From an optimization exercise on the open Yosys and OpenROAD flow, aimed at a short achievable clock period and few clock cycles; shortcuts taken in it are not production practice.
At most, simulation tests tie the RTL to the original design; equivalence was not proved.
Not every run is shown, and edits may drop behaviour that the tests do not exercise.
No functional check of the RTL was part of runs 2 and 4.
The flow treats the clock pin as an ideal source, which a real chip does not have.
No activity file was given, so power comes from the tool's default toggle rates.

--- flow/constraint.sdc ---
create_clock -name core_clock -period 9.0 [get_ports {clock}]
set_input_delay 1.8000 -clock core_clock [delete_from_list [all_inputs] [get_ports {clock}]]
set_output_delay 1.8000 -clock core_clock [all_outputs]
set_load 0.01 [all_outputs]
--- flow/run.sh ---
#!/bin/bash
# synth_recipe.tcl (not shown) runs the flow's synth.tcl, then flattens the netlist and writes it again
# the make line also repeats each setting of config.mk as NAME=value (left out here)
make -C /OpenROAD-flow-scripts/flow DESIGN_CONFIG=/design/flow/config.mk WORK_HOME=/design/flow/orfs CLKGATE_MAP_FILE= SYNTH_SCRIPT=/design/flow/synth_recipe.tcl finish
--- flow/config.mk ---
export PLATFORM = sky130hd
export DESIGN_NAME = mips_mc
export DESIGN_NICKNAME = mips_mc
export VERILOG_FILES = /design/flow/design.v
export SDC_FILE = /design/flow/constraint.sdc
export NUM_CORES = 4
export LEC_CHECK = 0
export CAP_MARGIN = 20
export CORE_MARGIN = 2
export CORE_UTILIZATION = 40
export SLEW_MARGIN = 20
--- flow/design.v ---
module adder
  #(parameter Width = 32)
  ( input [Width-1:0] in1,
    input [Width-1:0] in2,
    output [Width-1:0] out
  );
  assign out = in1 + in2;
endmodule
module alu
  #(parameter Width = 32)
  ( input [Width-1:0] in1, in2,
    input [5:0] aluop,
    output reg [Width-1:0] out,
    output reg zero
  );
  parameter OPR_ADD = 6'b100000;
  parameter OPR_SUB = 6'b100010;
  always @(in1, in2, aluop)
  begin
    case(aluop)
    OPR_ADD : out = in1 + in2;
    OPR_SUB : out = in1 - in2;
    default : out = 0;
    endcase
    zero = out == 0;
  end
endmodule
module bitdemux
  #(parameter LogNum = 3)
  ( input i,
    input [LogNum - 1:0] s,
    output reg [2**LogNum-1:0] o
  );
  parameter Num = 2**LogNum;
  always @(i, s)
  begin : switch_block
    integer k;
    for(k = 0; k < Num; k = k + 1)
      o[k] = (k == s) ? i : 0;
  end
endmodule
module left_shifter #(parameter LogWidth = 5) (
  input[2**LogWidth-1:0] in,
  input[LogWidth-1:0] shamt,
  output[2**LogWidth-1:0] out
);
  assign out = in << shamt;
endmodule
module mux2
  #(parameter Width = 32)
  ( input [Width-1:0] i0, i1,
    input s,
    output [Width-1:0] o
  );
  assign o = (s ? i1 : i0);
endmodule
module mux8
  #(parameter Width = 32)
  ( input [Width-1:0] i0, i1, i2, i3, i4, i5, i6, i7,
    input [2:0] s,
    output reg [Width-1:0] o
  );
  always @(s, i0, i1, i2, i3, i4, i5, i6, i7)
    case(s)
    3'd0: o = i0;
    3'd1: o = i1;
    3'd2: o = i2;
    3'd3: o = i3;
    3'd4: o = i4;
    3'd5: o = i5;
    3'd6: o = i6;
    3'd7: o = i7;
    default: o = 0;
    endcase
endmodule
module register
  #(parameter Width = 32)
  ( input [Width-1:0] in,
    output reg [Width-1:0] out,
    input load, clock, reset
  );
  always @(posedge clock, posedge reset)
    if(reset) out <= 0;
    else if(load) out <= in;
endmodule
module register_file
  ( input [4:0] raddr1, raddr2, waddr,
    input [31:0] wdata,
    input write, clock, reset,
    output [31:0] rdata1, rdata2
  );
  wire [7:0] l;
  wire [31:0] rout0, rout1, rout2, rout3, rout4, rout5, rout6, rout7;
  bitdemux bdm(.i(write), .s(waddr[2:0]), .o(l));
  register r0(.in(wdata), .out(rout0), .load(l[0]), .clock(clock), .reset(reset));
  register r1(.in(wdata), .out(rout1), .load(l[1]), .clock(clock), .reset(reset));
  register r2(.in(wdata), .out(rout2), .load(l[2]), .clock(clock), .reset(reset));
  register r3(.in(wdata), .out(rout3), .load(l[3]), .clock(clock), .reset(reset));
  register r4(.in(wdata), .out(rout4), .load(l[4]), .clock(clock), .reset(reset));
  register r5(.in(wdata), .out(rout5), .load(l[5]), .clock(clock), .reset(reset));
  register r6(.in(wdata), .out(rout6), .load(l[6]), .clock(clock), .reset(reset));
  register r7(.in(wdata), .out(rout7), .load(l[7]), .clock(clock), .reset(reset));
  mux8 m1(
    .i0(rout0),
    .i1(rout1),
    .i2(rout2),
    .i3(rout3),
    .i4(rout4),
    .i5(rout5),
    .i6(rout6),
    .i7(rout7),
    .s(raddr1[2:0]),
    .o(rdata1)
  );
  mux8 m2(
    .i0(rout0),
    .i1(rout1),
    .i2(rout2),
    .i3(rout3),
    .i4(rout4),
    .i5(rout5),
    .i6(rout6),
    .i7(rout7),
    .s(raddr2[2:0]),
    .o(rdata2)
  );
endmodule
module sign_ext #(parameter src = 16, dest = 32)
(
    input [src-1:0] in,
    output [dest-1:0] out
);
    assign out = { {(dest-src){in[src-1]}}, in};
endmodule
module zero_ext #(parameter src = 16, dest = 32)
(
    input [src-1:0] in,
    output [dest-1:0] out
);
    assign out = { {(dest-src){1'b0}}, in};
endmodule
module op_aut (
  input clock, reset,
  input pc_load,
  input rd_mux_s,
  input write,
  input op2_mux_s,
  input[5:0] alu_funct,
  input branch_mux_s,
  input j_mux_s,
  output[31:0] imem_addr,
  input[31:0] imem_data,
  output rf_we,
  output[2:0] rf_waddr,
  output[31:0] rf_wdata,
  output[5:0] opcode,
  output[5:0] funct,
  output zero
);
  wire[31:0] pc_out, pc_adder_out,
             instruction;
  wire[4:0] rs, rt, rd, rd_mux_out;
  wire[15:0] imm;
  wire[25:0] j_imm;
  wire[31:0] rdata1, rdata2, imm_data, imm_shifted, op2_data, alu_result;
  wire[31:0] branch_adder_out, branch_result;
  wire[31:0] j_imm_data, j_imm_shifted;
  wire[31:0] new_pc;
  register pc(.in(new_pc), .out(pc_out), .load(pc_load), .clock(clock), .reset(reset));
  adder pc_adder(.in1(pc_out), .in2(32'h04), .out(pc_adder_out));
  assign imem_addr = pc_out;
  assign instruction = imem_data;
  assign opcode = instruction[31:26];
  assign funct = instruction[5:0];
  assign rs = instruction[25:21];
  assign rt = instruction[20:16];
  assign rd = instruction[15:11];
  assign imm = instruction[15:0];
  assign j_imm = instruction[25:0];
  mux2 #(.Width(5)) rd_mux(.i0(rt), .i1(rd), .s(rd_mux_s), .o(rd_mux_out));
  assign rf_we = write;
  assign rf_waddr = rd_mux_out[2:0];
  assign rf_wdata = alu_result;
  register_file regs(.raddr1(rs), .raddr2(rt), .waddr(rd_mux_out), .wdata(alu_result),
                     .write(write), .clock(clock), .reset(reset),
                     .rdata1(rdata1), .rdata2(rdata2));
  sign_ext #(.src(16), .dest(32)) imm_ext(.in(imm), .out(imm_data));
  mux2 op2_mux(.i0(rdata2), .i1(imm_data), .s(op2_mux_s), .o(op2_data));
  alu alu_inst(.in1(rdata1), .in2(op2_data), .aluop(alu_funct), .out(alu_result), .zero(zero));
  left_shifter imm_shifter(.in(imm_data), .shamt(5'b00010), .out(imm_shifted));
  adder branch_adder(.in1(pc_adder_out), .in2(imm_shifted), .out(branch_adder_out));
  mux2 branch_mux(.i0(pc_adder_out), .i1(branch_adder_out), .s(branch_mux_s), .o(branch_result));
  zero_ext #(.src(26), .dest(32)) j_imm_ext(.in(j_imm), .out(j_imm_data));
  left_shifter j_imm_shifter(.in(j_imm_data), .shamt(5'b00010), .out(j_imm_shifted));
  mux2 j_mux(.i0(branch_result), .i1(j_imm_shifted), .s(j_mux_s), .o(new_pc));
endmodule
module fsm (
  input clock, reset,
  input [5:0] opcode,
  input [5:0] funct,
  input zero,
  output reg pc_load,
  output reg write,
  output reg [5:0] alu_funct,
  output reg rd_mux_s, op2_mux_s, branch_mux_s, j_mux_s
);
  reg[2:0] state;
  parameter IF = 3'd0;
  parameter ID = 3'd1;
  parameter EX = 3'd2;
  parameter MA = 3'd3;
  parameter WB = 3'd4;
  parameter OP_R = 6'b000000;
  parameter OP_ADDI = 6'b001000;
  parameter OP_BEQ = 6'b000100;
  parameter OP_J = 6'b000010;
  parameter OPR_ADD = 6'b100000;
  parameter OPR_SUB = 6'b100010;
  always @(posedge clock, posedge reset)
  begin
    if (reset)
    begin
      state <= IF;
      pc_load <= 0;
      write <= 0;
      alu_funct <= 0;
      rd_mux_s <= 1;
      op2_mux_s <= 0;
      branch_mux_s <= 0;
      j_mux_s <= 0;
    end
    else
    begin
      case (state)
      IF:
      begin
        pc_load <= 0;
        write <= 0;
        alu_funct <= 0;
        rd_mux_s <= 1;
        op2_mux_s <= 0;
        branch_mux_s <= 0;
        j_mux_s <= 0;
        state <= ID;
      end
      ID:
      begin
        case (opcode)
        OP_R:
        begin
          alu_funct <= funct;
          state <= EX;
        end
        OP_ADDI:
        begin
          alu_funct <= OPR_ADD;
          rd_mux_s <= 0;
          op2_mux_s <= 1;
          state <= EX;
        end
        OP_BEQ:
        begin
          alu_funct <= OPR_SUB;
          rd_mux_s <= 1;
          state <= EX;
        end
        OP_J:
        begin
          j_mux_s <= 1;
          pc_load <= 1;
          state <= IF;
        end
        endcase
      end
      EX:
      begin
        case (opcode)
        OP_R, OP_ADDI: state <= WB;
        OP_BEQ:
        begin
          branch_mux_s <= zero;
          pc_load <= 1;
          state <= IF;
        end
        endcase
      end
      MA:;
      WB:
      begin
        write <= 1;
        pc_load <= 1;
        state <= IF;
      end
      default: state <= IF;
      endcase
    end
  end
endmodule
module mips_mc (
  input clock,
  input reset,
  output [31:0] imem_addr,
  input [31:0] imem_data,
  output rf_we,
  output [2:0] rf_waddr,
  output [31:0] rf_wdata
);
  reg [29:0] pc_q;                  
  reg        v_d;                   
  reg [31:0] ir_d;
  reg [29:0] pcp1_d;                
  reg [31:0] a_e, b_e;
  reg        sub_e, we_e;
  reg [2:0]  wa_e;
  reg        we_w;
  reg [2:0]  wa_w;
  reg [31:0] wd_w;
  reg [31:0] rf [0:7];
  wire [31:0] bx_e  = b_e ^ {32{sub_e}};
  wire [31:0] alu_e = a_e + bx_e + {31'd0, sub_e};
  wire [5:0]  op_d  = ir_d[31:26];
  wire        isr_d = (op_d == 6'b000000);
  wire        isi_d = (op_d == 6'b001000);
  wire        isb_d = (op_d == 6'b000100);
  wire [5:0]  fn_d  = ir_d[5:0];
  wire        fadd_d = (fn_d == 6'b100000);
  wire        fsub_d = (fn_d == 6'b100010);
  wire        zero_d = isr_d & ~fadd_d & ~fsub_d;    
  wire [2:0]  rs_d = ir_d[23:21];
  wire [2:0]  rt_d = ir_d[18:16];
  wire [2:0]  rd_d = ir_d[13:11];
  wire [31:0] sext_d = {{16{ir_d[15]}}, ir_d[15:0]};
  wire [31:0] rfa_d = (we_w && wa_w == rs_d) ? wd_w : rf[rs_d];
  wire [31:0] rfb_d = (we_w && wa_w == rt_d) ? wd_w : rf[rt_d];
  wire        depa_d = we_e && (wa_e == rs_d);
  wire        depb_d = we_e && (wa_e == rt_d);
  wire [31:0] opa_d = depa_d ? alu_e : rfa_d;
  wire [31:0] opb_d = depb_d ? alu_e : rfb_d;
  function sum_eq(input [31:0] a, input [31:0] b, input cin, input [31:0] c);
    reg [31:0] nc, x, y, z;
    begin
      nc = ~c;
      x = a ^ b ^ nc;
      y = (a & b) | (a & nc) | (b & nc);
      z = {y[30:0], cin};
      sum_eq = &(x ^ z);
    end
  endfunction
  wire eq_d = (rs_d == rt_d) ? 1'b1 :
              depa_d ? sum_eq(a_e, bx_e, sub_e, rfb_d) :
              depb_d ? sum_eq(a_e, bx_e, sub_e, rfa_d) :
              (rfa_d == rfb_d);
  wire        taken_d  = v_d & isb_d & eq_d;
  wire [29:0] target_d = pcp1_d + {{14{ir_d[15]}}, ir_d[15:0]};
  wire        isj_f  = (imem_data[31:26] == 6'b000010);
  wire [29:0] pcp1_f = pc_q + 30'd1;
  wire [29:0] pc_n   = taken_d ? target_d :
                       isj_f   ? {4'b0000, imem_data[25:0]} : pcp1_f;
  assign imem_addr = {pc_q, 2'b00};
  assign rf_we     = we_w;
  assign rf_waddr  = wa_w;
  assign rf_wdata  = wd_w;
  integer k;
  always @(posedge clock, posedge reset) begin
    if (reset) begin
      pc_q   <= 30'd0;
      v_d    <= 1'b0;
      ir_d   <= 32'd0;
      pcp1_d <= 30'd0;
      a_e    <= 32'd0;
      b_e    <= 32'd0;
      sub_e  <= 1'b0;
      we_e   <= 1'b0;
      wa_e   <= 3'd0;
      we_w   <= 1'b0;
      wa_w   <= 3'd0;
      wd_w   <= 32'd0;
      for (k = 0; k < 8; k = k + 1) rf[k] <= 32'd0;
    end else begin
      pc_q   <= pc_n;
      v_d    <= ~taken_d & ~isj_f;
      ir_d   <= imem_data;
      pcp1_d <= pcp1_f;
      a_e   <= zero_d ? 32'd0 : opa_d;
      b_e   <= isi_d ? sext_d : zero_d ? 32'd0 : opb_d;
      sub_e <= isr_d & fsub_d;
      we_e  <= v_d & (isr_d | isi_d);
      wa_e  <= isr_d ? rd_d : rt_d;
      we_w <= we_e;
      wa_w <= wa_e;
      wd_w <= alu_e;
      if (we_w) rf[wa_w] <= wd_w;
    end
  end
endmodule
Figure 1. I/O pins on the die edge (run 1).
(2 px per um) Pins as bars across the die edge, other pins in grey.
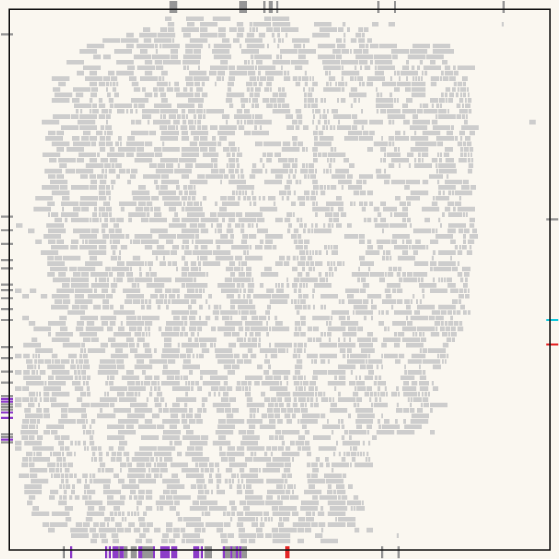
legend:
  red:
    port: rf_waddr
    pins: 3
    direction: output
    edge: 2 bottom, 1 right
  purple:
    port: imem_data
    pins: 32
    direction: input
    edge: 27 bottom, 5 left
  cyan:
    port: rf_we
    pins: 1
    direction: output
    edge: right
all pins by edge: 57 bottom, 27 left, 15 top, 3 right

Figure 2. Sequential cells grouped by signal name (run 1).
(2 px per um) Other sequential cells in the stronger grey, the rest of the logic in the fainter grey.
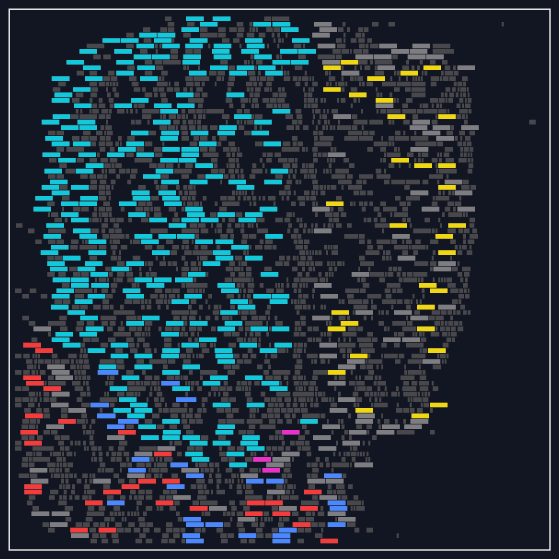
legend:
  magenta:
    name_in_the_netlist: wa_e
    placed_flops: 3
  cyan:
    name_in_the_netlist: rf
    placed_flops: 256
  red:
    name_in_the_netlist: pc_q
    placed_flops: 30
  yellow:
    name_in_the_netlist: a_e
    placed_flops: 32
  blue:
    name_in_the_netlist: ir_d
    placed_flops: 28
not coloured: 101

==> impl_metrics.json, run 1 <==
{
  "status": "complete, no violations",
  "drive_gt1_frac": 0.149,
  "grt_pass1_vias": 22500,
  "clk_pin_slew_ns": 0.06,
  "skew_ns": 0.0149,
  "min_path_type": "reg2reg",
  "grt_usage": 0.262,
  "vdd_drop_max_mv": 0.146,
  "crit_path_start_kind": "register",
  "die_w_um": 270,
  "via_count": 22500,
  "leakage_nw": 14.4,
  "wirelength_mm": 97.0,
  "max_cap_violations": 0,
  "finalCriticalPeriod_ns": 6.50,
  "layout.cells.non_filler": 3722,
  "slew_headroom": 0.278,
  "rows": 97,
  "finalHoldViolations": 0,
  "portBuffers": 99,
  "synthSimpleGateAreaFrac": 0.0904,
  "synthMuxAreaShare": 0.170,
  "finalSetupTns_ns": 0,
  "cts_sinks": 450,
  "syn_inst": 2742,
  "drt_pre_antenna_iters": 8,
  "cts_tree": "yes",
  "final_cell_mix": "dfrtp_1 (443), mux2_2 (237), nand2_1 (201), mux2i_1 (190), o21ai_0 (149)",
  "gr-total-overflow": 0,
  "synth_ff_type": "dfrtp_1",
  "cts_setup_buffers": 0,
  "ys_ff_latch": 450,
  "required_ns": 9.49,
  "cts_made_buffers": 49,
  "fmaxAchievable_mhz": 154,
  "rrSetupSlack_ns": 2.50,
  "synth_xor_area_frac": 0.0695,
  "cts_resized": 0,
  "critPathKind": "reg2reg",
  "syn-cell-area_sq_mm": 0.0282
}
Testbench counts for the RTL of run 1, summed over its fixed seeds: cycles 29,823.
Figure 3. Selected gate families (run 1).
(2 px per um)
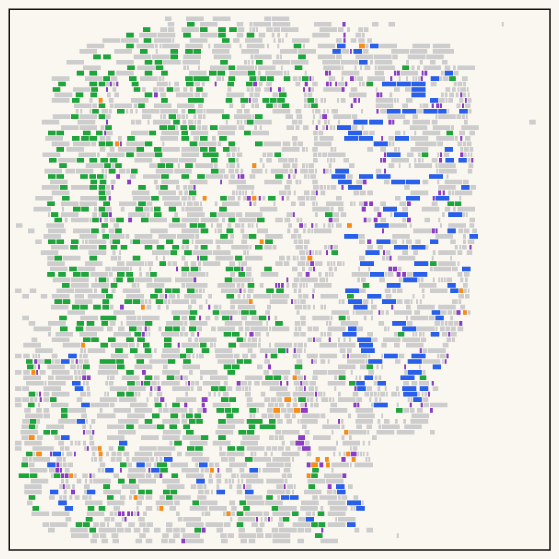
legend:
  purple:
    family: NOR gates
    cells: 229
    where: spread over the die
  green:
    family: multiplexers
    cells: 439
  blue:
    family: adder and majority cells
    cells: 125
    where: spread over the die
  orange:
    family: AND and OR gates
    cells: 36

run 1: layout make-up:
type	instances	area, sq um
inverters	132	499
repair buffers	145	1380
fillers	6606	38300
well taps	940	1180
clock buffers	66	1350
flip-flops and latches	450	11300
diodes	1	2.50
clock inverters	21	292
multi-input cells	1967	15600
run 1: routing by layer:
metal  global-route usage  part of all wire  up-vias
met5                    0           0.00019        -
met4               0.0981             0.040        2
met3               0.0533             0.087      248
met2                0.408              0.45     1076
met1                0.360              0.42    11300
li1                     -                 -     9809
run 1: state kept, by name, indices dropped and copies added (netlist names):
signal / flops
sub_e: 1
rf: 256
pcp1_d: 30
a_e: 32
we_e: 1
wd_w: 32
b_e: 32
wa_e: 3
we_w: 1
wa_w: 3
pc_q: 30
ir_d: 28
v_d: 1
run 1: synthesized netlist by cell type (all sizes together), types with 21 or more instances:
cell type / instances / area, sq um
o22ai: 81 / 507
nand2: 201 / 754
nand2b: 26 / 163
nor3: 38 / 190
a211oi: 33 / 248
a21o: 38 / 285
nor2b: 25 / 156
nand3: 35 / 175
a21oi: 110 / 551
mux2i: 190 / 1900
a221oi: 39 / 348
dfrtp: 450 / 11300
clkbuf: 111 / 419
o21ai: 155 / 780
nor4: 21 / 131
buf: 83 / 470
inv: 132 / 495
ha: 61 / 763
xor2: 102 / 893
xnor2: 122 / 1070
nand4: 22 / 138
nor2: 142 / 533
fa: 64 / 1280
mux2: 242 / 2730
run 1: stage by stage:
stage               utilization  area [sq um]  setup slack [ns]  hold slack, ns
CTS                       0.451         31500              2.54           0.460
detailed placement        0.428         29900              2.57           0.437
floorplan                     -         28200              1.11           0.386
global placement          0.428         29900              2.60           0.444
finish                    0.452         31600              2.50           0.454
global route              0.452         31600              2.19           0.482
run 1: power breakdown:
| part | internal (mW) | total [mW] | leakage [nW] | switching (mW) |
|---|---|---|---|---|
| Clock | 1.23 | 2.11 | 0.812 | 0.881 |
| Combinational | 0.745 | 1.68 | 7.73 | 0.930 |
| Sequential | 2.25 | 2.57 | 5.89 | 0.321 |
run 1: worst paths after layout:
path                       startpoint  endpoint  cells past startpoint
setup reg to reg             ir_d[18]  pc_q[21]                     16
setup / recovery             ir_d[18]  pc_q[21]                     16
hold / removal                wa_e[0]   wa_w[0]                      0
max in group asynchronous       reset  ir_d[22]                      4
hold reg to reg               wa_e[0]   wa_w[0]                      0
min in group asynchronous       reset   ir_d[1]                      2
--- run 2 (diff from run 1) ---
--- a/flow/design.v
+++ b/flow/design.v
@@ -307,89 +307,14 @@
 );
-  reg [29:0] pc_q;                  
-  reg        v_d;                   
-  reg [31:0] ir_d;
-  reg [29:0] pcp1_d;                
-  reg [31:0] a_e, b_e;
-  reg        sub_e, we_e;
-  reg [2:0]  wa_e;
-  reg        we_w;
-  reg [2:0]  wa_w;
-  reg [31:0] wd_w;
-  reg [31:0] rf [0:7];
-  wire [31:0] bx_e  = b_e ^ {32{sub_e}};
-  wire [31:0] alu_e = a_e + bx_e + {31'd0, sub_e};
-  wire [5:0]  op_d  = ir_d[31:26];
-  wire        isr_d = (op_d == 6'b000000);
-  wire        isi_d = (op_d == 6'b001000);
-  wire        isb_d = (op_d == 6'b000100);
-  wire [5:0]  fn_d  = ir_d[5:0];
-  wire        fadd_d = (fn_d == 6'b100000);
-  wire        fsub_d = (fn_d == 6'b100010);
-  wire        zero_d = isr_d & ~fadd_d & ~fsub_d;    
-  wire [2:0]  rs_d = ir_d[23:21];
-  wire [2:0]  rt_d = ir_d[18:16];
-  wire [2:0]  rd_d = ir_d[13:11];
-  wire [31:0] sext_d = {{16{ir_d[15]}}, ir_d[15:0]};
-  wire [31:0] rfa_d = (we_w && wa_w == rs_d) ? wd_w : rf[rs_d];
-  wire [31:0] rfb_d = (we_w && wa_w == rt_d) ? wd_w : rf[rt_d];
-  wire        depa_d = we_e && (wa_e == rs_d);
-  wire        depb_d = we_e && (wa_e == rt_d);
-  wire [31:0] opa_d = depa_d ? alu_e : rfa_d;
-  wire [31:0] opb_d = depb_d ? alu_e : rfb_d;
-  function sum_eq(input [31:0] a, input [31:0] b, input cin, input [31:0] c);
-    reg [31:0] nc, x, y, z;
-    begin
-      nc = ~c;
-      x = a ^ b ^ nc;
-      y = (a & b) | (a & nc) | (b & nc);
-      z = {y[30:0], cin};
-      sum_eq = &(x ^ z);
-    end
-  endfunction
-  wire eq_d = (rs_d == rt_d) ? 1'b1 :
-              depa_d ? sum_eq(a_e, bx_e, sub_e, rfb_d) :
-              depb_d ? sum_eq(a_e, bx_e, sub_e, rfa_d) :
-              (rfa_d == rfb_d);
-  wire        taken_d  = v_d & isb_d & eq_d;
-  wire [29:0] target_d = pcp1_d + {{14{ir_d[15]}}, ir_d[15:0]};
-  wire        isj_f  = (imem_data[31:26] == 6'b000010);
-  wire [29:0] pcp1_f = pc_q + 30'd1;
-  wire [29:0] pc_n   = taken_d ? target_d :
-                       isj_f   ? {4'b0000, imem_data[25:0]} : pcp1_f;
-  assign imem_addr = {pc_q, 2'b00};
-  assign rf_we     = we_w;
-  assign rf_waddr  = wa_w;
-  assign rf_wdata  = wd_w;
-  integer k;
-  always @(posedge clock, posedge reset) begin
-    if (reset) begin
-      pc_q   <= 30'd0;
-      v_d    <= 1'b0;
-      ir_d   <= 32'd0;
-      pcp1_d <= 30'd0;
-      a_e    <= 32'd0;
-      b_e    <= 32'd0;
-      sub_e  <= 1'b0;
-      we_e   <= 1'b0;
-      wa_e   <= 3'd0;
-      we_w   <= 1'b0;
-      wa_w   <= 3'd0;
-      wd_w   <= 32'd0;
-      for (k = 0; k < 8; k = k + 1) rf[k] <= 32'd0;
-    end else begin
-      pc_q   <= pc_n;
-      v_d    <= ~taken_d & ~isj_f;
-      ir_d   <= imem_data;
-      pcp1_d <= pcp1_f;
-      a_e   <= zero_d ? 32'd0 : opa_d;
-      b_e   <= isi_d ? sext_d : zero_d ? 32'd0 : opb_d;
-      sub_e <= isr_d & fsub_d;
-      we_e  <= v_d & (isr_d | isi_d);
-      wa_e  <= isr_d ? rd_d : rt_d;
-      we_w <= we_e;
-      wa_w <= wa_e;
-      wd_w <= alu_e;
-      if (we_w) rf[wa_w] <= wd_w;
-    end
-  end
+  wire pc_load, write, rd_mux_s, op2_mux_s, branch_mux_s, j_mux_s, zero;
+  wire [5:0] opcode, funct, alu_funct;
+  op_aut op_aut_inst(.clock(clock), .reset(reset), .pc_load(pc_load),
+                     .rd_mux_s(rd_mux_s), .write(write), .op2_mux_s(op2_mux_s),
+                     .alu_funct(alu_funct), .branch_mux_s(branch_mux_s), .j_mux_s(j_mux_s),
+                     .imem_addr(imem_addr), .imem_data(imem_data),
+                     .rf_we(rf_we), .rf_waddr(rf_waddr), .rf_wdata(rf_wdata),
+                     .opcode(opcode), .funct(funct), .zero(zero));
+  fsm fsm_inst(.clock(clock), .reset(reset),
+               .opcode(opcode), .funct(funct), .zero(zero),
+               .pc_load(pc_load), .write(write), .alu_funct(alu_funct),
+               .rd_mux_s(rd_mux_s), .op2_mux_s(op2_mux_s), .branch_mux_s(branch_mux_s), .j_mux_s(j_mux_s));
 endmodule
Figure 4. Cell sizes after repair (run 2).
(2 px per um)
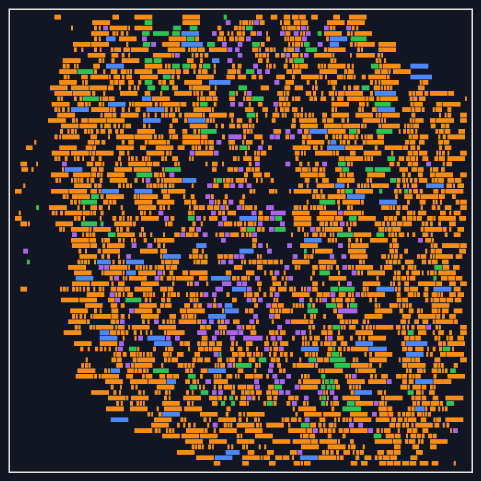
legend:
  orange:
    size: _0 and _1 cells
    cells: 2267
    share: 86%
    most_used: nand2_1
  purple:
    size: _3 and _4 cells
    cells: 201
    share: 7.6%
    most_used: buf_4
  green:
    size: _2 cells
    cells: 115
    share: 4.3%
    most_used: mux2_2
  blue:
    size: _6 and larger
    cells: 65
    share: 2.5%
    most_used: clkbuf_16

Figure 5. I/O pins on the die edge (run 2).
(2 px per um) Pins as bars across the die edge, other pins in grey.
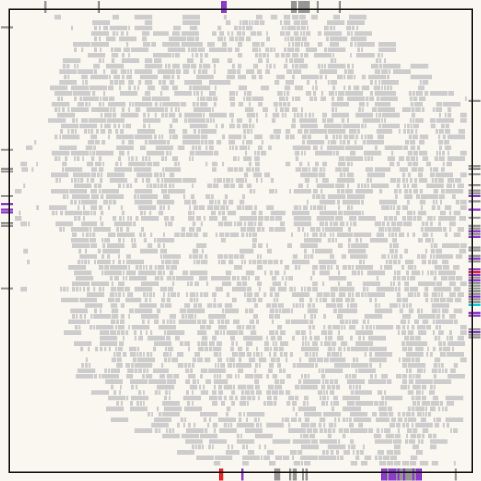
legend:
  red:
    port: rf_waddr
    pins: 3
    direction: output
    edge: 2 bottom, 1 right
  purple:
    port: imem_data
    pins: 32
    direction: input
    edge: 14 bottom, 12 right, 3 top, 3 left
  cyan:
    port: rf_we
    pins: 1
    direction: output
    edge: right
all pins by edge: 41 right, 34 bottom, 16 top, 11 left
PortBufs: 99
Die Y: 231 um
Die Span X: 231 um

==> impl_metrics.json, run 2 <==
{
  "detailedPlace.worstSlack_ns": 0.0339,
  "finalHoldViolations": 0,
  "final_cell_mix": "nand2_1 (378), o21ai_0 (345), dfrtp_1 (300), buf_4 (186), nor2_1 (168)",
  "rr_endpoint": "fsm_inst.branch_mux_s",
  "grt_usage": 0.285,
  "status": "complete, no violations",
  "crit_path_start_kind": "primary input",
  "holdPathStages": 2,
  "drt_pre_antenna_iters": 5,
  "yosysMostFrequentCell": "nand2_1",
  "skew_ns": 0.0265,
  "fmaxAchievable_mhz": 114,
  "syn_inst": 2443,
  "synth_ff_type": "dfrtp_1",
  "gr-total-overflow": 0,
  "drive_gt1_frac": 0.144,
  "syn-cell-area_sq_mm": 0.0206,
  "synth_top_area_cell": "dfrtp_1",
  "finalCriticalPeriod_ns": 8.78,
  "synth_top_area_share": 0.365,
  "post-route-util": 0.485,
  "leakage_nw": 11.1,
  "rrSetupSlack_ns": 3.07,
  "place_area_sq_mm": 0.0233,
  "rows": 83,
  "slew_headroom": 0.153,
  "required_ns": 7.20,
  "ys_top_cells_by_count": "nand2_1 (386), o21ai_0 (347), dfrtp_1 (300), nor2_1 (168)",
  "clk_pin_slew_ns": 0.05,
  "fillers": 4931,
  "stdcell_area_sq_mm": 0.0248
}
Figure 6. Wiring heat map (run 2).
(1.5 px per um) 23 x 23 tiles, from black (low) to pale yellow (high), scaled to the fullest tile. Values are wire area over tile area, all layers added.
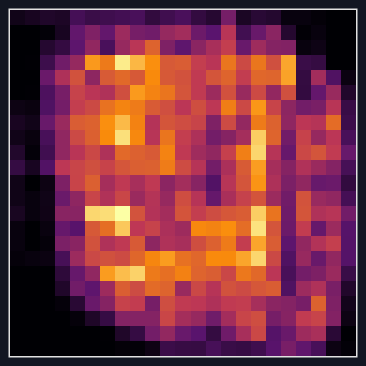
mean over tiles: 0.24
tiles over half the peak: 35%
emptiest ninth of the die: bottom left
fullest tile: 0.62
nearly empty tiles: 11%
WL per Instance: 23.0 um
Detailed Route WL: 76.5 mm

Figure 7. Selected gate families (run 2).
(2 px per um)
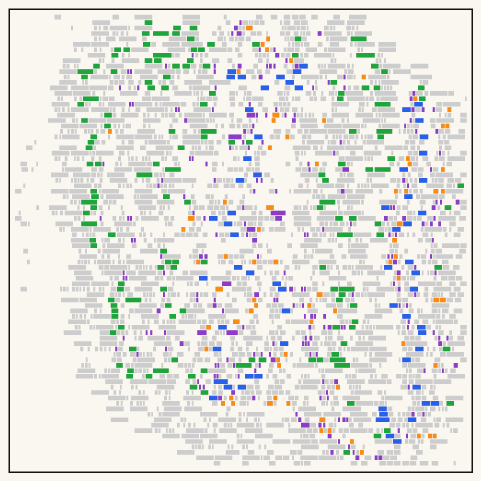
legend:
  purple:
    family: NOR gates
    cells: 235
  blue:
    family: adder and majority cells
    cells: 64
  orange:
    family: AND and OR gates
    cells: 72
  green:
    family: multiplexers
    cells: 149
    where: spread over the die
Cell Count, Final, Fillers Out: 3329
commonest non-fill, non-tap cell in the layout: nand2_1
multi-input combinational area share: 0.488

==> run 2: changes by cell type after synthesis, moves of 26 or more <==
cell     delta
inv_1      -30
fa_1       -62
nand2_1   +185
buf_2      -28
mux2_2    -193
dfrtp_1   -150
o21ai_0   +198
mux2i_1   -109
xnor2_1    -51
o22ai_1    -48
nor2_1     +26
xor2_1     -74
==> run 2: repair_timing <==
item	4_1_cts	5_1_grt
setup endpoints to repair	1	10
pin swaps	0	6
setup buffers	0	3
resized for setup	1	32
gates cloned	0	1
hold endpoints to repair	0	0
==> run 2: kinds of logic after synthesis <==
group,count (synthesis),share of synthesized area
buffers and inverters,261,0.0517
and+or+nand+nor,776,0.170
xor gates and xnor gates,100,0.0430
DFF,301,0.366
adders and majority gates,64,0.0397
muxes,149,0.0891
AOI/OAI and AO/OA,791,0.240
other,1,0.000182
==> run 2: final cells by class <==
class	count	area, sq um	area share
Multi-Input combinational cell	1882	12100	0.488
Sequential cell	301	7530	0.304
Timing Repair Buffer	294	2570	0.104
Clock buffer	53	1120	0.0451
Tap cell	680	851	0.0343
Inverter	104	394	0.0159
Clock inverter	14	210	0.00848
Antenna cell	1	2.50	0.000101
==> run 2: power breakdown <==
part | internal [mW] | switching, mW | total, mW
Clock | 1.01 | 0.623 | 1.63
Combinational | 1.24 | 1.61 | 2.85
Sequential | 1.44 | 0.123 | 1.56
Total | 3.69 | 2.35 | 6.04
==> run 2: how the worst max path moves through the flow <==
stage,endpoint,slack [ns]
after global placement,rf_wdata[30],0.07
after CTS,rf_wdata[24],0.03
after floorplan,rf_wdata[31],0.66
after detailed placement,rf_wdata[28],0.03
after global routing,rf_wdata[28],-0.09
final,rf_wdata[28],0.22
==> run 2: tightest hold or removal path: stages (launching register included) <==
cell     delay, ns
dfrtp_1       0.34
nand2_1       0.04
o21ai_0       0.06
==> run 2: layer usage <==
metal,GRT usage,vias to the layer above,wire (um)
met4,0.117,0,3120
met2,0.466,767,35500
met1,0.375,9475,32700
met5,0,-,0
li1,-,9115,-
met3,0.0498,163,5210
--- run 3 (changed files replaced; the others as in run 2) ---
removed: flow/run.sh
==> flow/design.v <==
module adder
  #(parameter Width = 32)
  ( input [Width-1:0] in1,
    input [Width-1:0] in2,
    output [Width-1:0] out
  );
  assign out = in1 + in2;
endmodule
module alu
  #(parameter Width = 32)
  ( input [Width-1:0] in1, in2,
    input [5:0] aluop,
    output reg [Width-1:0] out,
    output reg zero
  );
  parameter OPR_ADD = 6'b100000;
  parameter OPR_SUB = 6'b100010;
  always @(in1, in2, aluop)
  begin
    case(aluop)
    OPR_ADD : out = in1 + in2;
    OPR_SUB : out = in1 - in2;
    default : out = 0;
    endcase
    zero = out == 0;
  end
endmodule
module bitdemux
  #(parameter LogNum = 3)
  ( input i,
    input [LogNum - 1:0] s,
    output reg [2**LogNum-1:0] o
  );
  parameter Num = 2**LogNum;
  always @(i, s)
  begin : switch_block
    integer k;
    for(k = 0; k < Num; k = k + 1)
      o[k] = (k == s) ? i : 0;
  end
endmodule
module left_shifter #(parameter LogWidth = 5) (
  input[2**LogWidth-1:0] in,
  input[LogWidth-1:0] shamt,
  output[2**LogWidth-1:0] out
);
  assign out = in << shamt;
endmodule
module mux2
  #(parameter Width = 32)
  ( input [Width-1:0] i0, i1,
    input s,
    output [Width-1:0] o
  );
  assign o = (s ? i1 : i0);
endmodule
module mux8
  #(parameter Width = 32)
  ( input [Width-1:0] i0, i1, i2, i3, i4, i5, i6, i7,
    input [2:0] s,
    output reg [Width-1:0] o
  );
  always @(s, i0, i1, i2, i3, i4, i5, i6, i7)
    case(s)
    3'd0: o = i0;
    3'd1: o = i1;
    3'd2: o = i2;
    3'd3: o = i3;
    3'd4: o = i4;
    3'd5: o = i5;
    3'd6: o = i6;
    3'd7: o = i7;
    default: o = 0;
    endcase
endmodule
module register
  #(parameter Width = 32)
  ( input [Width-1:0] in,
    output reg [Width-1:0] out,
    input load, clock, reset
  );
  always @(posedge clock, posedge reset)
    if(reset) out <= 0;
    else if(load) out <= in;
endmodule
module register_file
  ( input [4:0] raddr1, raddr2, waddr,
    input [31:0] wdata,
    input write, clock, reset,
    output [31:0] rdata1, rdata2
  );
  wire [7:0] l;
  wire [31:0] rout0, rout1, rout2, rout3, rout4, rout5, rout6, rout7;
  bitdemux bdm(.i(write), .s(waddr[2:0]), .o(l));
  register r0(.in(wdata), .out(rout0), .load(l[0]), .clock(clock), .reset(reset));
  register r1(.in(wdata), .out(rout1), .load(l[1]), .clock(clock), .reset(reset));
  register r2(.in(wdata), .out(rout2), .load(l[2]), .clock(clock), .reset(reset));
  register r3(.in(wdata), .out(rout3), .load(l[3]), .clock(clock), .reset(reset));
  register r4(.in(wdata), .out(rout4), .load(l[4]), .clock(clock), .reset(reset));
  register r5(.in(wdata), .out(rout5), .load(l[5]), .clock(clock), .reset(reset));
  register r6(.in(wdata), .out(rout6), .load(l[6]), .clock(clock), .reset(reset));
  register r7(.in(wdata), .out(rout7), .load(l[7]), .clock(clock), .reset(reset));
  mux8 m1(
    .i0(rout0),
    .i1(rout1),
    .i2(rout2),
    .i3(rout3),
    .i4(rout4),
    .i5(rout5),
    .i6(rout6),
    .i7(rout7),
    .s(raddr1[2:0]),
    .o(rdata1)
  );
  mux8 m2(
    .i0(rout0),
    .i1(rout1),
    .i2(rout2),
    .i3(rout3),
    .i4(rout4),
    .i5(rout5),
    .i6(rout6),
    .i7(rout7),
    .s(raddr2[2:0]),
    .o(rdata2)
  );
endmodule
module sign_ext #(parameter src = 16, dest = 32)
(
    input [src-1:0] in,
    output [dest-1:0] out
);
    assign out = { {(dest-src){in[src-1]}}, in};
endmodule
module zero_ext #(parameter src = 16, dest = 32)
(
    input [src-1:0] in,
    output [dest-1:0] out
);
    assign out = { {(dest-src){1'b0}}, in};
endmodule
module op_aut (
  input clock, reset,
  input pc_load,
  input rd_mux_s,
  input write,
  input op2_mux_s,
  input[5:0] alu_funct,
  input branch_mux_s,
  input j_mux_s,
  output[31:0] imem_addr,
  input[31:0] imem_data,
  output rf_we,
  output[2:0] rf_waddr,
  output[31:0] rf_wdata,
  output[5:0] opcode,
  output[5:0] funct,
  output zero
);
  wire[31:0] pc_out, pc_adder_out,
             instruction;
  wire[4:0] rs, rt, rd, rd_mux_out;
  wire[15:0] imm;
  wire[25:0] j_imm;
  wire[31:0] rdata1, rdata2, imm_data, imm_shifted, op2_data, alu_result;
  wire[31:0] branch_adder_out, branch_result;
  wire[31:0] j_imm_data, j_imm_shifted;
  wire[31:0] new_pc;
  register pc(.in(new_pc), .out(pc_out), .load(pc_load), .clock(clock), .reset(reset));
  adder pc_adder(.in1(pc_out), .in2(32'h04), .out(pc_adder_out));
  assign imem_addr = pc_out;
  assign instruction = imem_data;
  assign opcode = instruction[31:26];
  assign funct = instruction[5:0];
  assign rs = instruction[25:21];
  assign rt = instruction[20:16];
  assign rd = instruction[15:11];
  assign imm = instruction[15:0];
  assign j_imm = instruction[25:0];
  mux2 #(.Width(5)) rd_mux(.i0(rt), .i1(rd), .s(rd_mux_s), .o(rd_mux_out));
  assign rf_we = write;
  assign rf_waddr = rd_mux_out[2:0];
  assign rf_wdata = alu_result;
  register_file regs(.raddr1(rs), .raddr2(rt), .waddr(rd_mux_out), .wdata(alu_result),
                     .write(write), .clock(clock), .reset(reset),
                     .rdata1(rdata1), .rdata2(rdata2));
  sign_ext #(.src(16), .dest(32)) imm_ext(.in(imm), .out(imm_data));
  mux2 op2_mux(.i0(rdata2), .i1(imm_data), .s(op2_mux_s), .o(op2_data));
  alu alu_inst(.in1(rdata1), .in2(op2_data), .aluop(alu_funct), .out(alu_result), .zero(zero));
  left_shifter imm_shifter(.in(imm_data), .shamt(5'b00010), .out(imm_shifted));
  adder branch_adder(.in1(pc_adder_out), .in2(imm_shifted), .out(branch_adder_out));
  mux2 branch_mux(.i0(pc_adder_out), .i1(branch_adder_out), .s(branch_mux_s), .o(branch_result));
  zero_ext #(.src(26), .dest(32)) j_imm_ext(.in(j_imm), .out(j_imm_data));
  left_shifter j_imm_shifter(.in(j_imm_data), .shamt(5'b00010), .out(j_imm_shifted));
  mux2 j_mux(.i0(branch_result), .i1(j_imm_shifted), .s(j_mux_s), .o(new_pc));
endmodule
module fsm (
  input clock, reset,
  input [5:0] opcode,
  input [5:0] funct,
  input zero,
  output reg pc_load,
  output reg write,
  output reg [5:0] alu_funct,
  output reg rd_mux_s, op2_mux_s, branch_mux_s, j_mux_s
);
  reg[2:0] state;
  parameter IF = 3'd0;
  parameter ID = 3'd1;
  parameter EX = 3'd2;
  parameter MA = 3'd3;
  parameter WB = 3'd4;
  parameter OP_R = 6'b000000;
  parameter OP_ADDI = 6'b001000;
  parameter OP_BEQ = 6'b000100;
  parameter OP_J = 6'b000010;
  parameter OPR_ADD = 6'b100000;
  parameter OPR_SUB = 6'b100010;
  always @(posedge clock, posedge reset)
  begin
    if (reset)
    begin
      state <= IF;
      pc_load <= 0;
      write <= 0;
      alu_funct <= 0;
      rd_mux_s <= 1;
      op2_mux_s <= 0;
      branch_mux_s <= 0;
      j_mux_s <= 0;
    end
    else
    begin
      case (state)
      IF:
      begin
        pc_load <= 0;
        write <= 0;
        alu_funct <= 0;
        rd_mux_s <= 1;
        op2_mux_s <= 0;
        branch_mux_s <= 0;
        j_mux_s <= 0;
        state <= ID;
      end
      ID:
      begin
        case (opcode)
        OP_R:
        begin
          alu_funct <= funct;
          state <= EX;
        end
        OP_ADDI:
        begin
          alu_funct <= OPR_ADD;
          rd_mux_s <= 0;
          op2_mux_s <= 1;
          state <= EX;
        end
        OP_BEQ:
        begin
          alu_funct <= OPR_SUB;
          rd_mux_s <= 1;
          state <= EX;
        end
        OP_J:
        begin
          j_mux_s <= 1;
          pc_load <= 1;
          state <= IF;
        end
        endcase
      end
      EX:
      begin
        case (opcode)
        OP_R, OP_ADDI: state <= WB;
        OP_BEQ:
        begin
          branch_mux_s <= zero;
          pc_load <= 1;
          state <= IF;
        end
        endcase
      end
      MA:;
      WB:
      begin
        write <= 1;
        pc_load <= 1;
        state <= IF;
      end
      default: state <= IF;
      endcase
    end
  end
endmodule
module mips_mc #(parameter NRC = 3) (
  input clock,
  input reset,
  output [31:0] imem_addr,
  input [31:0] imem_data,
  output rf_we,
  output [2:0] rf_waddr,
  output [31:0] rf_wdata
);
  reg [29:0] pc_q;                  
  reg        v_d;                   
  reg        vb_d;                  
  reg        btd_d;                 
  reg        isi_d, sub_d, wr_d;
  reg [2:0]  wa_d;
  reg [7:0]  sa_d, sb_d;            
  reg        swa_d, swb_d;          
  reg        depa_d, depb_d;        
  reg [15:0] imm_d;
  reg [29:0] pcp1_d;                
  reg [29:0] pcm1_d;                
  reg        jf_d;                  
  reg [25:0] jt_d;                  
  reg [NRC-1:0] rc_v;
  reg [29:0] rc_key [0:NRC-1];
  reg [29:0] rc_tgt [0:NRC-1];
  reg [1:0]  rc_ptr;
  reg        fill_e, fj_e;          
  reg [29:0] fkey_e;
  reg [25:0] jt_e;
  reg [31:0] a_e, b_e;
  reg        sub_e, we_e, vb_e;
  reg [2:0]  wa_e;
  reg [29:0] tgt_e;                 
  reg        we_w;
  reg [7:0]  wen_w;                 
  reg [2:0]  wa_w;
  reg [31:0] wd_w;
  reg [31:0] rf [0:7];
  wire [31:0] alu_e   = a_e + b_e + {31'd0, sub_e};
  wire        taken_e = vb_e & (a_e == b_e);
  reg [31:0] rfa_d, rfb_d;
  integer i;
  always @* begin
    rfa_d = {32{swa_d}} & wd_w;
    rfb_d = {32{swb_d}} & wd_w;
    for (i = 0; i < 8; i = i + 1) begin
      rfa_d = rfa_d | ({32{sa_d[i]}} & rf[i]);
      rfb_d = rfb_d | ({32{sb_d[i]}} & rf[i]);
    end
  end
  wire [31:0] sext_d = {{16{imm_d[15]}}, imm_d};
  wire [31:0] opa_d = depa_d ? alu_e : rfa_d;
  wire [31:0] opb_d = depb_d ? alu_e : rfb_d;
  wire [5:0]  op_f  = imem_data[31:26];
  wire        isr_f = (op_f == 6'b000000);
  wire        isi_f = (op_f == 6'b001000);
  wire        isb_f = (op_f == 6'b000100);
  wire        isj_f = (op_f == 6'b000010);
  wire [5:0]  fn_f  = imem_data[5:0];
  wire        fadd_f = (fn_f == 6'b100000);
  wire        fsub_f = (fn_f == 6'b100010);
  wire        zero_f = isr_f & ~fadd_f & ~fsub_f;    
  wire [2:0]  rs_f = imem_data[23:21];
  wire [2:0]  rt_f = imem_data[18:16];
  wire [2:0]  rd_f = imem_data[13:11];
  wire        same_f = (rs_f == rt_f);
  wire        bt_f  = isb_f & same_f;                
  wire        ua_f = ~zero_f;                        
  wire        ub_f = ~zero_f & ~isi_f;               
  wire        wa_hit_f = we_e & (wa_e == rs_f);
  wire        wb_hit_f = we_e & (wa_e == rt_f);
  wire        wr_now_d = v_d & wr_d;
  wire        ea_hit_f = wr_now_d & (wa_d == rs_f);
  wire        eb_hit_f = wr_now_d & (wa_d == rt_f);
  wire [29:0] pcp1_f = pc_q + 30'd1;
  wire [NRC-1:0] rc_hit;
  genvar g;
  generate for (g = 0; g < NRC; g = g + 1) begin : rc_look
    assign rc_hit[g] = rc_v[g] & (rc_key[g] == pc_q);
  end endgenerate
  reg [29:0] rc_t;
  integer m;
  always @* begin
    rc_t = 30'd0;
    for (m = 0; m < NRC; m = m + 1) rc_t = rc_t | ({30{rc_hit[m]}} & rc_tgt[m]);
  end
  wire [29:0] seq_n = (|rc_hit) ? rc_t : pcp1_f;
  wire [29:0] tgt_d = pcp1_d + {{14{imm_d[15]}}, imm_d};
  wire        btd_f = bt_f;
  wire        redir_f = isj_f;
  wire [29:0] pc_n = taken_e ? tgt_e :
                     btd_d   ? tgt_d :
                     isj_f   ? {4'b0000, imem_data[25:0]} : seq_n;
  wire [29:0] rc_ft = fj_e ? {4'b0000, jt_e} : tgt_e;
  assign imem_addr = {pc_q, 2'b00};
  assign rf_we     = we_w;
  assign rf_waddr  = wa_w;
  assign rf_wdata  = wd_w;
  integer k;
  always @(posedge clock, posedge reset) begin
    if (reset) begin
      pc_q   <= 30'd0;
      v_d    <= 1'b0;
      vb_d   <= 1'b0;
      btd_d  <= 1'b0;
      isi_d  <= 1'b0;
      sub_d  <= 1'b0;
      wr_d   <= 1'b0;
      wa_d   <= 3'd0;
      sa_d   <= 8'd0;
      sb_d   <= 8'd0;
      swa_d  <= 1'b0;
      swb_d  <= 1'b0;
      depa_d <= 1'b0;
      depb_d <= 1'b0;
      imm_d  <= 16'd0;
      pcp1_d <= 30'd0;
      pcm1_d <= 30'd0;
      jf_d   <= 1'b0;
      jt_d   <= 26'd0;
      rc_v   <= {NRC{1'b0}};
      rc_ptr <= 2'd0;
      fill_e <= 1'b0;
      fj_e   <= 1'b0;
      fkey_e <= 30'd0;
      jt_e   <= 26'd0;
      for (k = 0; k < NRC; k = k + 1) begin
        rc_key[k] <= 30'd0;
        rc_tgt[k] <= 30'd0;
      end
      a_e    <= 32'd0;
      b_e    <= 32'd0;
      sub_e  <= 1'b0;
      we_e   <= 1'b0;
      vb_e   <= 1'b0;
      wa_e   <= 3'd0;
      tgt_e  <= 30'd0;
      we_w   <= 1'b0;
      wen_w  <= 8'd0;
      wa_w   <= 3'd0;
      wd_w   <= 32'd0;
      for (k = 0; k < 8; k = k + 1) rf[k] <= 32'd0;
    end else begin
      pc_q   <= pc_n;
      v_d    <= ~taken_e & ~btd_d & ~redir_f;
      vb_d   <= ~taken_e & ~btd_d & isb_f & ~same_f;
      btd_d  <= ~taken_e & ~btd_d & btd_f;
      isi_d  <= isi_f;
      sub_d  <= isr_f & fsub_f;
      wr_d   <= isr_f | isi_f;
      wa_d   <= isr_f ? rd_f : rt_f;
      for (k = 0; k < 8; k = k + 1) begin
        sa_d[k] <= ua_f & ~wa_hit_f & (rs_f == k);
        sb_d[k] <= ub_f & ~wb_hit_f & (rt_f == k);
      end
      swa_d  <= ua_f & wa_hit_f;
      swb_d  <= ub_f & wb_hit_f;
      depa_d <= ua_f & ea_hit_f;
      depb_d <= ub_f & eb_hit_f;
      imm_d  <= imem_data[15:0];
      pcp1_d <= pcp1_f;
      pcm1_d <= pc_q - 30'd1;
      jf_d   <= isj_f;
      jt_d   <= imem_data[25:0];
      fill_e <= jf_d | btd_d;
      fj_e   <= jf_d;
      fkey_e <= pcm1_d;
      jt_e   <= jt_d;
      if (fill_e) begin
        rc_v[rc_ptr]   <= 1'b1;
        rc_key[rc_ptr] <= fkey_e;
        rc_tgt[rc_ptr] <= rc_ft;
        rc_ptr <= (rc_ptr == NRC - 1) ? 2'd0 : rc_ptr + 2'd1;
      end
      a_e   <= opa_d;
      b_e   <= (opb_d ^ {32{sub_d}}) | ({32{isi_d}} & sext_d);
      sub_e <= sub_d;
      we_e  <= ~taken_e & v_d & wr_d;
      vb_e  <= ~taken_e & vb_d;
      wa_e  <= wa_d;
      tgt_e <= tgt_d;
      we_w <= we_e;
      for (k = 0; k < 8; k = k + 1) wen_w[k] <= we_e & (wa_e == k);
      wa_w <= wa_e;
      wd_w <= alu_e;
      for (k = 0; k < 8; k = k + 1) if (wen_w[k]) rf[k] <= wd_w;
    end
  end
endmodule
==> flow/flow/run.sh <==
#!/bin/bash
# The standard ORFS layout (standard.sh), with these changes:
#  - repair_timing aims at a 2.5 ns period instead of stopping at 0 slack on
#    the 9 ns clock (SETUP_SLACK_MARGIN 6.5; the SDC is unchanged);
#  - synthesis leaves additions to ABC instead of mapping full/half-adder
#    cells (ADDER_MAP_FILE empty), and ABC and the resizer avoid the slow
#    4-high stacked gates and the delay cells (added to DONT_USE_CELLS);

# Each tool's output goes to the ORFS logs; make's output to standard.log.
here=$(pwd)
base="sky130_fd_sc_hd__probe_p_8 sky130_fd_sc_hd__probec_p_8 sky130_fd_sc_hd__lpflow_bleeder_1 sky130_fd_sc_hd__lpflow_clkbufkapwr_1 sky130_fd_sc_hd__lpflow_clkbufkapwr_16 sky130_fd_sc_hd__lpflow_clkbufkapwr_2 sky130_fd_sc_hd__lpflow_clkbufkapwr_4 sky130_fd_sc_hd__lpflow_clkbufkapwr_8 sky130_fd_sc_hd__lpflow_clkinvkapwr_1 sky130_fd_sc_hd__lpflow_clkinvkapwr_16 sky130_fd_sc_hd__lpflow_clkinvkapwr_2 sky130_fd_sc_hd__lpflow_clkinvkapwr_4 sky130_fd_sc_hd__lpflow_clkinvkapwr_8 sky130_fd_sc_hd__lpflow_decapkapwr_12 sky130_fd_sc_hd__lpflow_decapkapwr_3 sky130_fd_sc_hd__lpflow_decapkapwr_4 sky130_fd_sc_hd__lpflow_decapkapwr_6 sky130_fd_sc_hd__lpflow_decapkapwr_8 sky130_fd_sc_hd__lpflow_inputiso0n_1 sky130_fd_sc_hd__lpflow_inputiso0p_1 sky130_fd_sc_hd__lpflow_inputiso1n_1 sky130_fd_sc_hd__lpflow_inputiso1p_1 sky130_fd_sc_hd__lpflow_inputisolatch_1 sky130_fd_sc_hd__lpflow_isobufsrc_1 sky130_fd_sc_hd__lpflow_isobufsrc_16 sky130_fd_sc_hd__lpflow_isobufsrc_2 sky130_fd_sc_hd__lpflow_isobufsrc_4 sky130_fd_sc_hd__lpflow_isobufsrc_8 sky130_fd_sc_hd__lpflow_isobufsrckapwr_16 sky130_fd_sc_hd__lpflow_lsbuf_lh_hl_isowell_tap_1 sky130_fd_sc_hd__lpflow_lsbuf_lh_hl_isowell_tap_2 sky130_fd_sc_hd__lpflow_lsbuf_lh_hl_isowell_tap_4 sky130_fd_sc_hd__lpflow_lsbuf_lh_isowell_4 sky130_fd_sc_hd__lpflow_lsbuf_lh_isowell_tap_1 sky130_fd_sc_hd__lpflow_lsbuf_lh_isowell_tap_2 sky130_fd_sc_hd__lpflow_lsbuf_lh_isowell_tap_4"
extra=""
for c in or4_1 or4_2 or4_4 or4b_1 or4b_2 or4b_4 or4bb_1 or4bb_2 or4bb_4 \
         nor4_1 nor4_2 nor4_4 nor4b_1 nor4b_2 nor4b_4 nor4bb_1 nor4bb_2 nor4bb_4 \
         o41a_1 o41a_2 o41a_4 o41ai_1 o41ai_2 o41ai_4 a41o_1 a41o_2 a41o_4 a41oi_1 a41oi_2 a41oi_4 \
         clkdlybuf4s15_1 clkdlybuf4s15_2 clkdlybuf4s18_1 clkdlybuf4s18_2 clkdlybuf4s25_1 clkdlybuf4s25_2 \
         clkdlybuf4s50_1 clkdlybuf4s50_2 dlygate4sd1_1 dlygate4sd2_1 dlygate4sd3_1 \
         dlymetal6s2s_1 dlymetal6s4s_1 dlymetal6s6s_1; do
  extra="$extra sky130_fd_sc_hd__$c"
done
bash standard.sh \
  SETUP_SLACK_MARGIN=6.5 \
  ADDER_MAP_FILE= \
  "DONT_USE_CELLS=$base$extra" \
  finish > "$here/standard.log" 2>&1
==> flow/standard.sh <==
#!/bin/bash
# synth_recipe.tcl (not shown) runs the flow's synth.tcl, then flattens the netlist and writes it again
# the make line also repeats each setting of config.mk as NAME=value (left out here)
make -C /OpenROAD-flow-scripts/flow DESIGN_CONFIG=/design/flow/config.mk WORK_HOME=/design/flow/orfs CLKGATE_MAP_FILE= SYNTH_SCRIPT=/design/flow/synth_recipe.tcl "${@:-finish}"
==> flow/config.mk <==
export PLATFORM = sky130hd
export DESIGN_NAME = mips_mc
export DESIGN_NICKNAME = mips_mc
export VERILOG_FILES = /design/flow/design.v
export SDC_FILE = /design/flow/constraint.sdc
export NUM_CORES = 4
export LEC_CHECK = 0
export ABC_CLOCK_PERIOD_IN_PS = 2500
export CAP_MARGIN = 20
export CORE_MARGIN = 2
export CORE_UTILIZATION = 40
export SLEW_MARGIN = 20
Figure 8. I/O pins on the die edge (run 3).
(1.5 px per um) Pins as bars across the die edge, other pins in grey.
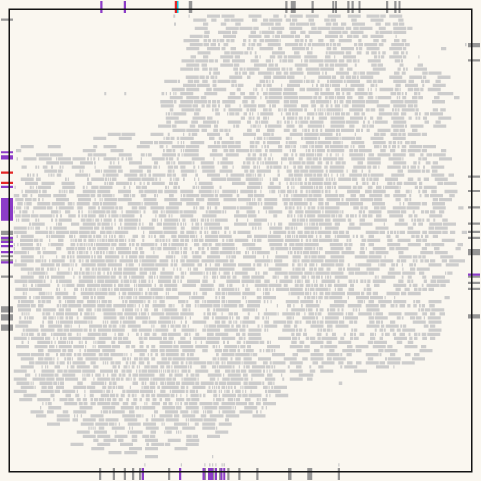
legend:
  purple:
    port: imem_data
    pins: 32
    direction: input
    edge: 20 left, 9 bottom, 2 top, 1 right
  red:
    port: rf_waddr
    pins: 3
    direction: output
    edge: 2 left, 1 top
  cyan:
    port: rf_we
    pins: 1
    direction: output
    edge: top
all pins by edge: 38 left, 27 bottom, 19 top, 18 right
Die Span X: 307 um
Die Y: 307 um

Figure 9. Selected gate families (run 3).
(1.5 px per um)
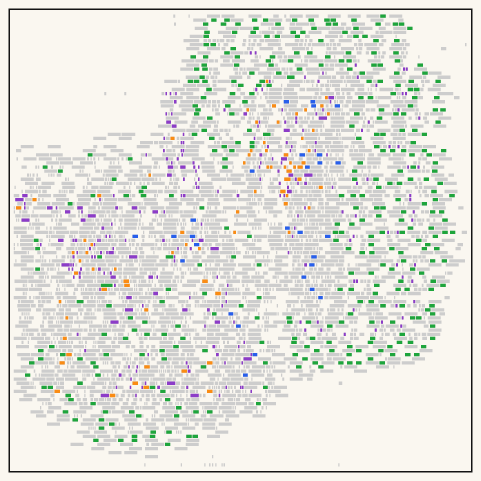
legend:
  green:
    family: multiplexers
    cells: 362
    where: spread over the die
  purple:
    family: NOR gates
    cells: 254
  orange:
    family: AND and OR gates
    cells: 74
  blue:
    family: adder and majority cells
    cells: 28
Cell Count, Final, Fillers Out: 4958
commonest non-fill, non-tap cell in the layout: dfrtp_1
multi-input combinational area share: 0.385

==> impl_metrics.json, run 3 <==
{
  "synth_top_area_share": 0.536,
  "grt.busiest_layer": "met2",
  "finalCriticalPeriod_ns": 3.12,
  "seq_area_sq_mm": 0.0199,
  "wl_per_cell_um": 25.5,
  "finalHoldViolations": 0,
  "drc": 0,
  "finalPower_mw": 10.7,
  "setup_viol": 0,
  "async_flop_share": 1.00,
  "synth_top_area_cell": "dfrtp_1",
  "via_count": 29900,
  "post-route-util": 0.511,
  "final_cell_mix": "dfrtp_1 (675), mux2_2 (325), nand2_1 (322), buf_1 (251), xnor2_1 (169)",
  "fmaxAchievable_mhz": 321,
  "grt_usage": 0.257,
  "required_ns": 7.20,
  "clk_pin_slew_ns": 0.06,
  "met2_usage": 0.406,
  "yosysMostFrequentCell": "dfrtp_1",
  "synth_cell_types": 93,
  "syn-cell-area_sq_mm": 0.0368,
  "syn_inst": 3302,
  "wirelength_mm": 126,
  "vdd_drop_max_mv": 0.178,
  "crit_path_start_kind": "register",
  "place_area_sq_mm": 0.0382,
  "diodes": 0,
  "portBuffers": 99,
  "drt_pre_antenna_iters": 9,
  "fillers": 7818,
  "netlist_top_cells_area": "dfrtp_1 (54%), mux2_2 (10%), xnor2_1 (5.3%), nand2_1 (3.4%), a22oi_1 (2.7%)",
  "ys_top_cells_by_count": "dfrtp_1 (788), nand2_1 (333), mux2_2 (328), xnor2_1 (222), clkbuf_1 (150)",
  "multi_input_area_sq_mm": 0.0180,
  "status": "complete, no violations",
  "skew_ns": 0.0305,
  "gp_congestion": 0.927,
  "worst-path-buf-inv": 1,
  "gr-total-overflow": 0,
  "synth_ff_type": "dfrtp_1",
  "drive_gt1_frac": 0.329,
  "leakage_nw": 20.4,
  "slew_headroom": 0.224,
  "use_met1": 0.349,
  "rows": 111,
  "grtUsageMet3": 0.0497,
  "clk_path_buf_depth": 3
}
Testbench counts for the RTL of run 3, summed over its fixed seeds: cycles 29,161.
Figure 10. Sequential cells grouped by signal name (run 3).
(1.5 px per um) Other sequential cells in the stronger grey, the rest of the logic in the fainter grey.
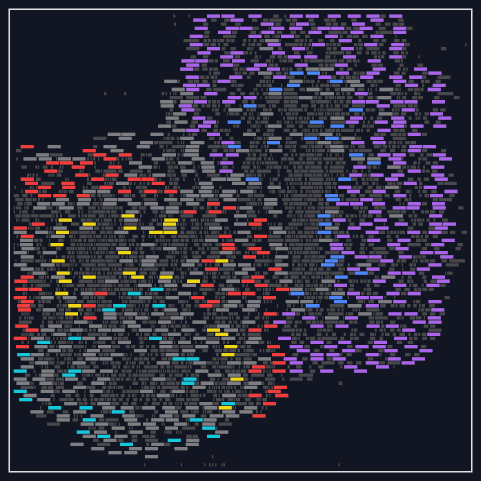
legend:
  yellow:
    name_in_the_netlist: pcp1_d
    placed_flops: 29
  cyan:
    name_in_the_netlist: pcm1_d
    placed_flops: 30
  blue:
    name_in_the_netlist: a_e
    placed_flops: 32
  purple:
    name_in_the_netlist: rf
    placed_flops: 256
  red:
    name_in_the_netlist: rc_tgt
    placed_flops: 90
not coloured: 351

Figure 11. Cell sizes after repair (run 3).
(1.5 px per um)
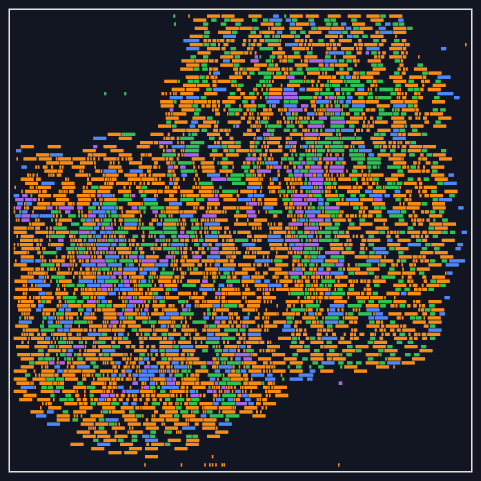
legend:
  purple:
    size: _3 and _4 cells
    cells: 165
    share: 4.4%
    most_used: buf_4
  green:
    size: _2 cells
    cells: 766
    share: 20%
    most_used: mux2_2
  orange:
    size: _0 and _1 cells
    cells: 2532
    share: 67%
    most_used: dfrtp_1
  blue:
    size: _6 and larger
    cells: 309
    share: 8.2%
    most_used: buf_6
Area Overhead vs Synth: 27.0%
post-route cell area: 0.0467 sq mm
worst setup margin: 5.88 ns

-- run 3: cell count changes after synthesis, sizes merged, moves of 70 or more --
cell    delta
a222oi    +92
a22oi    +122
dfrtp    +488
mux2     +282
nand3     +70
nor3      +76
o21ai    -224
xnor2    +153
-- run 3: final cells by class --
cell class                      count  share of cell area
Sequential cell                   788               0.425
Multi-Input combinational cell   2208               0.385
Timing Repair inverter              1            0.000107
Timing Repair Buffer              571              0.0878
Clock inverter                     30              0.0110
Inverter                           47             0.00388
Clock buffer                      127              0.0552
Tap cell                         1186              0.0318
-- run 3: final timing paths --
check | end | slack [ns] | depth (start not counted)
worst max-delay path | imem_addr[20] | 5.88 | 1
worst min-delay path | jt_e[17] | 0.33 | 0
worst max register to register | pcm1_d[14] | 5.98 | 21
worst min register to register | jt_e[17] | 0.33 | 0
max in group asynchronous | wd_w[12] | 6.61 | 4
min in group asynchronous | rf[4][7] | 1.34 | 2
-- run 3: metrics by stage --
step	cells	setup TNS, ns	setup slack, ns	hold WS (ns)
6_report	4958	0	5.88	0.333
5_1_grt	4958	0	5.86	0.347
4_1_cts	4869	0	5.85	0.339
3_5_place_dp	4368	0	4.95	0.335
3_3_place_gp	4368	0	4.93	0.331
2_1_floorplan	3303	-2846.95	-3.61	0.331
-- run 3: cell families after synthesis --
| group | Yosys count | synth area share |
|---|---|---|
| AO/OA/AOI/OAI | 686 | 0.135 |
| XOR/XNOR | 287 | 0.0695 |
| adder cells (fa/ha/maj) | 28 | 0.00799 |
| buffers and inverters | 313 | 0.0347 |
| flip-flops | 788 | 0.536 |
| multiplexers | 362 | 0.110 |
| other | 1 | 0.000102 |
| AND/OR/NAND/NOR | 837 | 0.107 |
-- run 3: report_power, final --
group / switching [mW] / internal, mW / leakage (nW)
clock network: 1.52 / 2.34 / 1.51
registers: 0.444 / 4.02 / 10.2
logic: 1.30 / 1.03 / 8.68
total: 3.27 / 7.39 / 20.4
-- run 3: timing repair --
item                       in CTS  in global routing
buffers inserted              331                 83
setup endpoints to repair     897                529
pin swaps                     151                151
gates cloned                   13                  6
resized for setup             608                254
-- run 3: layer usage --
| layer | routed length, um | part of all wire |
|---|---|---|
| met1 | 51700 | 0.41 |
| met2 | 58200 | 0.46 |
| met3 | 10700 | 0.085 |
| met4 | 5710 | 0.045 |
| met5 | 27 | 0.00021 |
--- run 4 (diff from run 3) ---
--- a/flow/design.v
+++ b/flow/design.v
@@ -298,3 +298,3 @@
 endmodule
-module mips_mc #(parameter NRC = 3) (
+module mips_mc #(parameter NRC = 3, parameter PCW = 12) (
   input clock,
@@ -307,3 +307,5 @@
 );
-  reg [29:0] pc_q;                  
+  reg [PCW-1:0] pc_q;               
+  reg [PCW-1:0] pcn_q;              
+  wire [PCW-1:0] pc_i = ~pcn_q;
   reg        v_d;                   
@@ -317,13 +319,13 @@
   reg [15:0] imm_d;
-  reg [29:0] pcp1_d;                
-  reg [29:0] pcm1_d;                
+  reg [PCW-1:0] pcp1_d;                
+  reg [PCW-1:0] pcm1_d;                
   reg        jf_d;                  
-  reg [25:0] jt_d;                  
+  reg [PCW-1:0] jt_d;                  
   reg [NRC-1:0] rc_v;
-  reg [29:0] rc_key [0:NRC-1];
-  reg [29:0] rc_tgt [0:NRC-1];
+  reg [PCW-1:0] rc_key [0:NRC-1];
+  reg [PCW-1:0] rc_tgt [0:NRC-1];
   reg [1:0]  rc_ptr;
   reg        fill_e, fj_e;          
-  reg [29:0] fkey_e;
-  reg [25:0] jt_e;
+  reg [PCW-1:0] fkey_e;
+  reg [PCW-1:0] jt_e;
   reg [31:0] a_e, b_e;
@@ -331,6 +333,7 @@
   reg [2:0]  wa_e;
-  reg [29:0] tgt_e;                 
+  reg [PCW-1:0] tgt_e;                 
   reg        we_w;
+  reg [2:0]  wa_o;                  
+  reg [31:0] wd_o;
   reg [7:0]  wen_w;                 
-  reg [2:0]  wa_w;
   reg [31:0] wd_w;
@@ -352,7 +355,6 @@
   wire [31:0] opb_d = depb_d ? alu_e : rfb_d;
-  wire [5:0]  op_f  = imem_data[31:26];
-  wire        isr_f = (op_f == 6'b000000);
-  wire        isi_f = (op_f == 6'b001000);
-  wire        isb_f = (op_f == 6'b000100);
-  wire        isj_f = (op_f == 6'b000010);
+  wire        isi_f = imem_data[29];
+  wire        isb_f = imem_data[28];
+  wire        isj_f = imem_data[27];
+  wire        isr_f = ~imem_data[29] & ~imem_data[28] & ~imem_data[27];
   wire [5:0]  fn_f  = imem_data[5:0];
@@ -373,3 +375,3 @@
   wire        eb_hit_f = wr_now_d & (wa_d == rt_f);
-  wire [29:0] pcp1_f = pc_q + 30'd1;
+  wire [PCW-1:0] pcp1_f = pc_i + 1'b1;
   wire [NRC-1:0] rc_hit;
@@ -377,22 +379,22 @@
   generate for (g = 0; g < NRC; g = g + 1) begin : rc_look
-    assign rc_hit[g] = rc_v[g] & (rc_key[g] == pc_q);
+    assign rc_hit[g] = rc_v[g] & (rc_key[g] == pc_i);
   end endgenerate
-  reg [29:0] rc_t;
+  reg [PCW-1:0] rc_t;
   integer m;
   always @* begin
-    rc_t = 30'd0;
-    for (m = 0; m < NRC; m = m + 1) rc_t = rc_t | ({30{rc_hit[m]}} & rc_tgt[m]);
+    rc_t = {PCW{1'b0}};
+    for (m = 0; m < NRC; m = m + 1) rc_t = rc_t | ({PCW{rc_hit[m]}} & rc_tgt[m]);
   end
-  wire [29:0] seq_n = (|rc_hit) ? rc_t : pcp1_f;
-  wire [29:0] tgt_d = pcp1_d + {{14{imm_d[15]}}, imm_d};
+  wire [PCW-1:0] seq_n = (|rc_hit) ? rc_t : pcp1_f;
+  wire [PCW-1:0] tgt_d = pcp1_d + imm_d[PCW-1:0];
   wire        btd_f = bt_f;
   wire        redir_f = isj_f;
-  wire [29:0] pc_n = taken_e ? tgt_e :
-                     btd_d   ? tgt_d :
-                     isj_f   ? {4'b0000, imem_data[25:0]} : seq_n;
-  wire [29:0] rc_ft = fj_e ? {4'b0000, jt_e} : tgt_e;
-  assign imem_addr = {pc_q, 2'b00};
+  wire [PCW-1:0] pc_e = taken_e ? tgt_e : btd_d ? tgt_d : seq_n;
+  wire           jsel = isj_f & ~taken_e & ~btd_d;
+  wire [PCW-1:0] pc_n = jsel ? imem_data[PCW-1:0] : pc_e;
+  wire [PCW-1:0] rc_ft = fj_e ? jt_e : tgt_e;
+  assign imem_addr = {{(30-PCW){1'b0}}, pc_q, 2'b00};
   assign rf_we     = we_w;
-  assign rf_waddr  = wa_w;
-  assign rf_wdata  = wd_w;
+  assign rf_waddr  = wa_o;
+  assign rf_wdata  = wd_o;
   integer k;
@@ -400,3 +402,4 @@
     if (reset) begin
-      pc_q   <= 30'd0;
+      pc_q   <= {PCW{1'b0}};
+      pcn_q  <= {PCW{1'b1}};
       v_d    <= 1'b0;
@@ -414,7 +417,3 @@
       depb_d <= 1'b0;
-      imm_d  <= 16'd0;
-      pcp1_d <= 30'd0;
-      pcm1_d <= 30'd0;
       jf_d   <= 1'b0;
-      jt_d   <= 26'd0;
       rc_v   <= {NRC{1'b0}};
@@ -423,10 +422,2 @@
       fj_e   <= 1'b0;
-      fkey_e <= 30'd0;
-      jt_e   <= 26'd0;
-      for (k = 0; k < NRC; k = k + 1) begin
-        rc_key[k] <= 30'd0;
-        rc_tgt[k] <= 30'd0;
-      end
-      a_e    <= 32'd0;
-      b_e    <= 32'd0;
       sub_e  <= 1'b0;
@@ -435,7 +426,4 @@
       wa_e   <= 3'd0;
-      tgt_e  <= 30'd0;
       we_w   <= 1'b0;
       wen_w  <= 8'd0;
-      wa_w   <= 3'd0;
-      wd_w   <= 32'd0;
       for (k = 0; k < 8; k = k + 1) rf[k] <= 32'd0;
@@ -443,2 +431,3 @@
       pc_q   <= pc_n;
+      pcn_q  <= ~pc_n;
       v_d    <= ~taken_e & ~btd_d & ~redir_f;
@@ -458,19 +447,9 @@
       depb_d <= ub_f & eb_hit_f;
-      imm_d  <= imem_data[15:0];
-      pcp1_d <= pcp1_f;
-      pcm1_d <= pc_q - 30'd1;
       jf_d   <= isj_f;
-      jt_d   <= imem_data[25:0];
       fill_e <= jf_d | btd_d;
       fj_e   <= jf_d;
-      fkey_e <= pcm1_d;
-      jt_e   <= jt_d;
       if (fill_e) begin
-        rc_v[rc_ptr]   <= 1'b1;
-        rc_key[rc_ptr] <= fkey_e;
-        rc_tgt[rc_ptr] <= rc_ft;
+        rc_v[rc_ptr] <= 1'b1;
         rc_ptr <= (rc_ptr == NRC - 1) ? 2'd0 : rc_ptr + 2'd1;
       end
-      a_e   <= opa_d;
-      b_e   <= (opb_d ^ {32{sub_d}}) | ({32{isi_d}} & sext_d);
       sub_e <= sub_d;
@@ -479,7 +458,4 @@
       wa_e  <= wa_d;
-      tgt_e <= tgt_d;
       we_w <= we_e;
       for (k = 0; k < 8; k = k + 1) wen_w[k] <= we_e & (wa_e == k);
-      wa_w <= wa_e;
-      wd_w <= alu_e;
       for (k = 0; k < 8; k = k + 1) if (wen_w[k]) rf[k] <= wd_w;
@@ -487,2 +463,20 @@
   end
+  always @(posedge clock) begin
+    imm_d  <= imem_data[15:0];
+    pcp1_d <= pcp1_f;
+    pcm1_d <= pc_i - 1'b1;
+    jt_d   <= imem_data[PCW-1:0];
+    fkey_e <= pcm1_d;
+    jt_e   <= jt_d;
+    if (fill_e) begin
+      rc_key[rc_ptr] <= fkey_e;
+      rc_tgt[rc_ptr] <= rc_ft;
+    end
+    a_e   <= opa_d;
+    b_e   <= (opb_d ^ {32{sub_d}}) | ({32{isi_d}} & sext_d);
+    tgt_e <= tgt_d;
+    wd_w  <= alu_e;
+    wa_o  <= wa_e;
+    wd_o  <= alu_e;
+  end
 endmodule
--- a/flow/flow/run.sh
+++ b/flow/flow/run.sh
@@ -7,4 +7,2 @@
 #    4-high stacked gates and the delay cells (added to DONT_USE_CELLS);
-
-# Each tool's output goes to the ORFS logs; make's output to standard.log.
 here=$(pwd)
@@ -20,6 +18,6 @@
 done
-bash standard.sh \
-  SETUP_SLACK_MARGIN=6.5 \
-  ADDER_MAP_FILE= \
-  "DONT_USE_CELLS=$base$extra" \
-  finish > "$here/standard.log" 2>&1
+args=(SETUP_SLACK_MARGIN=6.5 ADDER_MAP_FILE= "DONT_USE_CELLS=$base$extra")
+bash standard.sh "${args[@]}" cts > "$here/standard.log" 2>&1 || exit 1
+odb=$(ls -d "$here"/orfs/results/*/*/*/4_cts.odb)
+ODB="$odb" openroad -no_init -exit "$here/flow/clock_root.tcl" > "$here/clock_root.log" 2>&1 || exit 1
+bash standard.sh "${args[@]}" finish >> "$here/standard.log" 2>&1
==> flow/flow/clock_root.tcl (new file) <==
read_db $::env(ODB)
set block [ord::get_db_block]
set port_net [$block findNet clock]
set sinks [$port_net getITerms]
if {[llength $sinks] != 1} { puts "CLOCKROOT: port drives [llength $sinks] pins, left as is"; exit 0 }
set root [[lindex $sinks 0] getInst]
set out_net ""
foreach it [$root getITerms] {
  if {[$it isOutputSignal]} { set out_net [$it getNet] }
}
set loads {}
foreach it [$out_net getITerms] {
  if {[$it getInst] != $root} { lappend loads $it }
}
if {[llength $loads] > 4 || [llength $loads] == 0} { puts "CLOCKROOT: root drives [llength $loads] pins, left as is"; exit 0 }
foreach it $loads {
  if {![string match "*clkbuf*" [[[$it getInst] getMaster] getName]]} { puts "CLOCKROOT: root drives a non-buffer, left as is"; exit 0 }
}
foreach it $loads { $it disconnect; $it connect $port_net }
puts "CLOCKROOT: removed [$root getName] ([[$root getMaster] getName]); port now drives [llength $loads] buffers"
odb::dbInst_destroy $root
odb::dbNet_destroy $out_net
write_db $::env(ODB)
Figure 12. Sequential cells grouped by signal name (run 4).
(2 px per um) Other sequential cells in the stronger grey, the rest of the logic in the fainter grey.
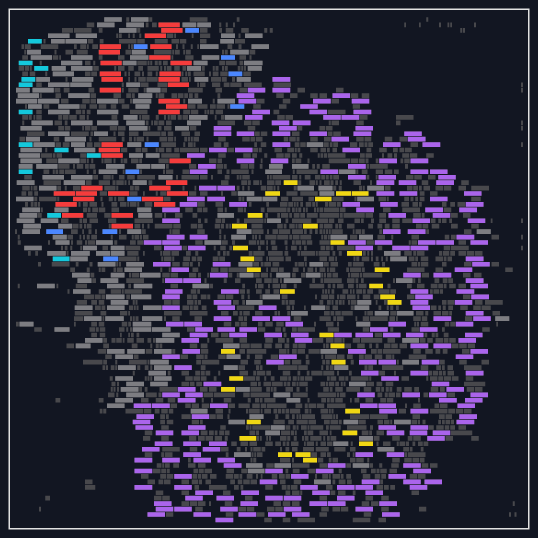
legend:
  yellow:
    name_in_the_netlist: a_e
    placed_flops: 32
  purple:
    name_in_the_netlist: rf
    placed_flops: 256
  blue:
    name_in_the_netlist: jt_d
    placed_flops: 11
  cyan:
    name_in_the_netlist: pcm1_d
    placed_flops: 12
    where: top left
  red:
    name_in_the_netlist: rc_tgt
    placed_flops: 36
    where: top left
not coloured: 231
sequential share of cell area: 0.445
register area: 0.0142 sq mm

Figure 13. Cell sizes after repair (run 4).
(2 px per um)
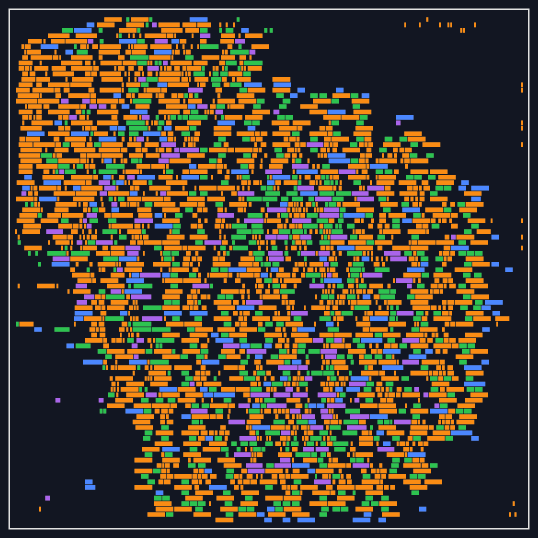
legend:
  orange:
    size: _0 and _1 cells
    cells: 1638
    share: 65%
    most_used: dfrtp_1
  blue:
    size: _6 and larger
    cells: 159
    share: 6.3%
    most_used: buf_6
  purple:
    size: _3 and _4 cells
    cells: 144
    share: 5.7%
    most_used: dfxtp_4
  green:
    size: _2 cells
    cells: 568
    share: 23%
    most_used: mux2_2
worst setup margin: 6.14 ns
Area Overhead vs Synth: 22.5%
Repair and plain buffers: 322
post-route cell area: 0.0319 sq mm

==> impl_metrics.json, run 4 <==
{
  "vdd_drop_max_mv": 0.217,
  "crit_path_start_kind": "register",
  "dr_wl_met2_mm": 37.5,
  "clk_path_buf_depth": 3,
  "final_cell_mix": "dfrtp_1 (308), mux2_2 (274), buf_1 (142), a22oi_1 (128), dfxtp_1 (107)",
  "dr_wl_met3_mm": 7.31,
  "status": "complete, no violations",
  "synth_ff_type": "dfrtp_1",
  "highest_layer": "met4",
  "synth_fa_ha_area_frac": 0.00721,
  "grtUsageMet3": 0.0459,
  "ys_top_cells_by_count": "dfrtp_1 (320), mux2_2 (284), dfxtp_1 (174), a22oi_1 (129), clkbuf_1 (117)",
  "synth_top_area_cell": "dfrtp_1",
  "use_met1": 0.322,
  "fillers": 5597,
  "rows": 93,
  "layout_commonest_cell": "dfrtp_1",
  "via_count": 20000,
  "clk_pin_slew_ns": 0.06,
  "synth_cell_types": 80,
  "gp_congestion": 0.864,
  "syn-cell-area_sq_mm": 0.0260,
  "finalCriticalPeriod_ns": 2.86,
  "grt_usage": 0.234,
  "synth_compound_area_frac": 0.143,
  "wirelength_mm": 80.8,
  "slew_headroom": 0.200,
  "syn_inst": 2255,
  "timing.hold.ws_ns": 0.326,
  "leakage_nw": 12.8,
  "wl_per_cell_um": 24.0,
  "synth_xor_area_frac": 0.0599,
  "setup_viol": 0
}
Figure 14. Worst path highlighted (run 4).
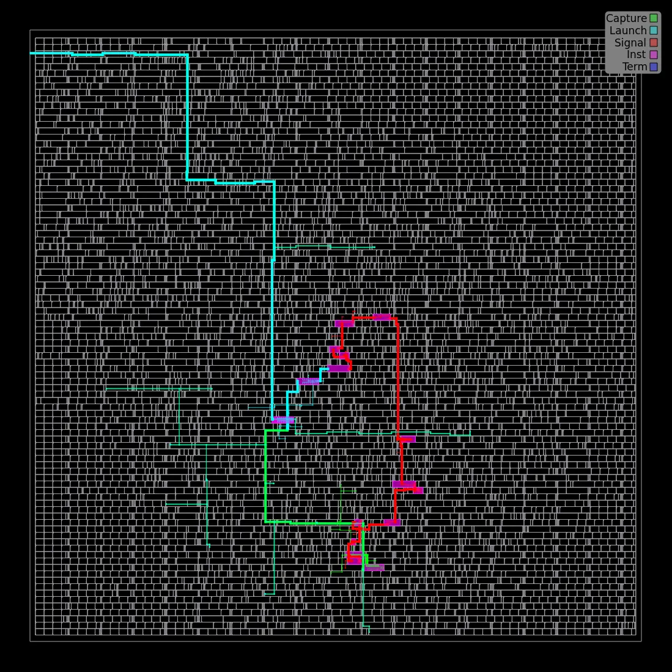
Cell Count, Final, Fillers Out: 3364
fin util: 0.496
final setup TNS: 0 ns

Figure 15. I/O pins on the die edge (run 4).
(2 px per um) Pins as bars across the die edge, other pins in grey.
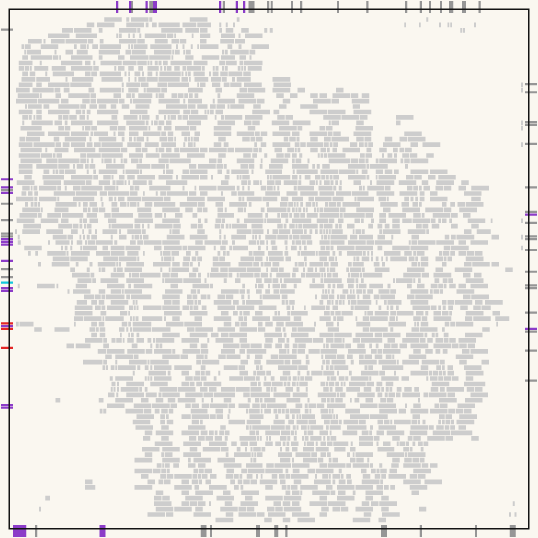
legend:
  purple:
    port: imem_data
    pins: 32
    direction: input
    edge: 12 left, 10 bottom, 8 top, 2 right
  cyan:
    port: rf_we
    pins: 1
    direction: output
    edge: left
  red:
    port: rf_waddr
    pins: 3
    direction: output
    edge: left
all pins by edge: 30 top, 28 bottom, 24 left, 20 right
PortBufs: 74
Die Span X: 259 um
Die Y: 259 um

[run 4: cell count changes in the layout (fill, tap and decap cells not counted), moves of 33 or more]
cell | before | now
dfrtp_1 | 675 | 308
dfxtp_1 | 0 | 107
clkbuf_16 | 94 | 61
edfxtp_1 | 0 | 72
buf_1 | 251 | 142
nand2_1 | 322 | 88
mux2_2 | 325 | 274
dfrtp_2 | 109 | 9
dfxtp_4 | 0 | 40
buf_6 | 150 | 78
xnor2_1 | 169 | 79
o21ai_0 | 109 | 13
[run 4: where the power goes]
| part | total, mW | switching (mW) | internal, mW |
|---|---|---|---|
| Sequential | 4.56 | 0.889 | 3.67 |
| Combinational | 3.22 | 1.63 | 1.60 |
| Clock | 2.52 | 1.06 | 1.46 |
| Total | 10.3 | 3.57 | 6.73 |
[run 4: what timing repair did]
action	in CTS	in global routing
pin swaps	70	107
gates resized for setup	326	218
hold buffers	0	0
gates cloned	2	1
setup endpoints to repair	452	356
setup buffers	146	64
[run 4: worst max-delay path, cell delays in order (launching register included)]
cell and delay (ns):
dfrtp_1 0.38, maj3_2 0.31, maj3_2 0.37, o211ai_4 0.21
a211oi_4 0.12, o21ba_4 0.23, o311ai_4 0.23, buf_6 0.16
a21boi_4 0.06, o211ai_1 0.24, nand3_1 0.15, mux2_4 0.28
[run 4: kinds of logic (layout without fill, tap and decap cells)]
logic type               Yosys count  after routing
AO/OA/AOI/OAI                    482            482
XOR/XNOR                         178            178
adder cells (fa/ha/maj)           18             18
buffers and inverters            254            488
flip-flops                       578            578
multiplexers                     300            300
other                              1             20
AND/OR/NAND/NOR                  444            445
[run 4: final cells by class]
class                           instances  area (sq um)  share of cell area
Clock buffer                           87          1690              0.0531
Timing Repair inverter                  1          5.00            0.000157
Clock inverter                         28           355              0.0111
Tap cell                              855          1070              0.0335
Inverter                               50           199             0.00624
Timing Repair Buffer                  322          2020              0.0634
Sequential cell                       578         14200               0.445
Multi-Input combinational cell       1443         12400               0.388
[run 4: final timing paths]
kind	start	endpoint	slack, ns	cells past startpoint
min in group asynchronous	reset	rf[5][1]	1.72	2
max in group asynchronous	reset	rf[1][27]	6.66	4
min reg2reg	pcm1_d[5]	fkey_e[5]	0.33	0
max	sub_e	a_e[26]	6.14	11
max reg2reg	sub_e	a_e[26]	6.14	11
min	pcm1_d[5]	fkey_e[5]	0.33	0
--- run 5 (diff from run 4) ---
--- a/flow/design.v
+++ b/flow/design.v
@@ -317,3 +317,5 @@
   reg        swa_d, swb_d;          
-  reg        depa_d, depb_d;        
+  reg        depa_d;                
+  reg        depbp_d, depbn_d;      
+  reg        subr_d;                
   reg [15:0] imm_d;
@@ -353,4 +355,5 @@
   wire [31:0] sext_d = {{16{imm_d[15]}}, imm_d};
-  wire [31:0] opa_d = depa_d ? alu_e : rfa_d;
-  wire [31:0] opb_d = depb_d ? alu_e : rfb_d;
+  wire [31:0] opa_d = ({32{depa_d}} & alu_e) | rfa_d;
+  wire [31:0] opb_d = ({32{depbp_d}} & alu_e) | ({32{depbn_d}} & ~alu_e) |
+                      (rfb_d ^ {32{subr_d}}) | ({32{isi_d}} & sext_d);
   wire        isi_f = imem_data[29];
@@ -416,3 +419,5 @@
       depa_d <= 1'b0;
-      depb_d <= 1'b0;
+      depbp_d <= 1'b0;
+      depbn_d <= 1'b0;
+      subr_d <= 1'b0;
       jf_d   <= 1'b0;
@@ -440,9 +445,11 @@
       for (k = 0; k < 8; k = k + 1) begin
-        sa_d[k] <= ua_f & ~wa_hit_f & (rs_f == k);
-        sb_d[k] <= ub_f & ~wb_hit_f & (rt_f == k);
+        sa_d[k] <= ua_f & ~ea_hit_f & ~wa_hit_f & (rs_f == k);
+        sb_d[k] <= ub_f & ~eb_hit_f & ~wb_hit_f & (rt_f == k);
       end
-      swa_d  <= ua_f & wa_hit_f;
-      swb_d  <= ub_f & wb_hit_f;
+      swa_d  <= ua_f & ~ea_hit_f & wa_hit_f;
+      swb_d  <= ub_f & ~eb_hit_f & wb_hit_f;
       depa_d <= ua_f & ea_hit_f;
-      depb_d <= ub_f & eb_hit_f;
+      depbp_d <= ub_f & eb_hit_f & ~(isr_f & fsub_f);
+      depbn_d <= ub_f & eb_hit_f & (isr_f & fsub_f);
+      subr_d <= isr_f & fsub_f & ~eb_hit_f;
       jf_d   <= isj_f;
@@ -475,3 +482,3 @@
     a_e   <= opa_d;
-    b_e   <= (opb_d ^ {32{sub_d}}) | ({32{isi_d}} & sext_d);
+    b_e   <= opb_d;
     tgt_e <= tgt_d;
==> flow/flow/clock_root.tcl (replaced) <==
read_db $::env(ODB)
set block [ord::get_db_block]
set port_net [$block findNet clock]
set sinks [$port_net getITerms]
if {[llength $sinks] != 1} { puts "CLOCKROOT: port drives [llength $sinks] pins, left as is"; exit 0 }
set root [[lindex $sinks 0] getInst]
set out_net ""
foreach it [$root getITerms] { if {[$it isOutputSignal]} { set out_net [$it getNet] } }
set loads {}
foreach it [$out_net getITerms] { if {[$it getInst] != $root} { lappend loads $it } }
if {[llength $loads] == 0} { puts "CLOCKROOT: root drives nothing, left as is"; exit 0 }
foreach it $loads {
  if {![string match "*clkbuf*" [[[$it getInst] getMaster] getName]]} { puts "CLOCKROOT: root drives a non-buffer, left as is"; exit 0 }
}
set moved 0
if {[llength $loads] > 4} {
  # centre of the buffers
  set sx 0; set sy 0
  foreach it $loads { lassign [[$it getInst] getLocation] x y; set sx [expr {$sx + $x}]; set sy [expr {$sy + $y}] }
  set cx [expr {double($sx) / [llength $loads]}]; set cy [expr {double($sy) / [llength $loads]}]
  # sort by angle around the centre, cut into 4 runs
  set byang {}
  foreach it $loads { lassign [[$it getInst] getLocation] x y; lappend byang [list [expr {atan2($y - $cy, $x - $cx)}] $it] }
  set byang [lsort -real -index 0 $byang]
  set n [llength $byang]
  set keep {}
  for {set g 0} {$g < 4} {incr g} {
    set lo [expr {($g * $n) / 4}]; set hi [expr {(($g + 1) * $n) / 4 - 1}]
    set grp {}
    for {set i $lo} {$i <= $hi} {incr i} { lappend grp [lindex [lindex $byang $i] 1] }
    set k [lindex $grp 0]
    set kinst [$k getInst]
    set knet ""
    foreach it [$kinst getITerms] { if {[$it isOutputSignal]} { set knet [$it getNet] } }
    set gx 0; set gy 0
    foreach it $grp { lassign [[$it getInst] getLocation] x y; set gx [expr {$gx + $x}]; set gy [expr {$gy + $y}] }
    foreach it [lrange $grp 1 end] {
      set inst [$it getInst]
      set onet ""
      foreach t [$inst getITerms] { if {[$t isOutputSignal]} { set onet [$t getNet] } }
      foreach t [$onet getITerms] { if {[$t getInst] != $inst} { $t disconnect; $t connect $knet } }
      foreach t [$onet getBTerms] { puts "CLOCKROOT: a buffer drives a port, left as is"; exit 0 }
      odb::dbInst_destroy $inst
      odb::dbNet_destroy $onet
    }
    $kinst setLocation [expr {int($gx / [llength $grp])}] [expr {int($gy / [llength $grp])}]
    lappend keep $k
    incr moved
  }
  set loads $keep
}
foreach it $loads { $it disconnect; $it connect $port_net }
puts "CLOCKROOT: removed [$root getName] ([[$root getMaster] getName]); port now drives [llength $loads] buffers (merged into $moved)"
odb::dbInst_destroy $root
odb::dbNet_destroy $out_net
if {$moved} {
  detailed_placement
  check_placement
}
write_db $::env(ODB)
Figure 16. Cell sizes after repair (run 5).
(2 px per um)
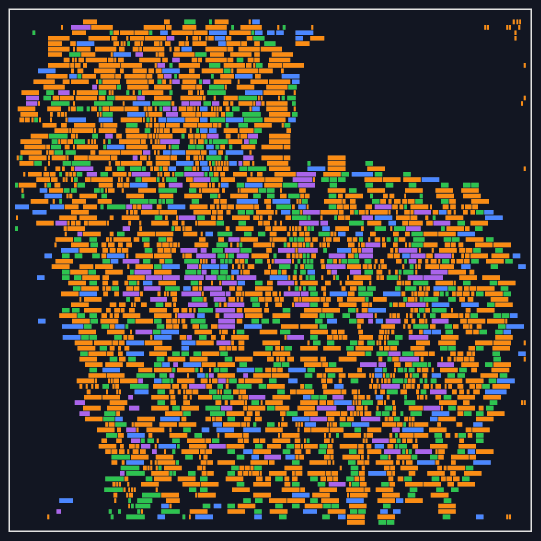
legend:
  purple:
    size: _3 and _4 cells
    cells: 154
    share: 6.1%
    most_used: dfxtp_4
  orange:
    size: _0 and _1 cells
    cells: 1631
    share: 64%
    most_used: dfrtp_1
  green:
    size: _2 cells
    cells: 579
    share: 23%
    most_used: mux2_2
  blue:
    size: _6 and larger
    cells: 172
    share: 6.8%
    most_used: buf_6

Figure 17. Worst path highlighted (run 5).
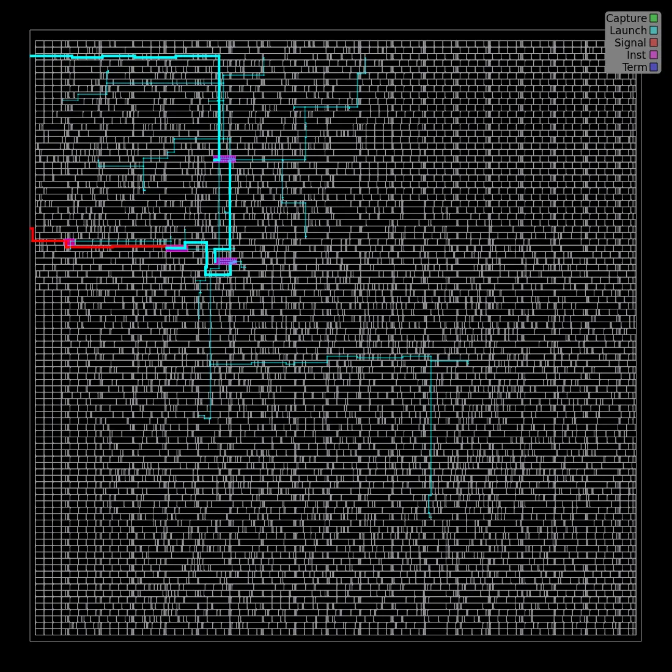
Cell Count, Final, Fillers Out: 3393
fin util: 0.506
shortest period the worst path allows: 2.84 ns
worst setup margin: 6.16 ns

==> impl_metrics.json, run 5 <==
{
  "status": "complete, no violations",
  "critPathCaptureType": "primary output",
  "portBuffers": 74,
  "antenna_found_initial": 1,
  "vdd_drop_max_mv": 0.197,
  "rows": 93,
  "p_comb_frac": 0.337,
  "p_int_mw": 7.07,
  "layout_commonest_cell": "dfrtp_1",
  "multi_input_area_sq_mm": 0.0130,
  "syn2layout_area_growth_pct": 24.7,
  "cts_resized": 363,
  "path_cells": "buf_6",
  "grt_usage": 0.249,
  "largest_reg_flops": 256,
  "drc": 0,
  "crit_path_start_kind": "register",
  "syn_inst": 2237,
  "seqPwrFrac": 0.421,
  "cts_setup_buffers": 164,
  "synth_cell_types": 79,
  "slew_headroom": 0.151,
  "clk_path_buf_depth": 3,
  "slowest_delay_ns": 0.42,
  "syn-cell-area_sq_mm": 0.0263,
  "leakage_nw": 13.1,
  "synth_ff_type": "dfrtp_1",
  "clk_pin_slew_ns": 0.06,
  "switching_share": 0.356,
  "die_w_um": 260,
  "ys_top_cells_by_count": "dfrtp_1 (322), mux2_2 (274), dfxtp_1 (174), xnor2_1 (113), clkbuf_1 (111)",
  "setup_viol": 0,
  "gp_congestion": 0.928,
  "cts_hold_buffers": 0,
  "worst-path-buf-inv": 1,
  "wl_per_cell_um": 25.8,
  "clkPwrFrac": 0.242,
  "switchingPower_mw": 3.91,
  "final_cell_mix": "dfrtp_1 (311), mux2_2 (267), buf_1 (149), dfxtp_1 (107), a22oi_1 (103)",
  "finalSetupTns_ns": 0,
  "via_count": 20600,
  "slowest_stage": "dfrtp_1",
  "dp_hpwl_mm": 50.5,
  "fillers": 5638,
  "die_h_um": 260,
  "synth_top_area_cell": "dfrtp_1"
}
Testbench counts for the RTL of run 5, summed over its fixed seeds: cycles 29,161.
Figure 18. Selected gate families (run 5).
(2 px per um)
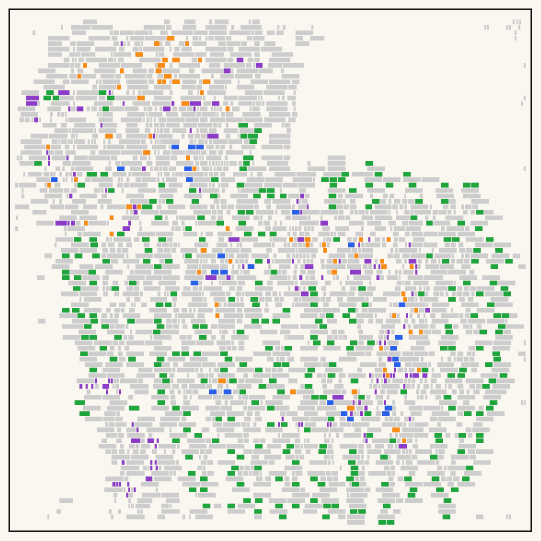
legend:
  blue:
    family: adder and majority cells
    cells: 26
  purple:
    family: NOR gates
    cells: 133
    where: spread over the die
  green:
    family: multiplexers
    cells: 310
  orange:
    family: AND and OR gates
    cells: 70

Figure 19. Sequential cells grouped by signal name (run 5).
(2 px per um) Other sequential cells in the stronger grey, the rest of the logic in the fainter grey.
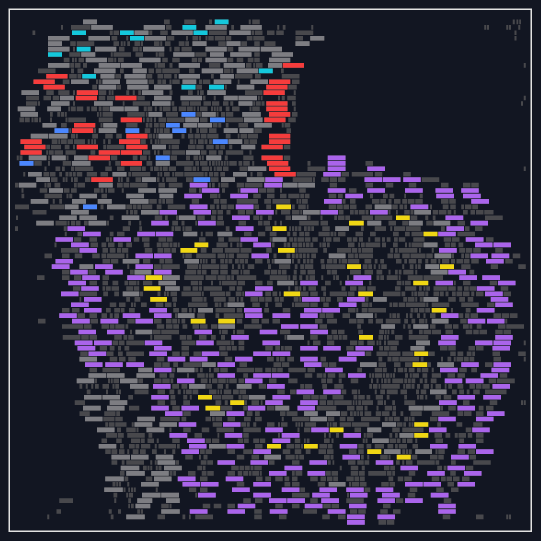
legend:
  yellow:
    name_in_the_netlist: a_e
    placed_flops: 32
  purple:
    name_in_the_netlist: rf
    placed_flops: 256
  blue:
    name_in_the_netlist: jt_d
    placed_flops: 11
  red:
    name_in_the_netlist: rc_tgt
    placed_flops: 36
  cyan:
    name_in_the_netlist: pcm1_d
    placed_flops: 12
Seq. pwr: 4.62 mW
sequential share of cell area: 0.434
register area: 0.0142 sq mm

run 5: cell types whose count changed in the layout (fill, tap and decap cells not counted), moves of 24 or more:
cell      delta
inv_1       -24
nor3_1      -49
a22oi_1     -25
a221oi_1    +50
nand4_1     +27
run 5: power by group through the flow:
stage	sequential, mW	combinational, mW	clock, mW
finish	4.62	3.70	2.66
detailed placement	4.63	2.52	0
global placement	4.58	2.47	0
floorplan	4.21	2.13	0
CTS	4.56	3.27	2.86
global route	4.72	3.96	2.80
run 5: cell type report:
type                            count  share of cell area
Clock inverter                     19             0.00875
Timing Repair inverter              2            0.000382
Clock buffer                      100              0.0573
Sequential cell                   580               0.434
Inverter                           21             0.00310
Multi-Input combinational cell   1463               0.396
Timing Repair Buffer              351              0.0672
Tap cell                          855              0.0327
Antenna cell                        2            0.000153
run 5: cell families (layout without fill, tap and decap cells):
logic type / Yosys count / count (layout) / synth area share
AOI/OAI and AO/OA: 484 / 484 / 0.144
DFF: 580 / 580 / 0.534
buffers and inverters: 216 / 493 / 0.0347
and+or+nand+nor: 432 / 435 / 0.0828
muxes: 310 / 310 / 0.131
adders and majority gates: 26 / 26 / 0.0104
other: 1 / 22 / 0.000143
xor gates and xnor gates: 188 / 188 / 0.0635
run 5: path summary, 6_finish.rpt:
path,cells after the start,startpoint,slack (ns),endpoint
setup / recovery,1,pc_q[6],6.16,imem_addr[8]
hold / removal,0,pcm1_d[11],0.33,fkey_e[11]
setup reg to reg,18,jt_d[1],6.20,pc_q[2]
hold reg to reg,0,pcm1_d[11],0.33,fkey_e[11]
max in group asynchronous,5,reset,6.68,rf[1][18]
min in group asynchronous,3,reset,1.56,wen_w[4]
run 5: metrics by stage:
stage	total power [mW]	utilization	instance area, sq um	hold WS [ns]	instances
after global placement	7.06	0.422	27300	0.311	3031
after global routing	11.5	0.506	32700	0.336	3392
after floorplan	6.33	-	26600	0.310	2256
after CTS	10.7	0.488	31600	0.323	3323
final	11.0	0.506	32700	0.326	3393
after detailed placement	7.16	0.422	27300	0.315	3031
run 5: metal layers:
| layer | global-route usage | wire (um) | part of all wire | vias to the layer above |
|---|---|---|---|---|
| li1 | - | - | - | 8821 |
| met1 | 0.331 | 35200 | 0.40 | 10400 |
| met2 | 0.399 | 40800 | 0.47 | 1128 |
| met3 | 0.0482 | 8000 | 0.091 | 258 |
| met4 | 0.106 | 3610 | 0.041 | 0 |
| met5 | 0 | 0 | 0 | - |
--- run 6 (diff from run 5) ---
--- a/flow/flow/run.sh
+++ b/flow/flow/run.sh
@@ -6,3 +6,5 @@
 #    cells (ADDER_MAP_FILE empty), and ABC and the resizer avoid the slow
-#    4-high stacked gates and the delay cells (added to DONT_USE_CELLS);
+#    3- and 4-high stacked OR/NOR gates, maj3 and the delay cells (added to
+#    DONT_USE_CELLS);
+#  - clock tree sinks are clustered in groups of at most 20 within 100 um;
 here=$(pwd)
@@ -15,6 +17,9 @@
          clkdlybuf4s50_1 clkdlybuf4s50_2 dlygate4sd1_1 dlygate4sd2_1 dlygate4sd3_1 \
-         dlymetal6s2s_1 dlymetal6s4s_1 dlymetal6s6s_1; do
+         dlymetal6s2s_1 dlymetal6s4s_1 dlymetal6s6s_1 \
+         or3_1 or3_2 or3_4 or3b_1 or3b_2 or3b_4 nor3_1 nor3_2 nor3_4 nor3b_1 nor3b_2 nor3b_4 \
+         maj3_1 maj3_2 maj3_4; do
   extra="$extra sky130_fd_sc_hd__$c"
 done
-args=(SETUP_SLACK_MARGIN=6.5 ADDER_MAP_FILE= "DONT_USE_CELLS=$base$extra")
+args=(SETUP_SLACK_MARGIN=6.5 ADDER_MAP_FILE= "DONT_USE_CELLS=$base$extra"
+      CTS_CLUSTER_SIZE=20 CTS_CLUSTER_DIAMETER=100)
 bash standard.sh "${args[@]}" cts > "$here/standard.log" 2>&1 || exit 1
Figure 20. Sequential cells grouped by signal name (run 6).
(2 px per um) Other sequential cells in the stronger grey, the rest of the logic in the fainter grey.
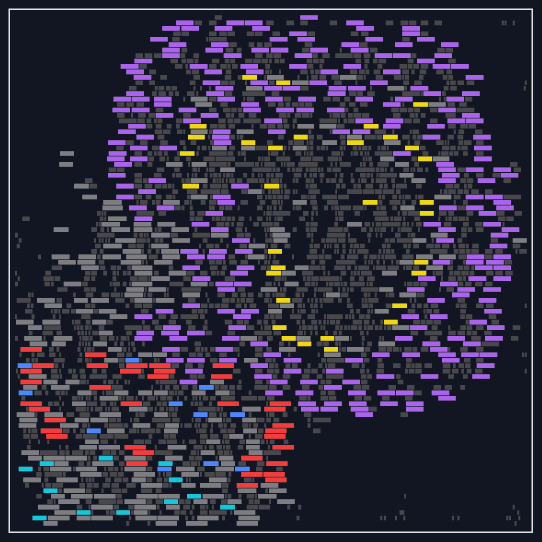
legend:
  purple:
    name_in_the_netlist: rf
    placed_flops: 256
    where: spread over the die
  red:
    name_in_the_netlist: rc_tgt
    placed_flops: 36
  cyan:
    name_in_the_netlist: pcm1_d
    placed_flops: 12
    where: bottom left
  blue:
    name_in_the_netlist: jt_d
    placed_flops: 11
  yellow:
    name_in_the_netlist: a_e
    placed_flops: 32
not coloured: 233
fin util: 0.474
register area: 0.0142 sq mm
sequential share of cell area: 0.458

Figure 21. Worst path highlighted (run 6).
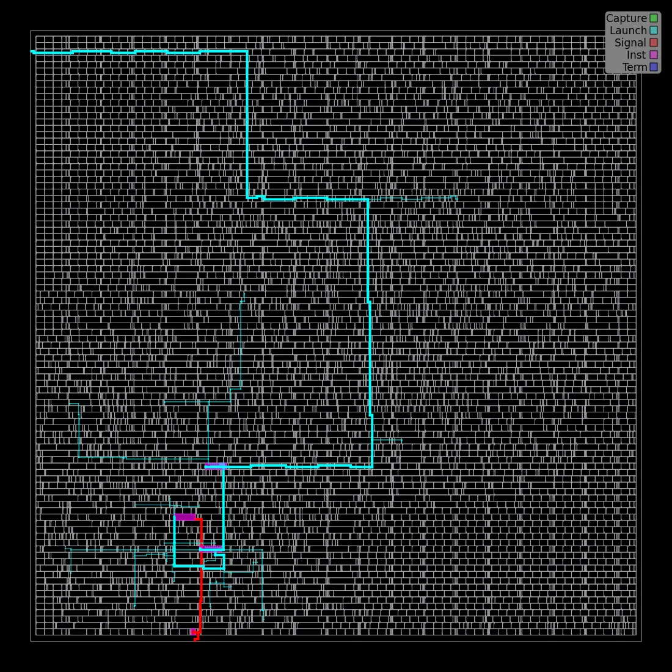
worst setup margin: 6.24 ns
Cell Count, Final, Fillers Out: 3353
shortest period the worst path allows: 2.76 ns

==> impl_metrics.json, run 6 <==
{
  "timing.hold.ws_ns": 0.327,
  "r2r_start": "sub_e",
  "die_area_sq_mm": 0.0680,
  "finalHoldViolations": 0,
  "drtIter0Drc": 2006,
  "vdd_drop_max_mv": 0.163,
  "die_w_um": 261,
  "grt_usage": 0.245,
  "min_from": "pcm1_d[9]",
  "synth_ff_type": "dfrtp_1",
  "synth_top_area_cell": "dfrtp_1",
  "worst-path-buf-inv": 1,
  "synth_cell_types": 71,
  "clk_path_buf_depth": 3,
  "drc": 0,
  "rr_endpoint": "a_e[28]",
  "slowest_delay_ns": 0.41,
  "ys_top_cells_by_count": "dfrtp_1 (322), mux2_2 (275), dfxtp_1 (174), nor2_1 (135), nand2_1 (115)",
  "min_to": "fkey_e[9]",
  "gp_congestion": 0.919,
  "antenna_found_initial": 1,
  "fillers": 5865,
  "wl_per_cell_um": 25.5,
  "cts_tree": "yes",
  "clk_pin_slew_ns": 0.09,
  "dp_hpwl_mm": 52.4,
  "crit_path_start_kind": "register",
  "portBuffers": 74,
  "syn-cell-area_sq_mm": 0.0264,
  "via_count": 20400,
  "finalSetupTns_ns": 0,
  "worst-r2r-cell-count": 13,
  "syn2layout_area_growth_pct": 17.8,
  "slew_headroom": 0.192,
  "diodes": 0,
  "setup_viol": 0,
  "use_met1": 0.344,
  "critPathCaptureType": "primary output",
  "startpoint": "pc_q[5]",
  "status": "complete, no violations",
  "leakage_nw": 12.3,
  "die_h_um": 261,
  "rrSetupSlack_ns": 6.26,
  "largest_reg_flops": 256,
  "slowest_stage": "dfrtp_1",
  "holdPathStages": 0,
  "cp.depth": 1,
  "rows": 94,
  "syn_inst": 2303,
  "grt.busiest_layer": "met2",
  "final_cell_mix": "dfrtp_1 (303), mux2_2 (267), buf_1 (126), dfxtp_1 (108)",
  "cp-endpoint": "imem_addr[7]",
  "met2_usage": 0.374
}
Figure 22. I/O pins on the die edge (run 6).
(2 px per um) Pins as bars across the die edge, other pins in grey.
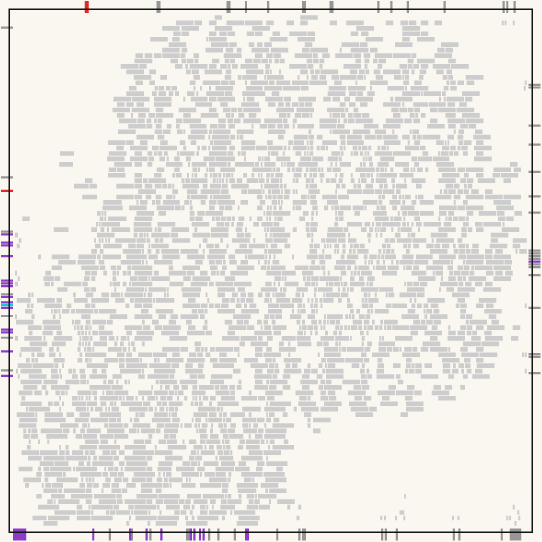
legend:
  red:
    port: rf_waddr
    pins: 3
    direction: output
    edge: 2 top, 1 left
  cyan:
    port: rf_we
    pins: 1
    direction: output
    edge: left
  purple:
    port: imem_data
    pins: 32
    direction: input
    edge: 17 bottom, 14 left, 1 right

Figure 23. Selected gate families (run 6).
(2 px per um)
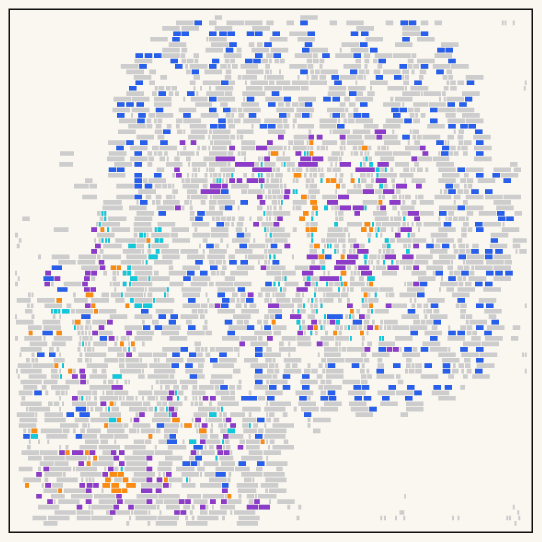
legend:
  purple:
    family: XOR/XNOR gates
    cells: 190
  blue:
    family: multiplexers
    cells: 293
    where: spread over the die
  cyan:
    family: NOR gates
    cells: 144
  orange:
    family: AND and OR gates
    cells: 76
multi-input combinational area share: 0.405

run 6: layer usage:
layer	share of wire	up-vias	routed length (um)
met5	0.00015	-	13
met4	0.034	2	2880
met3	0.092	217	7890
met2	0.45	1060	38400
met1	0.43	10300	36400
li1	-	8853	-
run 6: cell families (layout without fill, tap and decap cells):
family	after synthesis	after routing	synth area share
XOR/XNOR	190	190	0.0637
AND/OR/NAND/NOR	460	462	0.0852
flip-flops	580	580	0.532
AO/OA/AOI/OAI	536	536	0.157
multiplexers	293	293	0.124
other	1	20	0.000142
buffers and inverters	243	408	0.0387
run 6: stage by stage:
step | cell area (sq um) | total power [mW] | cells
2_1_floorplan | 26700 | 6.36 | 2322
3_3_place_gp | 27400 | 7.15 | 3102
3_5_place_dp | 27400 | 7.24 | 3102
4_1_cts | 29900 | 9.51 | 3272
5_1_grt | 31100 | 10.3 | 3353
6_report | 31100 | 9.76 | 3353
run 6: what timing repair did:
item                       4_1_cts  5_1_grt
resized for setup              309      217
hold endpoints to repair         0        0
hold buffers                     0        0
buffers inserted               101       80
gates cloned                     1        2
pin swaps                       35       54
setup endpoints to repair      419      459
run 6: final cells by class:
cell class / count / area, sq um / share of cell area
clock buffer: 59 / 997 / 0.0321
clock inverter: 8 / 109 / 0.00350
inverter: 47 / 200 / 0.00644
multi-input combinational: 1501 / 12600 / 0.405
sequential: 580 / 14200 / 0.458
tap: 864 / 1080 / 0.0348
timing repair buffer: 294 / 1880 / 0.0605
run 6: report_power, final:
group          total [mW]  internal (mW)  leakage, nW  switching (mW)
Clock                1.71          0.791        0.529           0.924
Combinational        3.43           1.62         5.49            1.81
Sequential           4.62           3.67         6.27           0.956
Total                9.76           6.08         12.3            3.68
run 6: worst reg2reg max path: cells and delay by family, from the launching register on:
| kind | cells | cell delay (ns) |
|---|---|---|
| buffers and inverters | 4 | 0.55 |
| AOI/OAI and AO/OA | 7 | 1.43 |
| and+or+nand+nor | 2 | 0.26 |
| DFF | 1 | 0.39 |
--- run 7 (diff from run 6) ---
--- a/flow/design.v
+++ b/flow/design.v
@@ -410,14 +410,3 @@
       btd_d  <= 1'b0;
-      isi_d  <= 1'b0;
-      sub_d  <= 1'b0;
       wr_d   <= 1'b0;
-      wa_d   <= 3'd0;
-      sa_d   <= 8'd0;
-      sb_d   <= 8'd0;
-      swa_d  <= 1'b0;
-      swb_d  <= 1'b0;
-      depa_d <= 1'b0;
-      depbp_d <= 1'b0;
-      depbn_d <= 1'b0;
-      subr_d <= 1'b0;
       jf_d   <= 1'b0;
@@ -427,6 +416,4 @@
       fj_e   <= 1'b0;
-      sub_e  <= 1'b0;
       we_e   <= 1'b0;
       vb_e   <= 1'b0;
-      wa_e   <= 3'd0;
       we_w   <= 1'b0;
@@ -440,16 +427,3 @@
       btd_d  <= ~taken_e & ~btd_d & btd_f;
-      isi_d  <= isi_f;
-      sub_d  <= isr_f & fsub_f;
       wr_d   <= isr_f | isi_f;
-      wa_d   <= isr_f ? rd_f : rt_f;
-      for (k = 0; k < 8; k = k + 1) begin
-        sa_d[k] <= ua_f & ~ea_hit_f & ~wa_hit_f & (rs_f == k);
-        sb_d[k] <= ub_f & ~eb_hit_f & ~wb_hit_f & (rt_f == k);
-      end
-      swa_d  <= ua_f & ~ea_hit_f & wa_hit_f;
-      swb_d  <= ub_f & ~eb_hit_f & wb_hit_f;
-      depa_d <= ua_f & ea_hit_f;
-      depbp_d <= ub_f & eb_hit_f & ~(isr_f & fsub_f);
-      depbn_d <= ub_f & eb_hit_f & (isr_f & fsub_f);
-      subr_d <= isr_f & fsub_f & ~eb_hit_f;
       jf_d   <= isj_f;
@@ -461,6 +435,4 @@
       end
-      sub_e <= sub_d;
       we_e  <= ~taken_e & v_d & wr_d;
       vb_e  <= ~taken_e & vb_d;
-      wa_e  <= wa_d;
       we_w <= we_e;
@@ -471,2 +443,17 @@
   always @(posedge clock) begin
+    for (k = 0; k < 8; k = k + 1) begin
+      sa_d[k] <= ua_f & ~ea_hit_f & ~wa_hit_f & (rs_f == k);
+      sb_d[k] <= ub_f & ~eb_hit_f & ~wb_hit_f & (rt_f == k);
+    end
+    isi_d  <= isi_f;
+    sub_d  <= isr_f & fsub_f;
+    wa_d   <= isr_f ? rd_f : rt_f;
+    swa_d  <= ua_f & ~ea_hit_f & wa_hit_f;
+    swb_d  <= ub_f & ~eb_hit_f & wb_hit_f;
+    depa_d <= ua_f & ea_hit_f;
+    depbp_d <= ub_f & eb_hit_f & ~(isr_f & fsub_f);
+    depbn_d <= ub_f & eb_hit_f & (isr_f & fsub_f);
+    subr_d <= isr_f & fsub_f & ~eb_hit_f;
+    sub_e <= sub_d;
+    wa_e  <= wa_d;
     imm_d  <= imem_data[15:0];
--- a/flow/flow/run.sh
+++ b/flow/flow/run.sh
@@ -6,4 +6,4 @@
 #    cells (ADDER_MAP_FILE empty), and ABC and the resizer avoid the slow
-#    3- and 4-high stacked OR/NOR gates, maj3 and the delay cells (added to
-#    DONT_USE_CELLS);
+#    3- and 4-high stacked OR/NOR gates, 4-input ANDs, maj3 and the delay
+#    cells (added to DONT_USE_CELLS);
 #  - clock tree sinks are clustered in groups of at most 20 within 100 um;
@@ -19,3 +19,4 @@
          or3_1 or3_2 or3_4 or3b_1 or3b_2 or3b_4 nor3_1 nor3_2 nor3_4 nor3b_1 nor3b_2 nor3b_4 \
-         maj3_1 maj3_2 maj3_4; do
+         maj3_1 maj3_2 maj3_4 \
+         and4_1 and4_2 and4_4 and4b_1 and4b_2 and4b_4 and4bb_1 and4bb_2 and4bb_4; do
   extra="$extra sky130_fd_sc_hd__$c"
Figure 24. I/O pins on the die edge (run 7).
(2 px per um) Pins as bars across the die edge, other pins in grey.
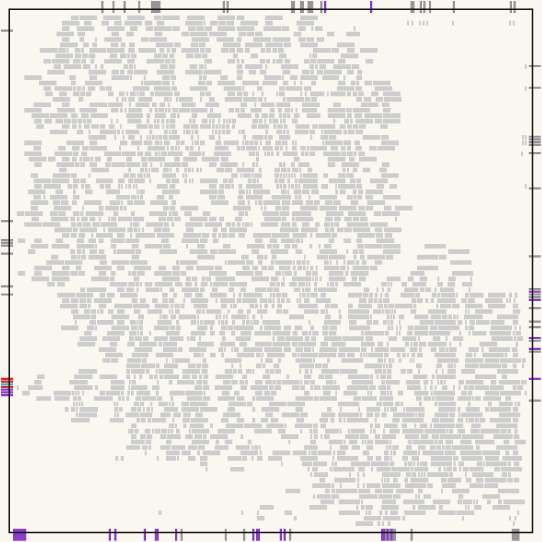
legend:
  purple:
    port: imem_data
    pins: 32
    direction: input
    edge: 22 bottom, 5 right, 3 left, 2 top
  red:
    port: rf_waddr
    pins: 3
    direction: output
    edge: left
  cyan:
    port: rf_we
    pins: 1
    direction: output
    edge: left
all pins by edge: 35 bottom, 29 top, 23 right, 15 left

Figure 25. Cell sizes after repair (run 7).
(2 px per um)
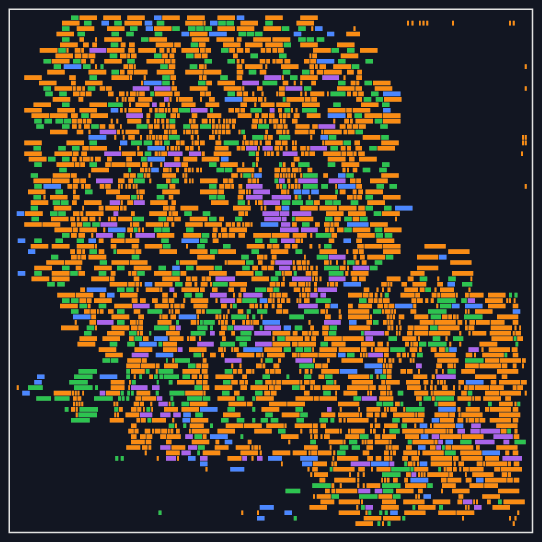
legend:
  orange:
    size: _0 and _1 cells
    cells: 1751
    share: 71%
    most_used: dfrtp_1
  blue:
    size: _6 and larger
    cells: 105
    share: 4.3%
    most_used: buf_6
  purple:
    size: _3 and _4 cells
    cells: 119
    share: 4.8%
    most_used: dfxtp_4
  green:
    size: _2 cells
    cells: 485
    share: 20%
    most_used: mux2_2

==> impl_metrics.json, run 7 <==
{
  "antenna_found_initial": 3,
  "clk_path_buf_depth": 3,
  "synth_ff_type": "dfrtp_1",
  "setup_ws_ns": 6.25,
  "stdcell_area_sq_mm": 0.0304,
  "wl_per_cell_um": 25.0,
  "syn_inst": 2343,
  "ys_top_cells_by_count": "dfrtp_1 (291), mux2_2 (269), dfxtp_1 (205), nor2_1 (134), nand2_1 (123)",
  "drtIter0Drc": 2148,
  "h-tree-depth": 2,
  "slew_headroom": 0.196,
  "vdd_drop_max_mv": 0.149,
  "gp_congestion": 0.876,
  "grt_usage": 0.239,
  "drt_pre_antenna_iters": 10,
  "cts_hold_buffers": 0,
  "cts_tree": "yes",
  "finalPower_mw": 9.39,
  "via_count": 20200,
  "largest_reg_flops": 256,
  "setup_viol": 0,
  "crit_path_start_kind": "primary input",
  "status": "complete, no violations",
  "finalSetupTns_ns": 0,
  "timing.hold.ws_ns": 0.332,
  "portBuffers": 74,
  "finalHoldViolations": 0,
  "dp.cells": 3129,
  "die_w_um": 261,
  "die_h_um": 261,
  "rows": 94,
  "clk_pin_slew_ns": 0.08,
  "final_cell_mix": "dfrtp_1 (283), mux2_2 (265), dfxtp_1 (131), nand2_1 (119), nor2_1 (112)",
  "layout_commonest_cell": "dfrtp_1",
  "synth_top_area_cell": "dfrtp_1",
  "diodes": 0,
  "finalCriticalPeriod_ns": 2.75,
  "min_path_type": "reg2reg",
  "place_area_sq_mm": 0.0273,
  "drc": 0,
  "syn-cell-area_sq_mm": 0.0264,
  "synth_cell_types": 77,
  "fillers": 5953,
  "cts_made_buffers": 35,
  "dp_hpwl_mm": 50.0,
  "leakage_nw": 12.1,
  "syn2layout_area_growth_pct": 15.3,
  "die_area_sq_mm": 0.0681,
  "critPathCaptureType": "register",
  "arrival_ns": 3.04,
  "critPathKind": "in2reg"
}
Testbench counts for the RTL of run 7, summed over its fixed seeds: cycles 29,161.
Figure 26. Worst path highlighted (run 7).
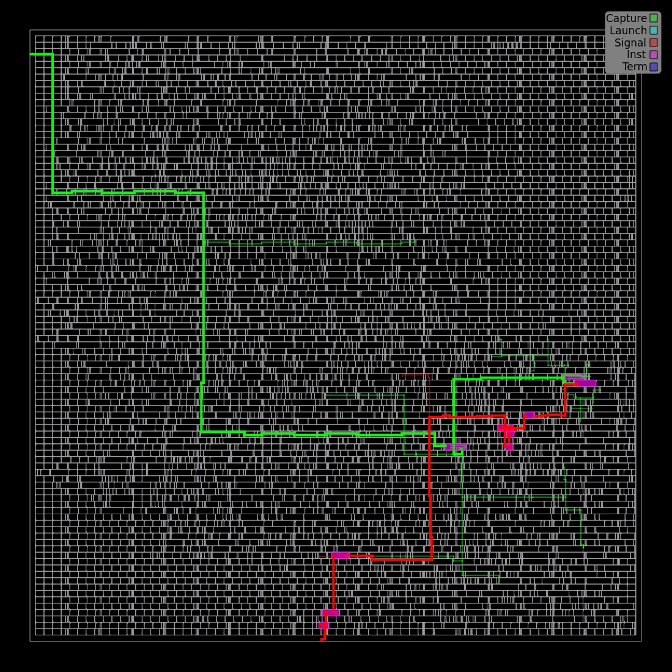
fin util: 0.465
Cell Count, Final, Fillers Out: 3324

Figure 27. Selected gate families (run 7).
(2 px per um)
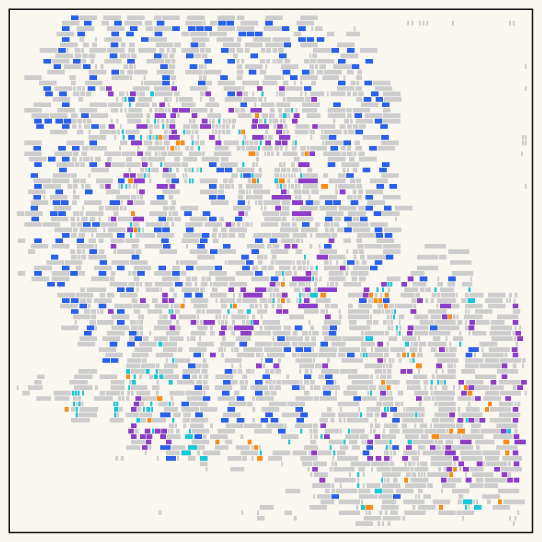
legend:
  purple:
    family: XOR/XNOR gates
    cells: 196
    where: spread over the die
  orange:
    family: AND and OR gates
    cells: 53
    where: spread over the die
  blue:
    family: multiplexers
    cells: 280
  cyan:
    family: NOR gates
    cells: 140

[run 7: cell families (layout without fill, tap and decap cells)]
family / count (synthesis) / count (layout) / synth area share
flip-flops: 580 / 580 / 0.525
AO/OA/AOI/OAI: 553 / 553 / 0.162
AND/OR/NAND/NOR: 461 / 461 / 0.0831
multiplexers: 280 / 280 / 0.119
buffers and inverters: 272 / 370 / 0.0441
XOR/XNOR: 196 / 196 / 0.0662
other: 1 / 20 / 0.000142
[run 7: cell type report]
type / count / area (sq um) / share of cell area
clock buffers: 58 / 962 / 0.0316
clock inverters: 5 / 75.1 / 0.00247
inverters: 62 / 240 / 0.00789
multi-input cells: 1510 / 12400 / 0.407
flip-flops and latches: 580 / 14100 / 0.462
well taps: 864 / 1080 / 0.0355
repair buffers: 244 / 1610 / 0.0529
repair inverters: 1 / 5.00 / 0.000164
[run 7: metal layers]
| layer | global-route usage | vias up | share of wire |
|---|---|---|---|
| met5 | 0 | - | 0.00025 |
| met4 | 0.0894 | 4 | 0.041 |
| met1 | 0.324 | 10100 | 0.42 |
| met2 | 0.381 | 980 | 0.46 |
| li1 | - | 8797 | - |
| met3 | 0.0430 | 264 | 0.078 |
[run 7: worst paths after layout]
check / start / endpoint / slack (ns) / cells past startpoint
worst min-delay path: pcm1_d[7] / fkey_e[7] / 0.33 / 0
worst max-delay path: imem_data[27] / pc_q[8] / 6.25 / 8
max in group asynchronous: reset / pcn_q[9] / 6.63 / 4
worst min register to register: pcm1_d[7] / fkey_e[7] / 0.33 / 0
min in group asynchronous: reset / vb_d / 1.61 / 3
worst max register to register: pcn_q[10] / pc_q[10] / 6.33 / 13
[run 7: repair_timing]
| action | in CTS | in global routing |
|---|---|---|
| gates cloned | 1 | 0 |
| pin swaps | 38 | 53 |
| gates resized for setup | 283 | 171 |
| buffers inserted | 85 | 46 |
| setup endpoints to repair | 415 | 315 |
[run 7: worst max-delay path, stage by stage]
cell	delay [ns]
buf_6	0.10
buf_12	0.11
buf_12	0.13
or2_4	0.23
a21oi_2	0.11
o21ai_1	0.07
a2111o_1	0.34
o221a_2	0.15
[run 7: where the power goes]
group / leakage [nW] / switching (mW) / internal (mW)
combinational: 5.41 / 1.66 / 1.49
clock: 0.494 / 0.894 / 0.753
sequential: 6.16 / 0.909 / 3.69
--- run 8 (diff from run 7) ---
--- a/flow/design.v
+++ b/flow/design.v
@@ -320,2 +320,3 @@
   reg        subr_d;                
+  reg        zero_d, zero_e;        
   reg [15:0] imm_d;
@@ -343,2 +344,3 @@
   wire [31:0] alu_e   = a_e + b_e + {31'd0, sub_e};
+  wire [31:0] res_e   = zero_e ? 32'd0 : alu_e;
   wire        taken_e = vb_e & (a_e == b_e);
@@ -355,4 +357,5 @@
   wire [31:0] sext_d = {{16{imm_d[15]}}, imm_d};
-  wire [31:0] opa_d = ({32{depa_d}} & alu_e) | rfa_d;
-  wire [31:0] opb_d = ({32{depbp_d}} & alu_e) | ({32{depbn_d}} & ~alu_e) |
+  wire [31:0] opa_d = ({32{depa_d & ~zero_e}} & alu_e) | rfa_d;
+  wire [31:0] opb_d = ({32{depbp_d & ~zero_e}} & alu_e) |
+                      ({32{depbn_d & ~zero_e}} & ~alu_e) | {32{depbn_d & zero_e}} |
                       (rfb_d ^ {32{subr_d}}) | ({32{isi_d}} & sext_d);
@@ -371,4 +374,4 @@
   wire        bt_f  = isb_f & same_f;                
-  wire        ua_f = ~zero_f;                        
-  wire        ub_f = ~zero_f & ~isi_f;               
+  wire        ua_f = 1'b1;                           
+  wire        ub_f = ~isi_f;                         
   wire        wa_hit_f = we_e & (wa_e == rs_f);
@@ -449,2 +452,4 @@
     sub_d  <= isr_f & fsub_f;
+    zero_d <= zero_f;
+    zero_e <= zero_d;
     wa_d   <= isr_f ? rd_f : rt_f;
@@ -471,5 +476,5 @@
     tgt_e <= tgt_d;
-    wd_w  <= alu_e;
+    wd_w  <= res_e;
     wa_o  <= wa_e;
-    wd_o  <= alu_e;
+    wd_o  <= res_e;
   end
Figure 28. Selected gate families (run 8).
(2 px per um)
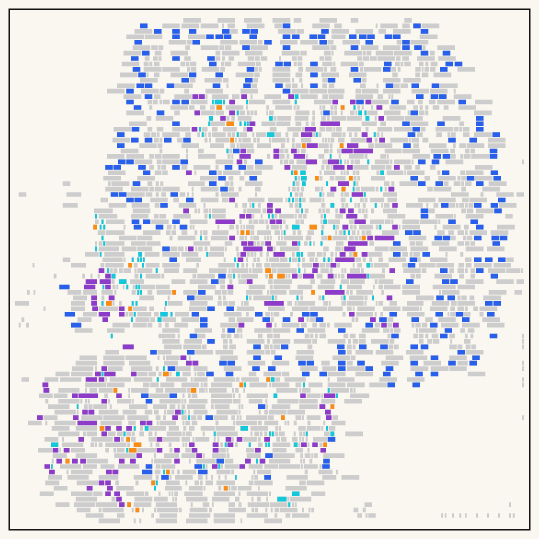
legend:
  cyan:
    family: NOR gates
    cells: 162
  orange:
    family: AND and OR gates
    cells: 43
  purple:
    family: XOR/XNOR gates
    cells: 190
  blue:
    family: multiplexers
    cells: 281
    where: spread over the die
Cell Count, Final, Fillers Out: 3322
multi-input combinational area share: 0.404

Figure 29. Cell sizes after repair (run 8).
(2 px per um)
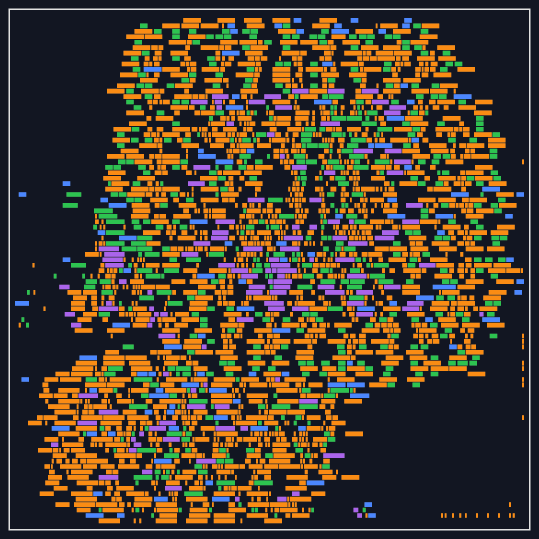
legend:
  orange:
    size: _0 and _1 cells
    cells: 1721
    share: 70%
    most_used: dfrtp_1
  purple:
    size: _3 and _4 cells
    cells: 125
    share: 5.1%
    most_used: dfxtp_4
  green:
    size: _2 cells
    cells: 514
    share: 21%
    most_used: mux2_2
  blue:
    size: _6 and larger
    cells: 106
    share: 4.3%
    most_used: buf_6
Repair and plain buffers: 276
post-route cell area: 0.0305 sq mm
worst setup margin: 6.24 ns
Area Overhead vs Synth: 16.6%

==> impl_metrics.json, run 8 <==
{
  "dp.cells": 3090,
  "dp_hpwl_mm": 49.1,
  "rows": 93,
  "largest_reg_flops": 256,
  "clk_path_buf_depth": 3,
  "switchingPower_mw": 3.42,
  "finalPower_mw": 9.32,
  "grt_usage": 0.230,
  "cts_made_buffers": 35,
  "clk_pin_slew_ns": 0.09,
  "crit_path_start_kind": "register",
  "arrival_ns": 0.96,
  "synth_xor_area_frac": 0.0643,
  "syn_inst": 2320,
  "min_path_type": "reg2reg",
  "critPathKind": "reg2out",
  "slowest_delay_ns": 0.43,
  "fillers": 5825,
  "slew_headroom": 0.208,
  "layout_commonest_cell": "dfrtp_1",
  "synth_cell_types": 77,
  "cts_tree": "yes",
  "setup_viol": 0,
  "gp_congestion": 0.917,
  "synth_top_area_cell": "dfrtp_1",
  "r2r_start": "a_e[5]",
  "leakage_nw": 11.9,
  "worst-r2r-cell-count": 12,
  "drtIter0Drc": 2497,
  "rrSetupSlack_ns": 6.31,
  "cts_hold_buffers": 0,
  "finalHoldViolations": 0,
  "status": "complete, no violations",
  "timing.hold.ws_ns": 0.325,
  "worst-path-buf-inv": 1,
  "synthSimpleGateAreaFrac": 0.0845,
  "clkPwrFrac": 0.172,
  "synth_top_family_by_area": "compound AO/OA/AOI/OAI gates",
  "portBuffers": 74,
  "path_cells": "buf_6",
  "final_cell_mix": "dfrtp_1 (283), mux2_2 (269), nor2_1 (131), a22oi_1 (128), nand2_1 (126)",
  "switching_share": 0.367,
  "slowest_stage": "dfrtp_1",
  "place_area_sq_mm": 0.0269,
  "synth_compound_area_frac": 0.157,
  "synth_ff_type": "dfrtp_1",
  "die_h_um": 260,
  "seqPwrFrac": 0.489,
  "synth_fa_ha_area_frac": 0,
  "h-tree-depth": 2,
  "cp-endpoint": "imem_addr[4]",
  "vdd_drop_max_mv": 0.142,
  "die_w_um": 260,
  "ys_top_cells_by_count": "dfrtp_1 (291), mux2_2 (273), dfxtp_1 (207), nor2_1 (154)"
}
Testbench counts for the RTL of run 8, summed over its fixed seeds: cycles 29,161.
Figure 30. Sequential cells grouped by signal name (run 8).
(2 px per um) Other sequential cells in the stronger grey, the rest of the logic in the fainter grey.
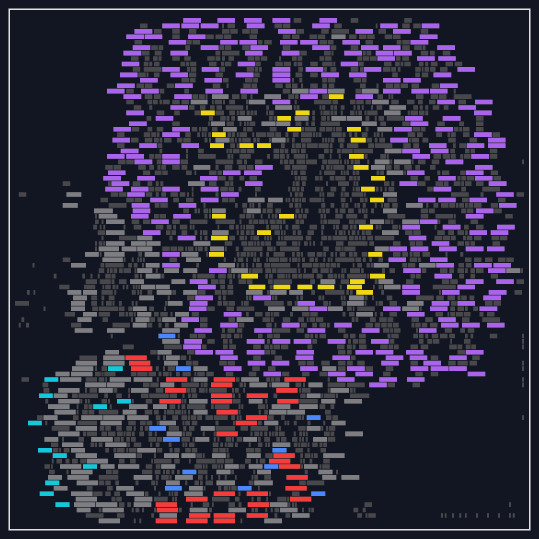
legend:
  red:
    name_in_the_netlist: rc_tgt
    placed_flops: 36
    where: bottom middle
  blue:
    name_in_the_netlist: jt_d
    placed_flops: 11
  cyan:
    name_in_the_netlist: pcm1_d
    placed_flops: 12
    where: bottom left
  purple:
    name_in_the_netlist: rf
    placed_flops: 256
  yellow:
    name_in_the_netlist: a_e
    placed_flops: 32
not coloured: 235
register area: 0.0142 sq mm
Seq. pwr: 4.56 mW

Figure 31. Worst path highlighted (run 8).
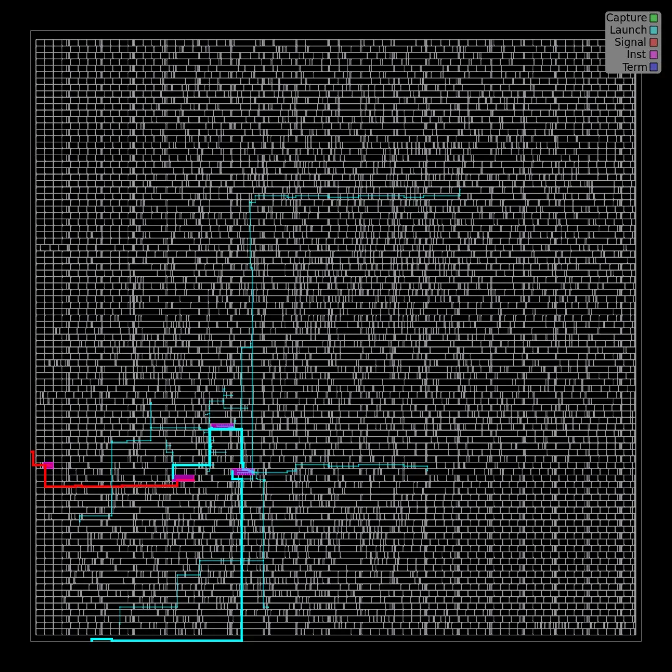
shortest period the worst path allows: 2.76 ns
fin util: 0.473

## run 8: changes by cell type after synthesis, moves of 12 or more
cell / before / now
a22o_1: 34 / 3
a22oi_1: 102 / 129
inv_1: 60 / 33
clkbuf_1: 101 / 125
nor2_1: 134 / 154
o21ai_0: 43 / 57
xor2_1: 85 / 71
buf_1: 45 / 32
nand3_1: 73 / 85
## run 8: cells by family after synthesis
logic type / count (synthesis)
other cells: 1
compound gates: 543
simple gates: 478
buf+inv: 245
xor+xnor: 190
flops: 582
mux: 281
## run 8: layer usage
| metal | vias up | track usage | part of all wire |
|---|---|---|---|
| met1 | 10100 | 0.323 | 0.43 |
| li1 | 8790 | - | - |
| met2 | 1009 | 0.359 | 0.45 |
| met5 | - | 0 | 0 |
| met3 | 204 | 0.0443 | 0.084 |
| met4 | 0 | 0.0728 | 0.032 |
## run 8: timing repair
action	CTS	global route
buffers inserted	115	50
pin swaps	43	66
gates resized for setup	333	170
cloned	2	2
setup endpoints to repair	434	227
## run 8: worst min-delay path by stage
stage	start	end	slack, ns	depth (start not counted)
6_report	pcm1_d[5]	fkey_e[5]	0.32	0
5_1_grt	pcm1_d[5]	fkey_e[5]	0.32	0
4_1_cts	pcm1_d[5]	fkey_e[5]	0.33	0
3_5_place_dp	pcm1_d[9]	fkey_e[9]	0.31	0
3_3_place_gp	pcm1_d[7]	fkey_e[7]	0.31	0
2_1_floorplan	pcm1_d[10]	fkey_e[10]	0.31	0
## run 8: power groups by stage
stage	Combinational [mW]	Sequential, mW	Clock, mW
final	3.16	4.56	1.60
after global routing	3.43	4.66	1.72
after CTS	2.89	4.50	1.68
after detailed placement	2.34	4.60	0
after global placement	2.29	4.54	0
after floorplan	2.04	4.13	0
## run 8: cell type report
| class | instances | area (sq um) | area share |
|---|---|---|---|
| antenna | 1 | 2.50 | 0.0000821 |
| clock buffer | 55 | 950 | 0.0312 |
| clock inverter | 7 | 47.5 | 0.00156 |
| inverter | 33 | 135 | 0.00444 |
| multi-input combinational | 1512 | 12300 | 0.404 |
| sequential | 582 | 14200 | 0.464 |
| tap | 855 | 1070 | 0.0351 |
| timing repair buffer | 276 | 1810 | 0.0594 |
| timing repair inverter | 1 | 5.00 | 0.000164 |

## port drivers added, routing unchanged
How much do the figures lean on ideal ports? The routed layouts below were timed once more, with nothing changed but the port constraints.
Step 1 sets driving cells, clkbuf_16 on the clock port and buf_2 on the other inputs (assumed; they add their load-dependent delay and slew).
Step 2 times the ports against the registers' clock, not the clock port: input delays grow and output delays shrink by t, the midpoint of the rising clock arrivals with the driver on.
Slacks: no drivers / after step 1 / after step 2; pairs: no drivers / after step 1.
run | shift t [ns] | slack for setup (ns) | worst slew at a driven data input, ns
run 1 | 0.663 | 2.498 / 2.498 / 2.498 | 0.06
run 2 | 0.615 | 0.224 / 0.154 / 0.154 | 0.11
run 3 | 0.713 | 5.881 / 5.811 / 5.563 | 0.11
run 4 | 0.572 | 6.143 / 6.084 / 5.930 | 0.06
run 5 | 0.601 | 6.157 / 6.030 / 5.953 | 0.09
run 6 | 0.520 | 6.243 / 6.118 / 5.831 | 0.07
run 7 | 0.514 | 6.252 / 6.146 / 5.830 | 0.07
run 8 | 0.498 | 6.240 / 6.120 / 5.953 | 0.08
After both steps setup and hold are still met in every run listed. For run 7, which loses most, drivers alone change the setup slack by -0.106 ns; drivers and shift together by -0.422 ns.
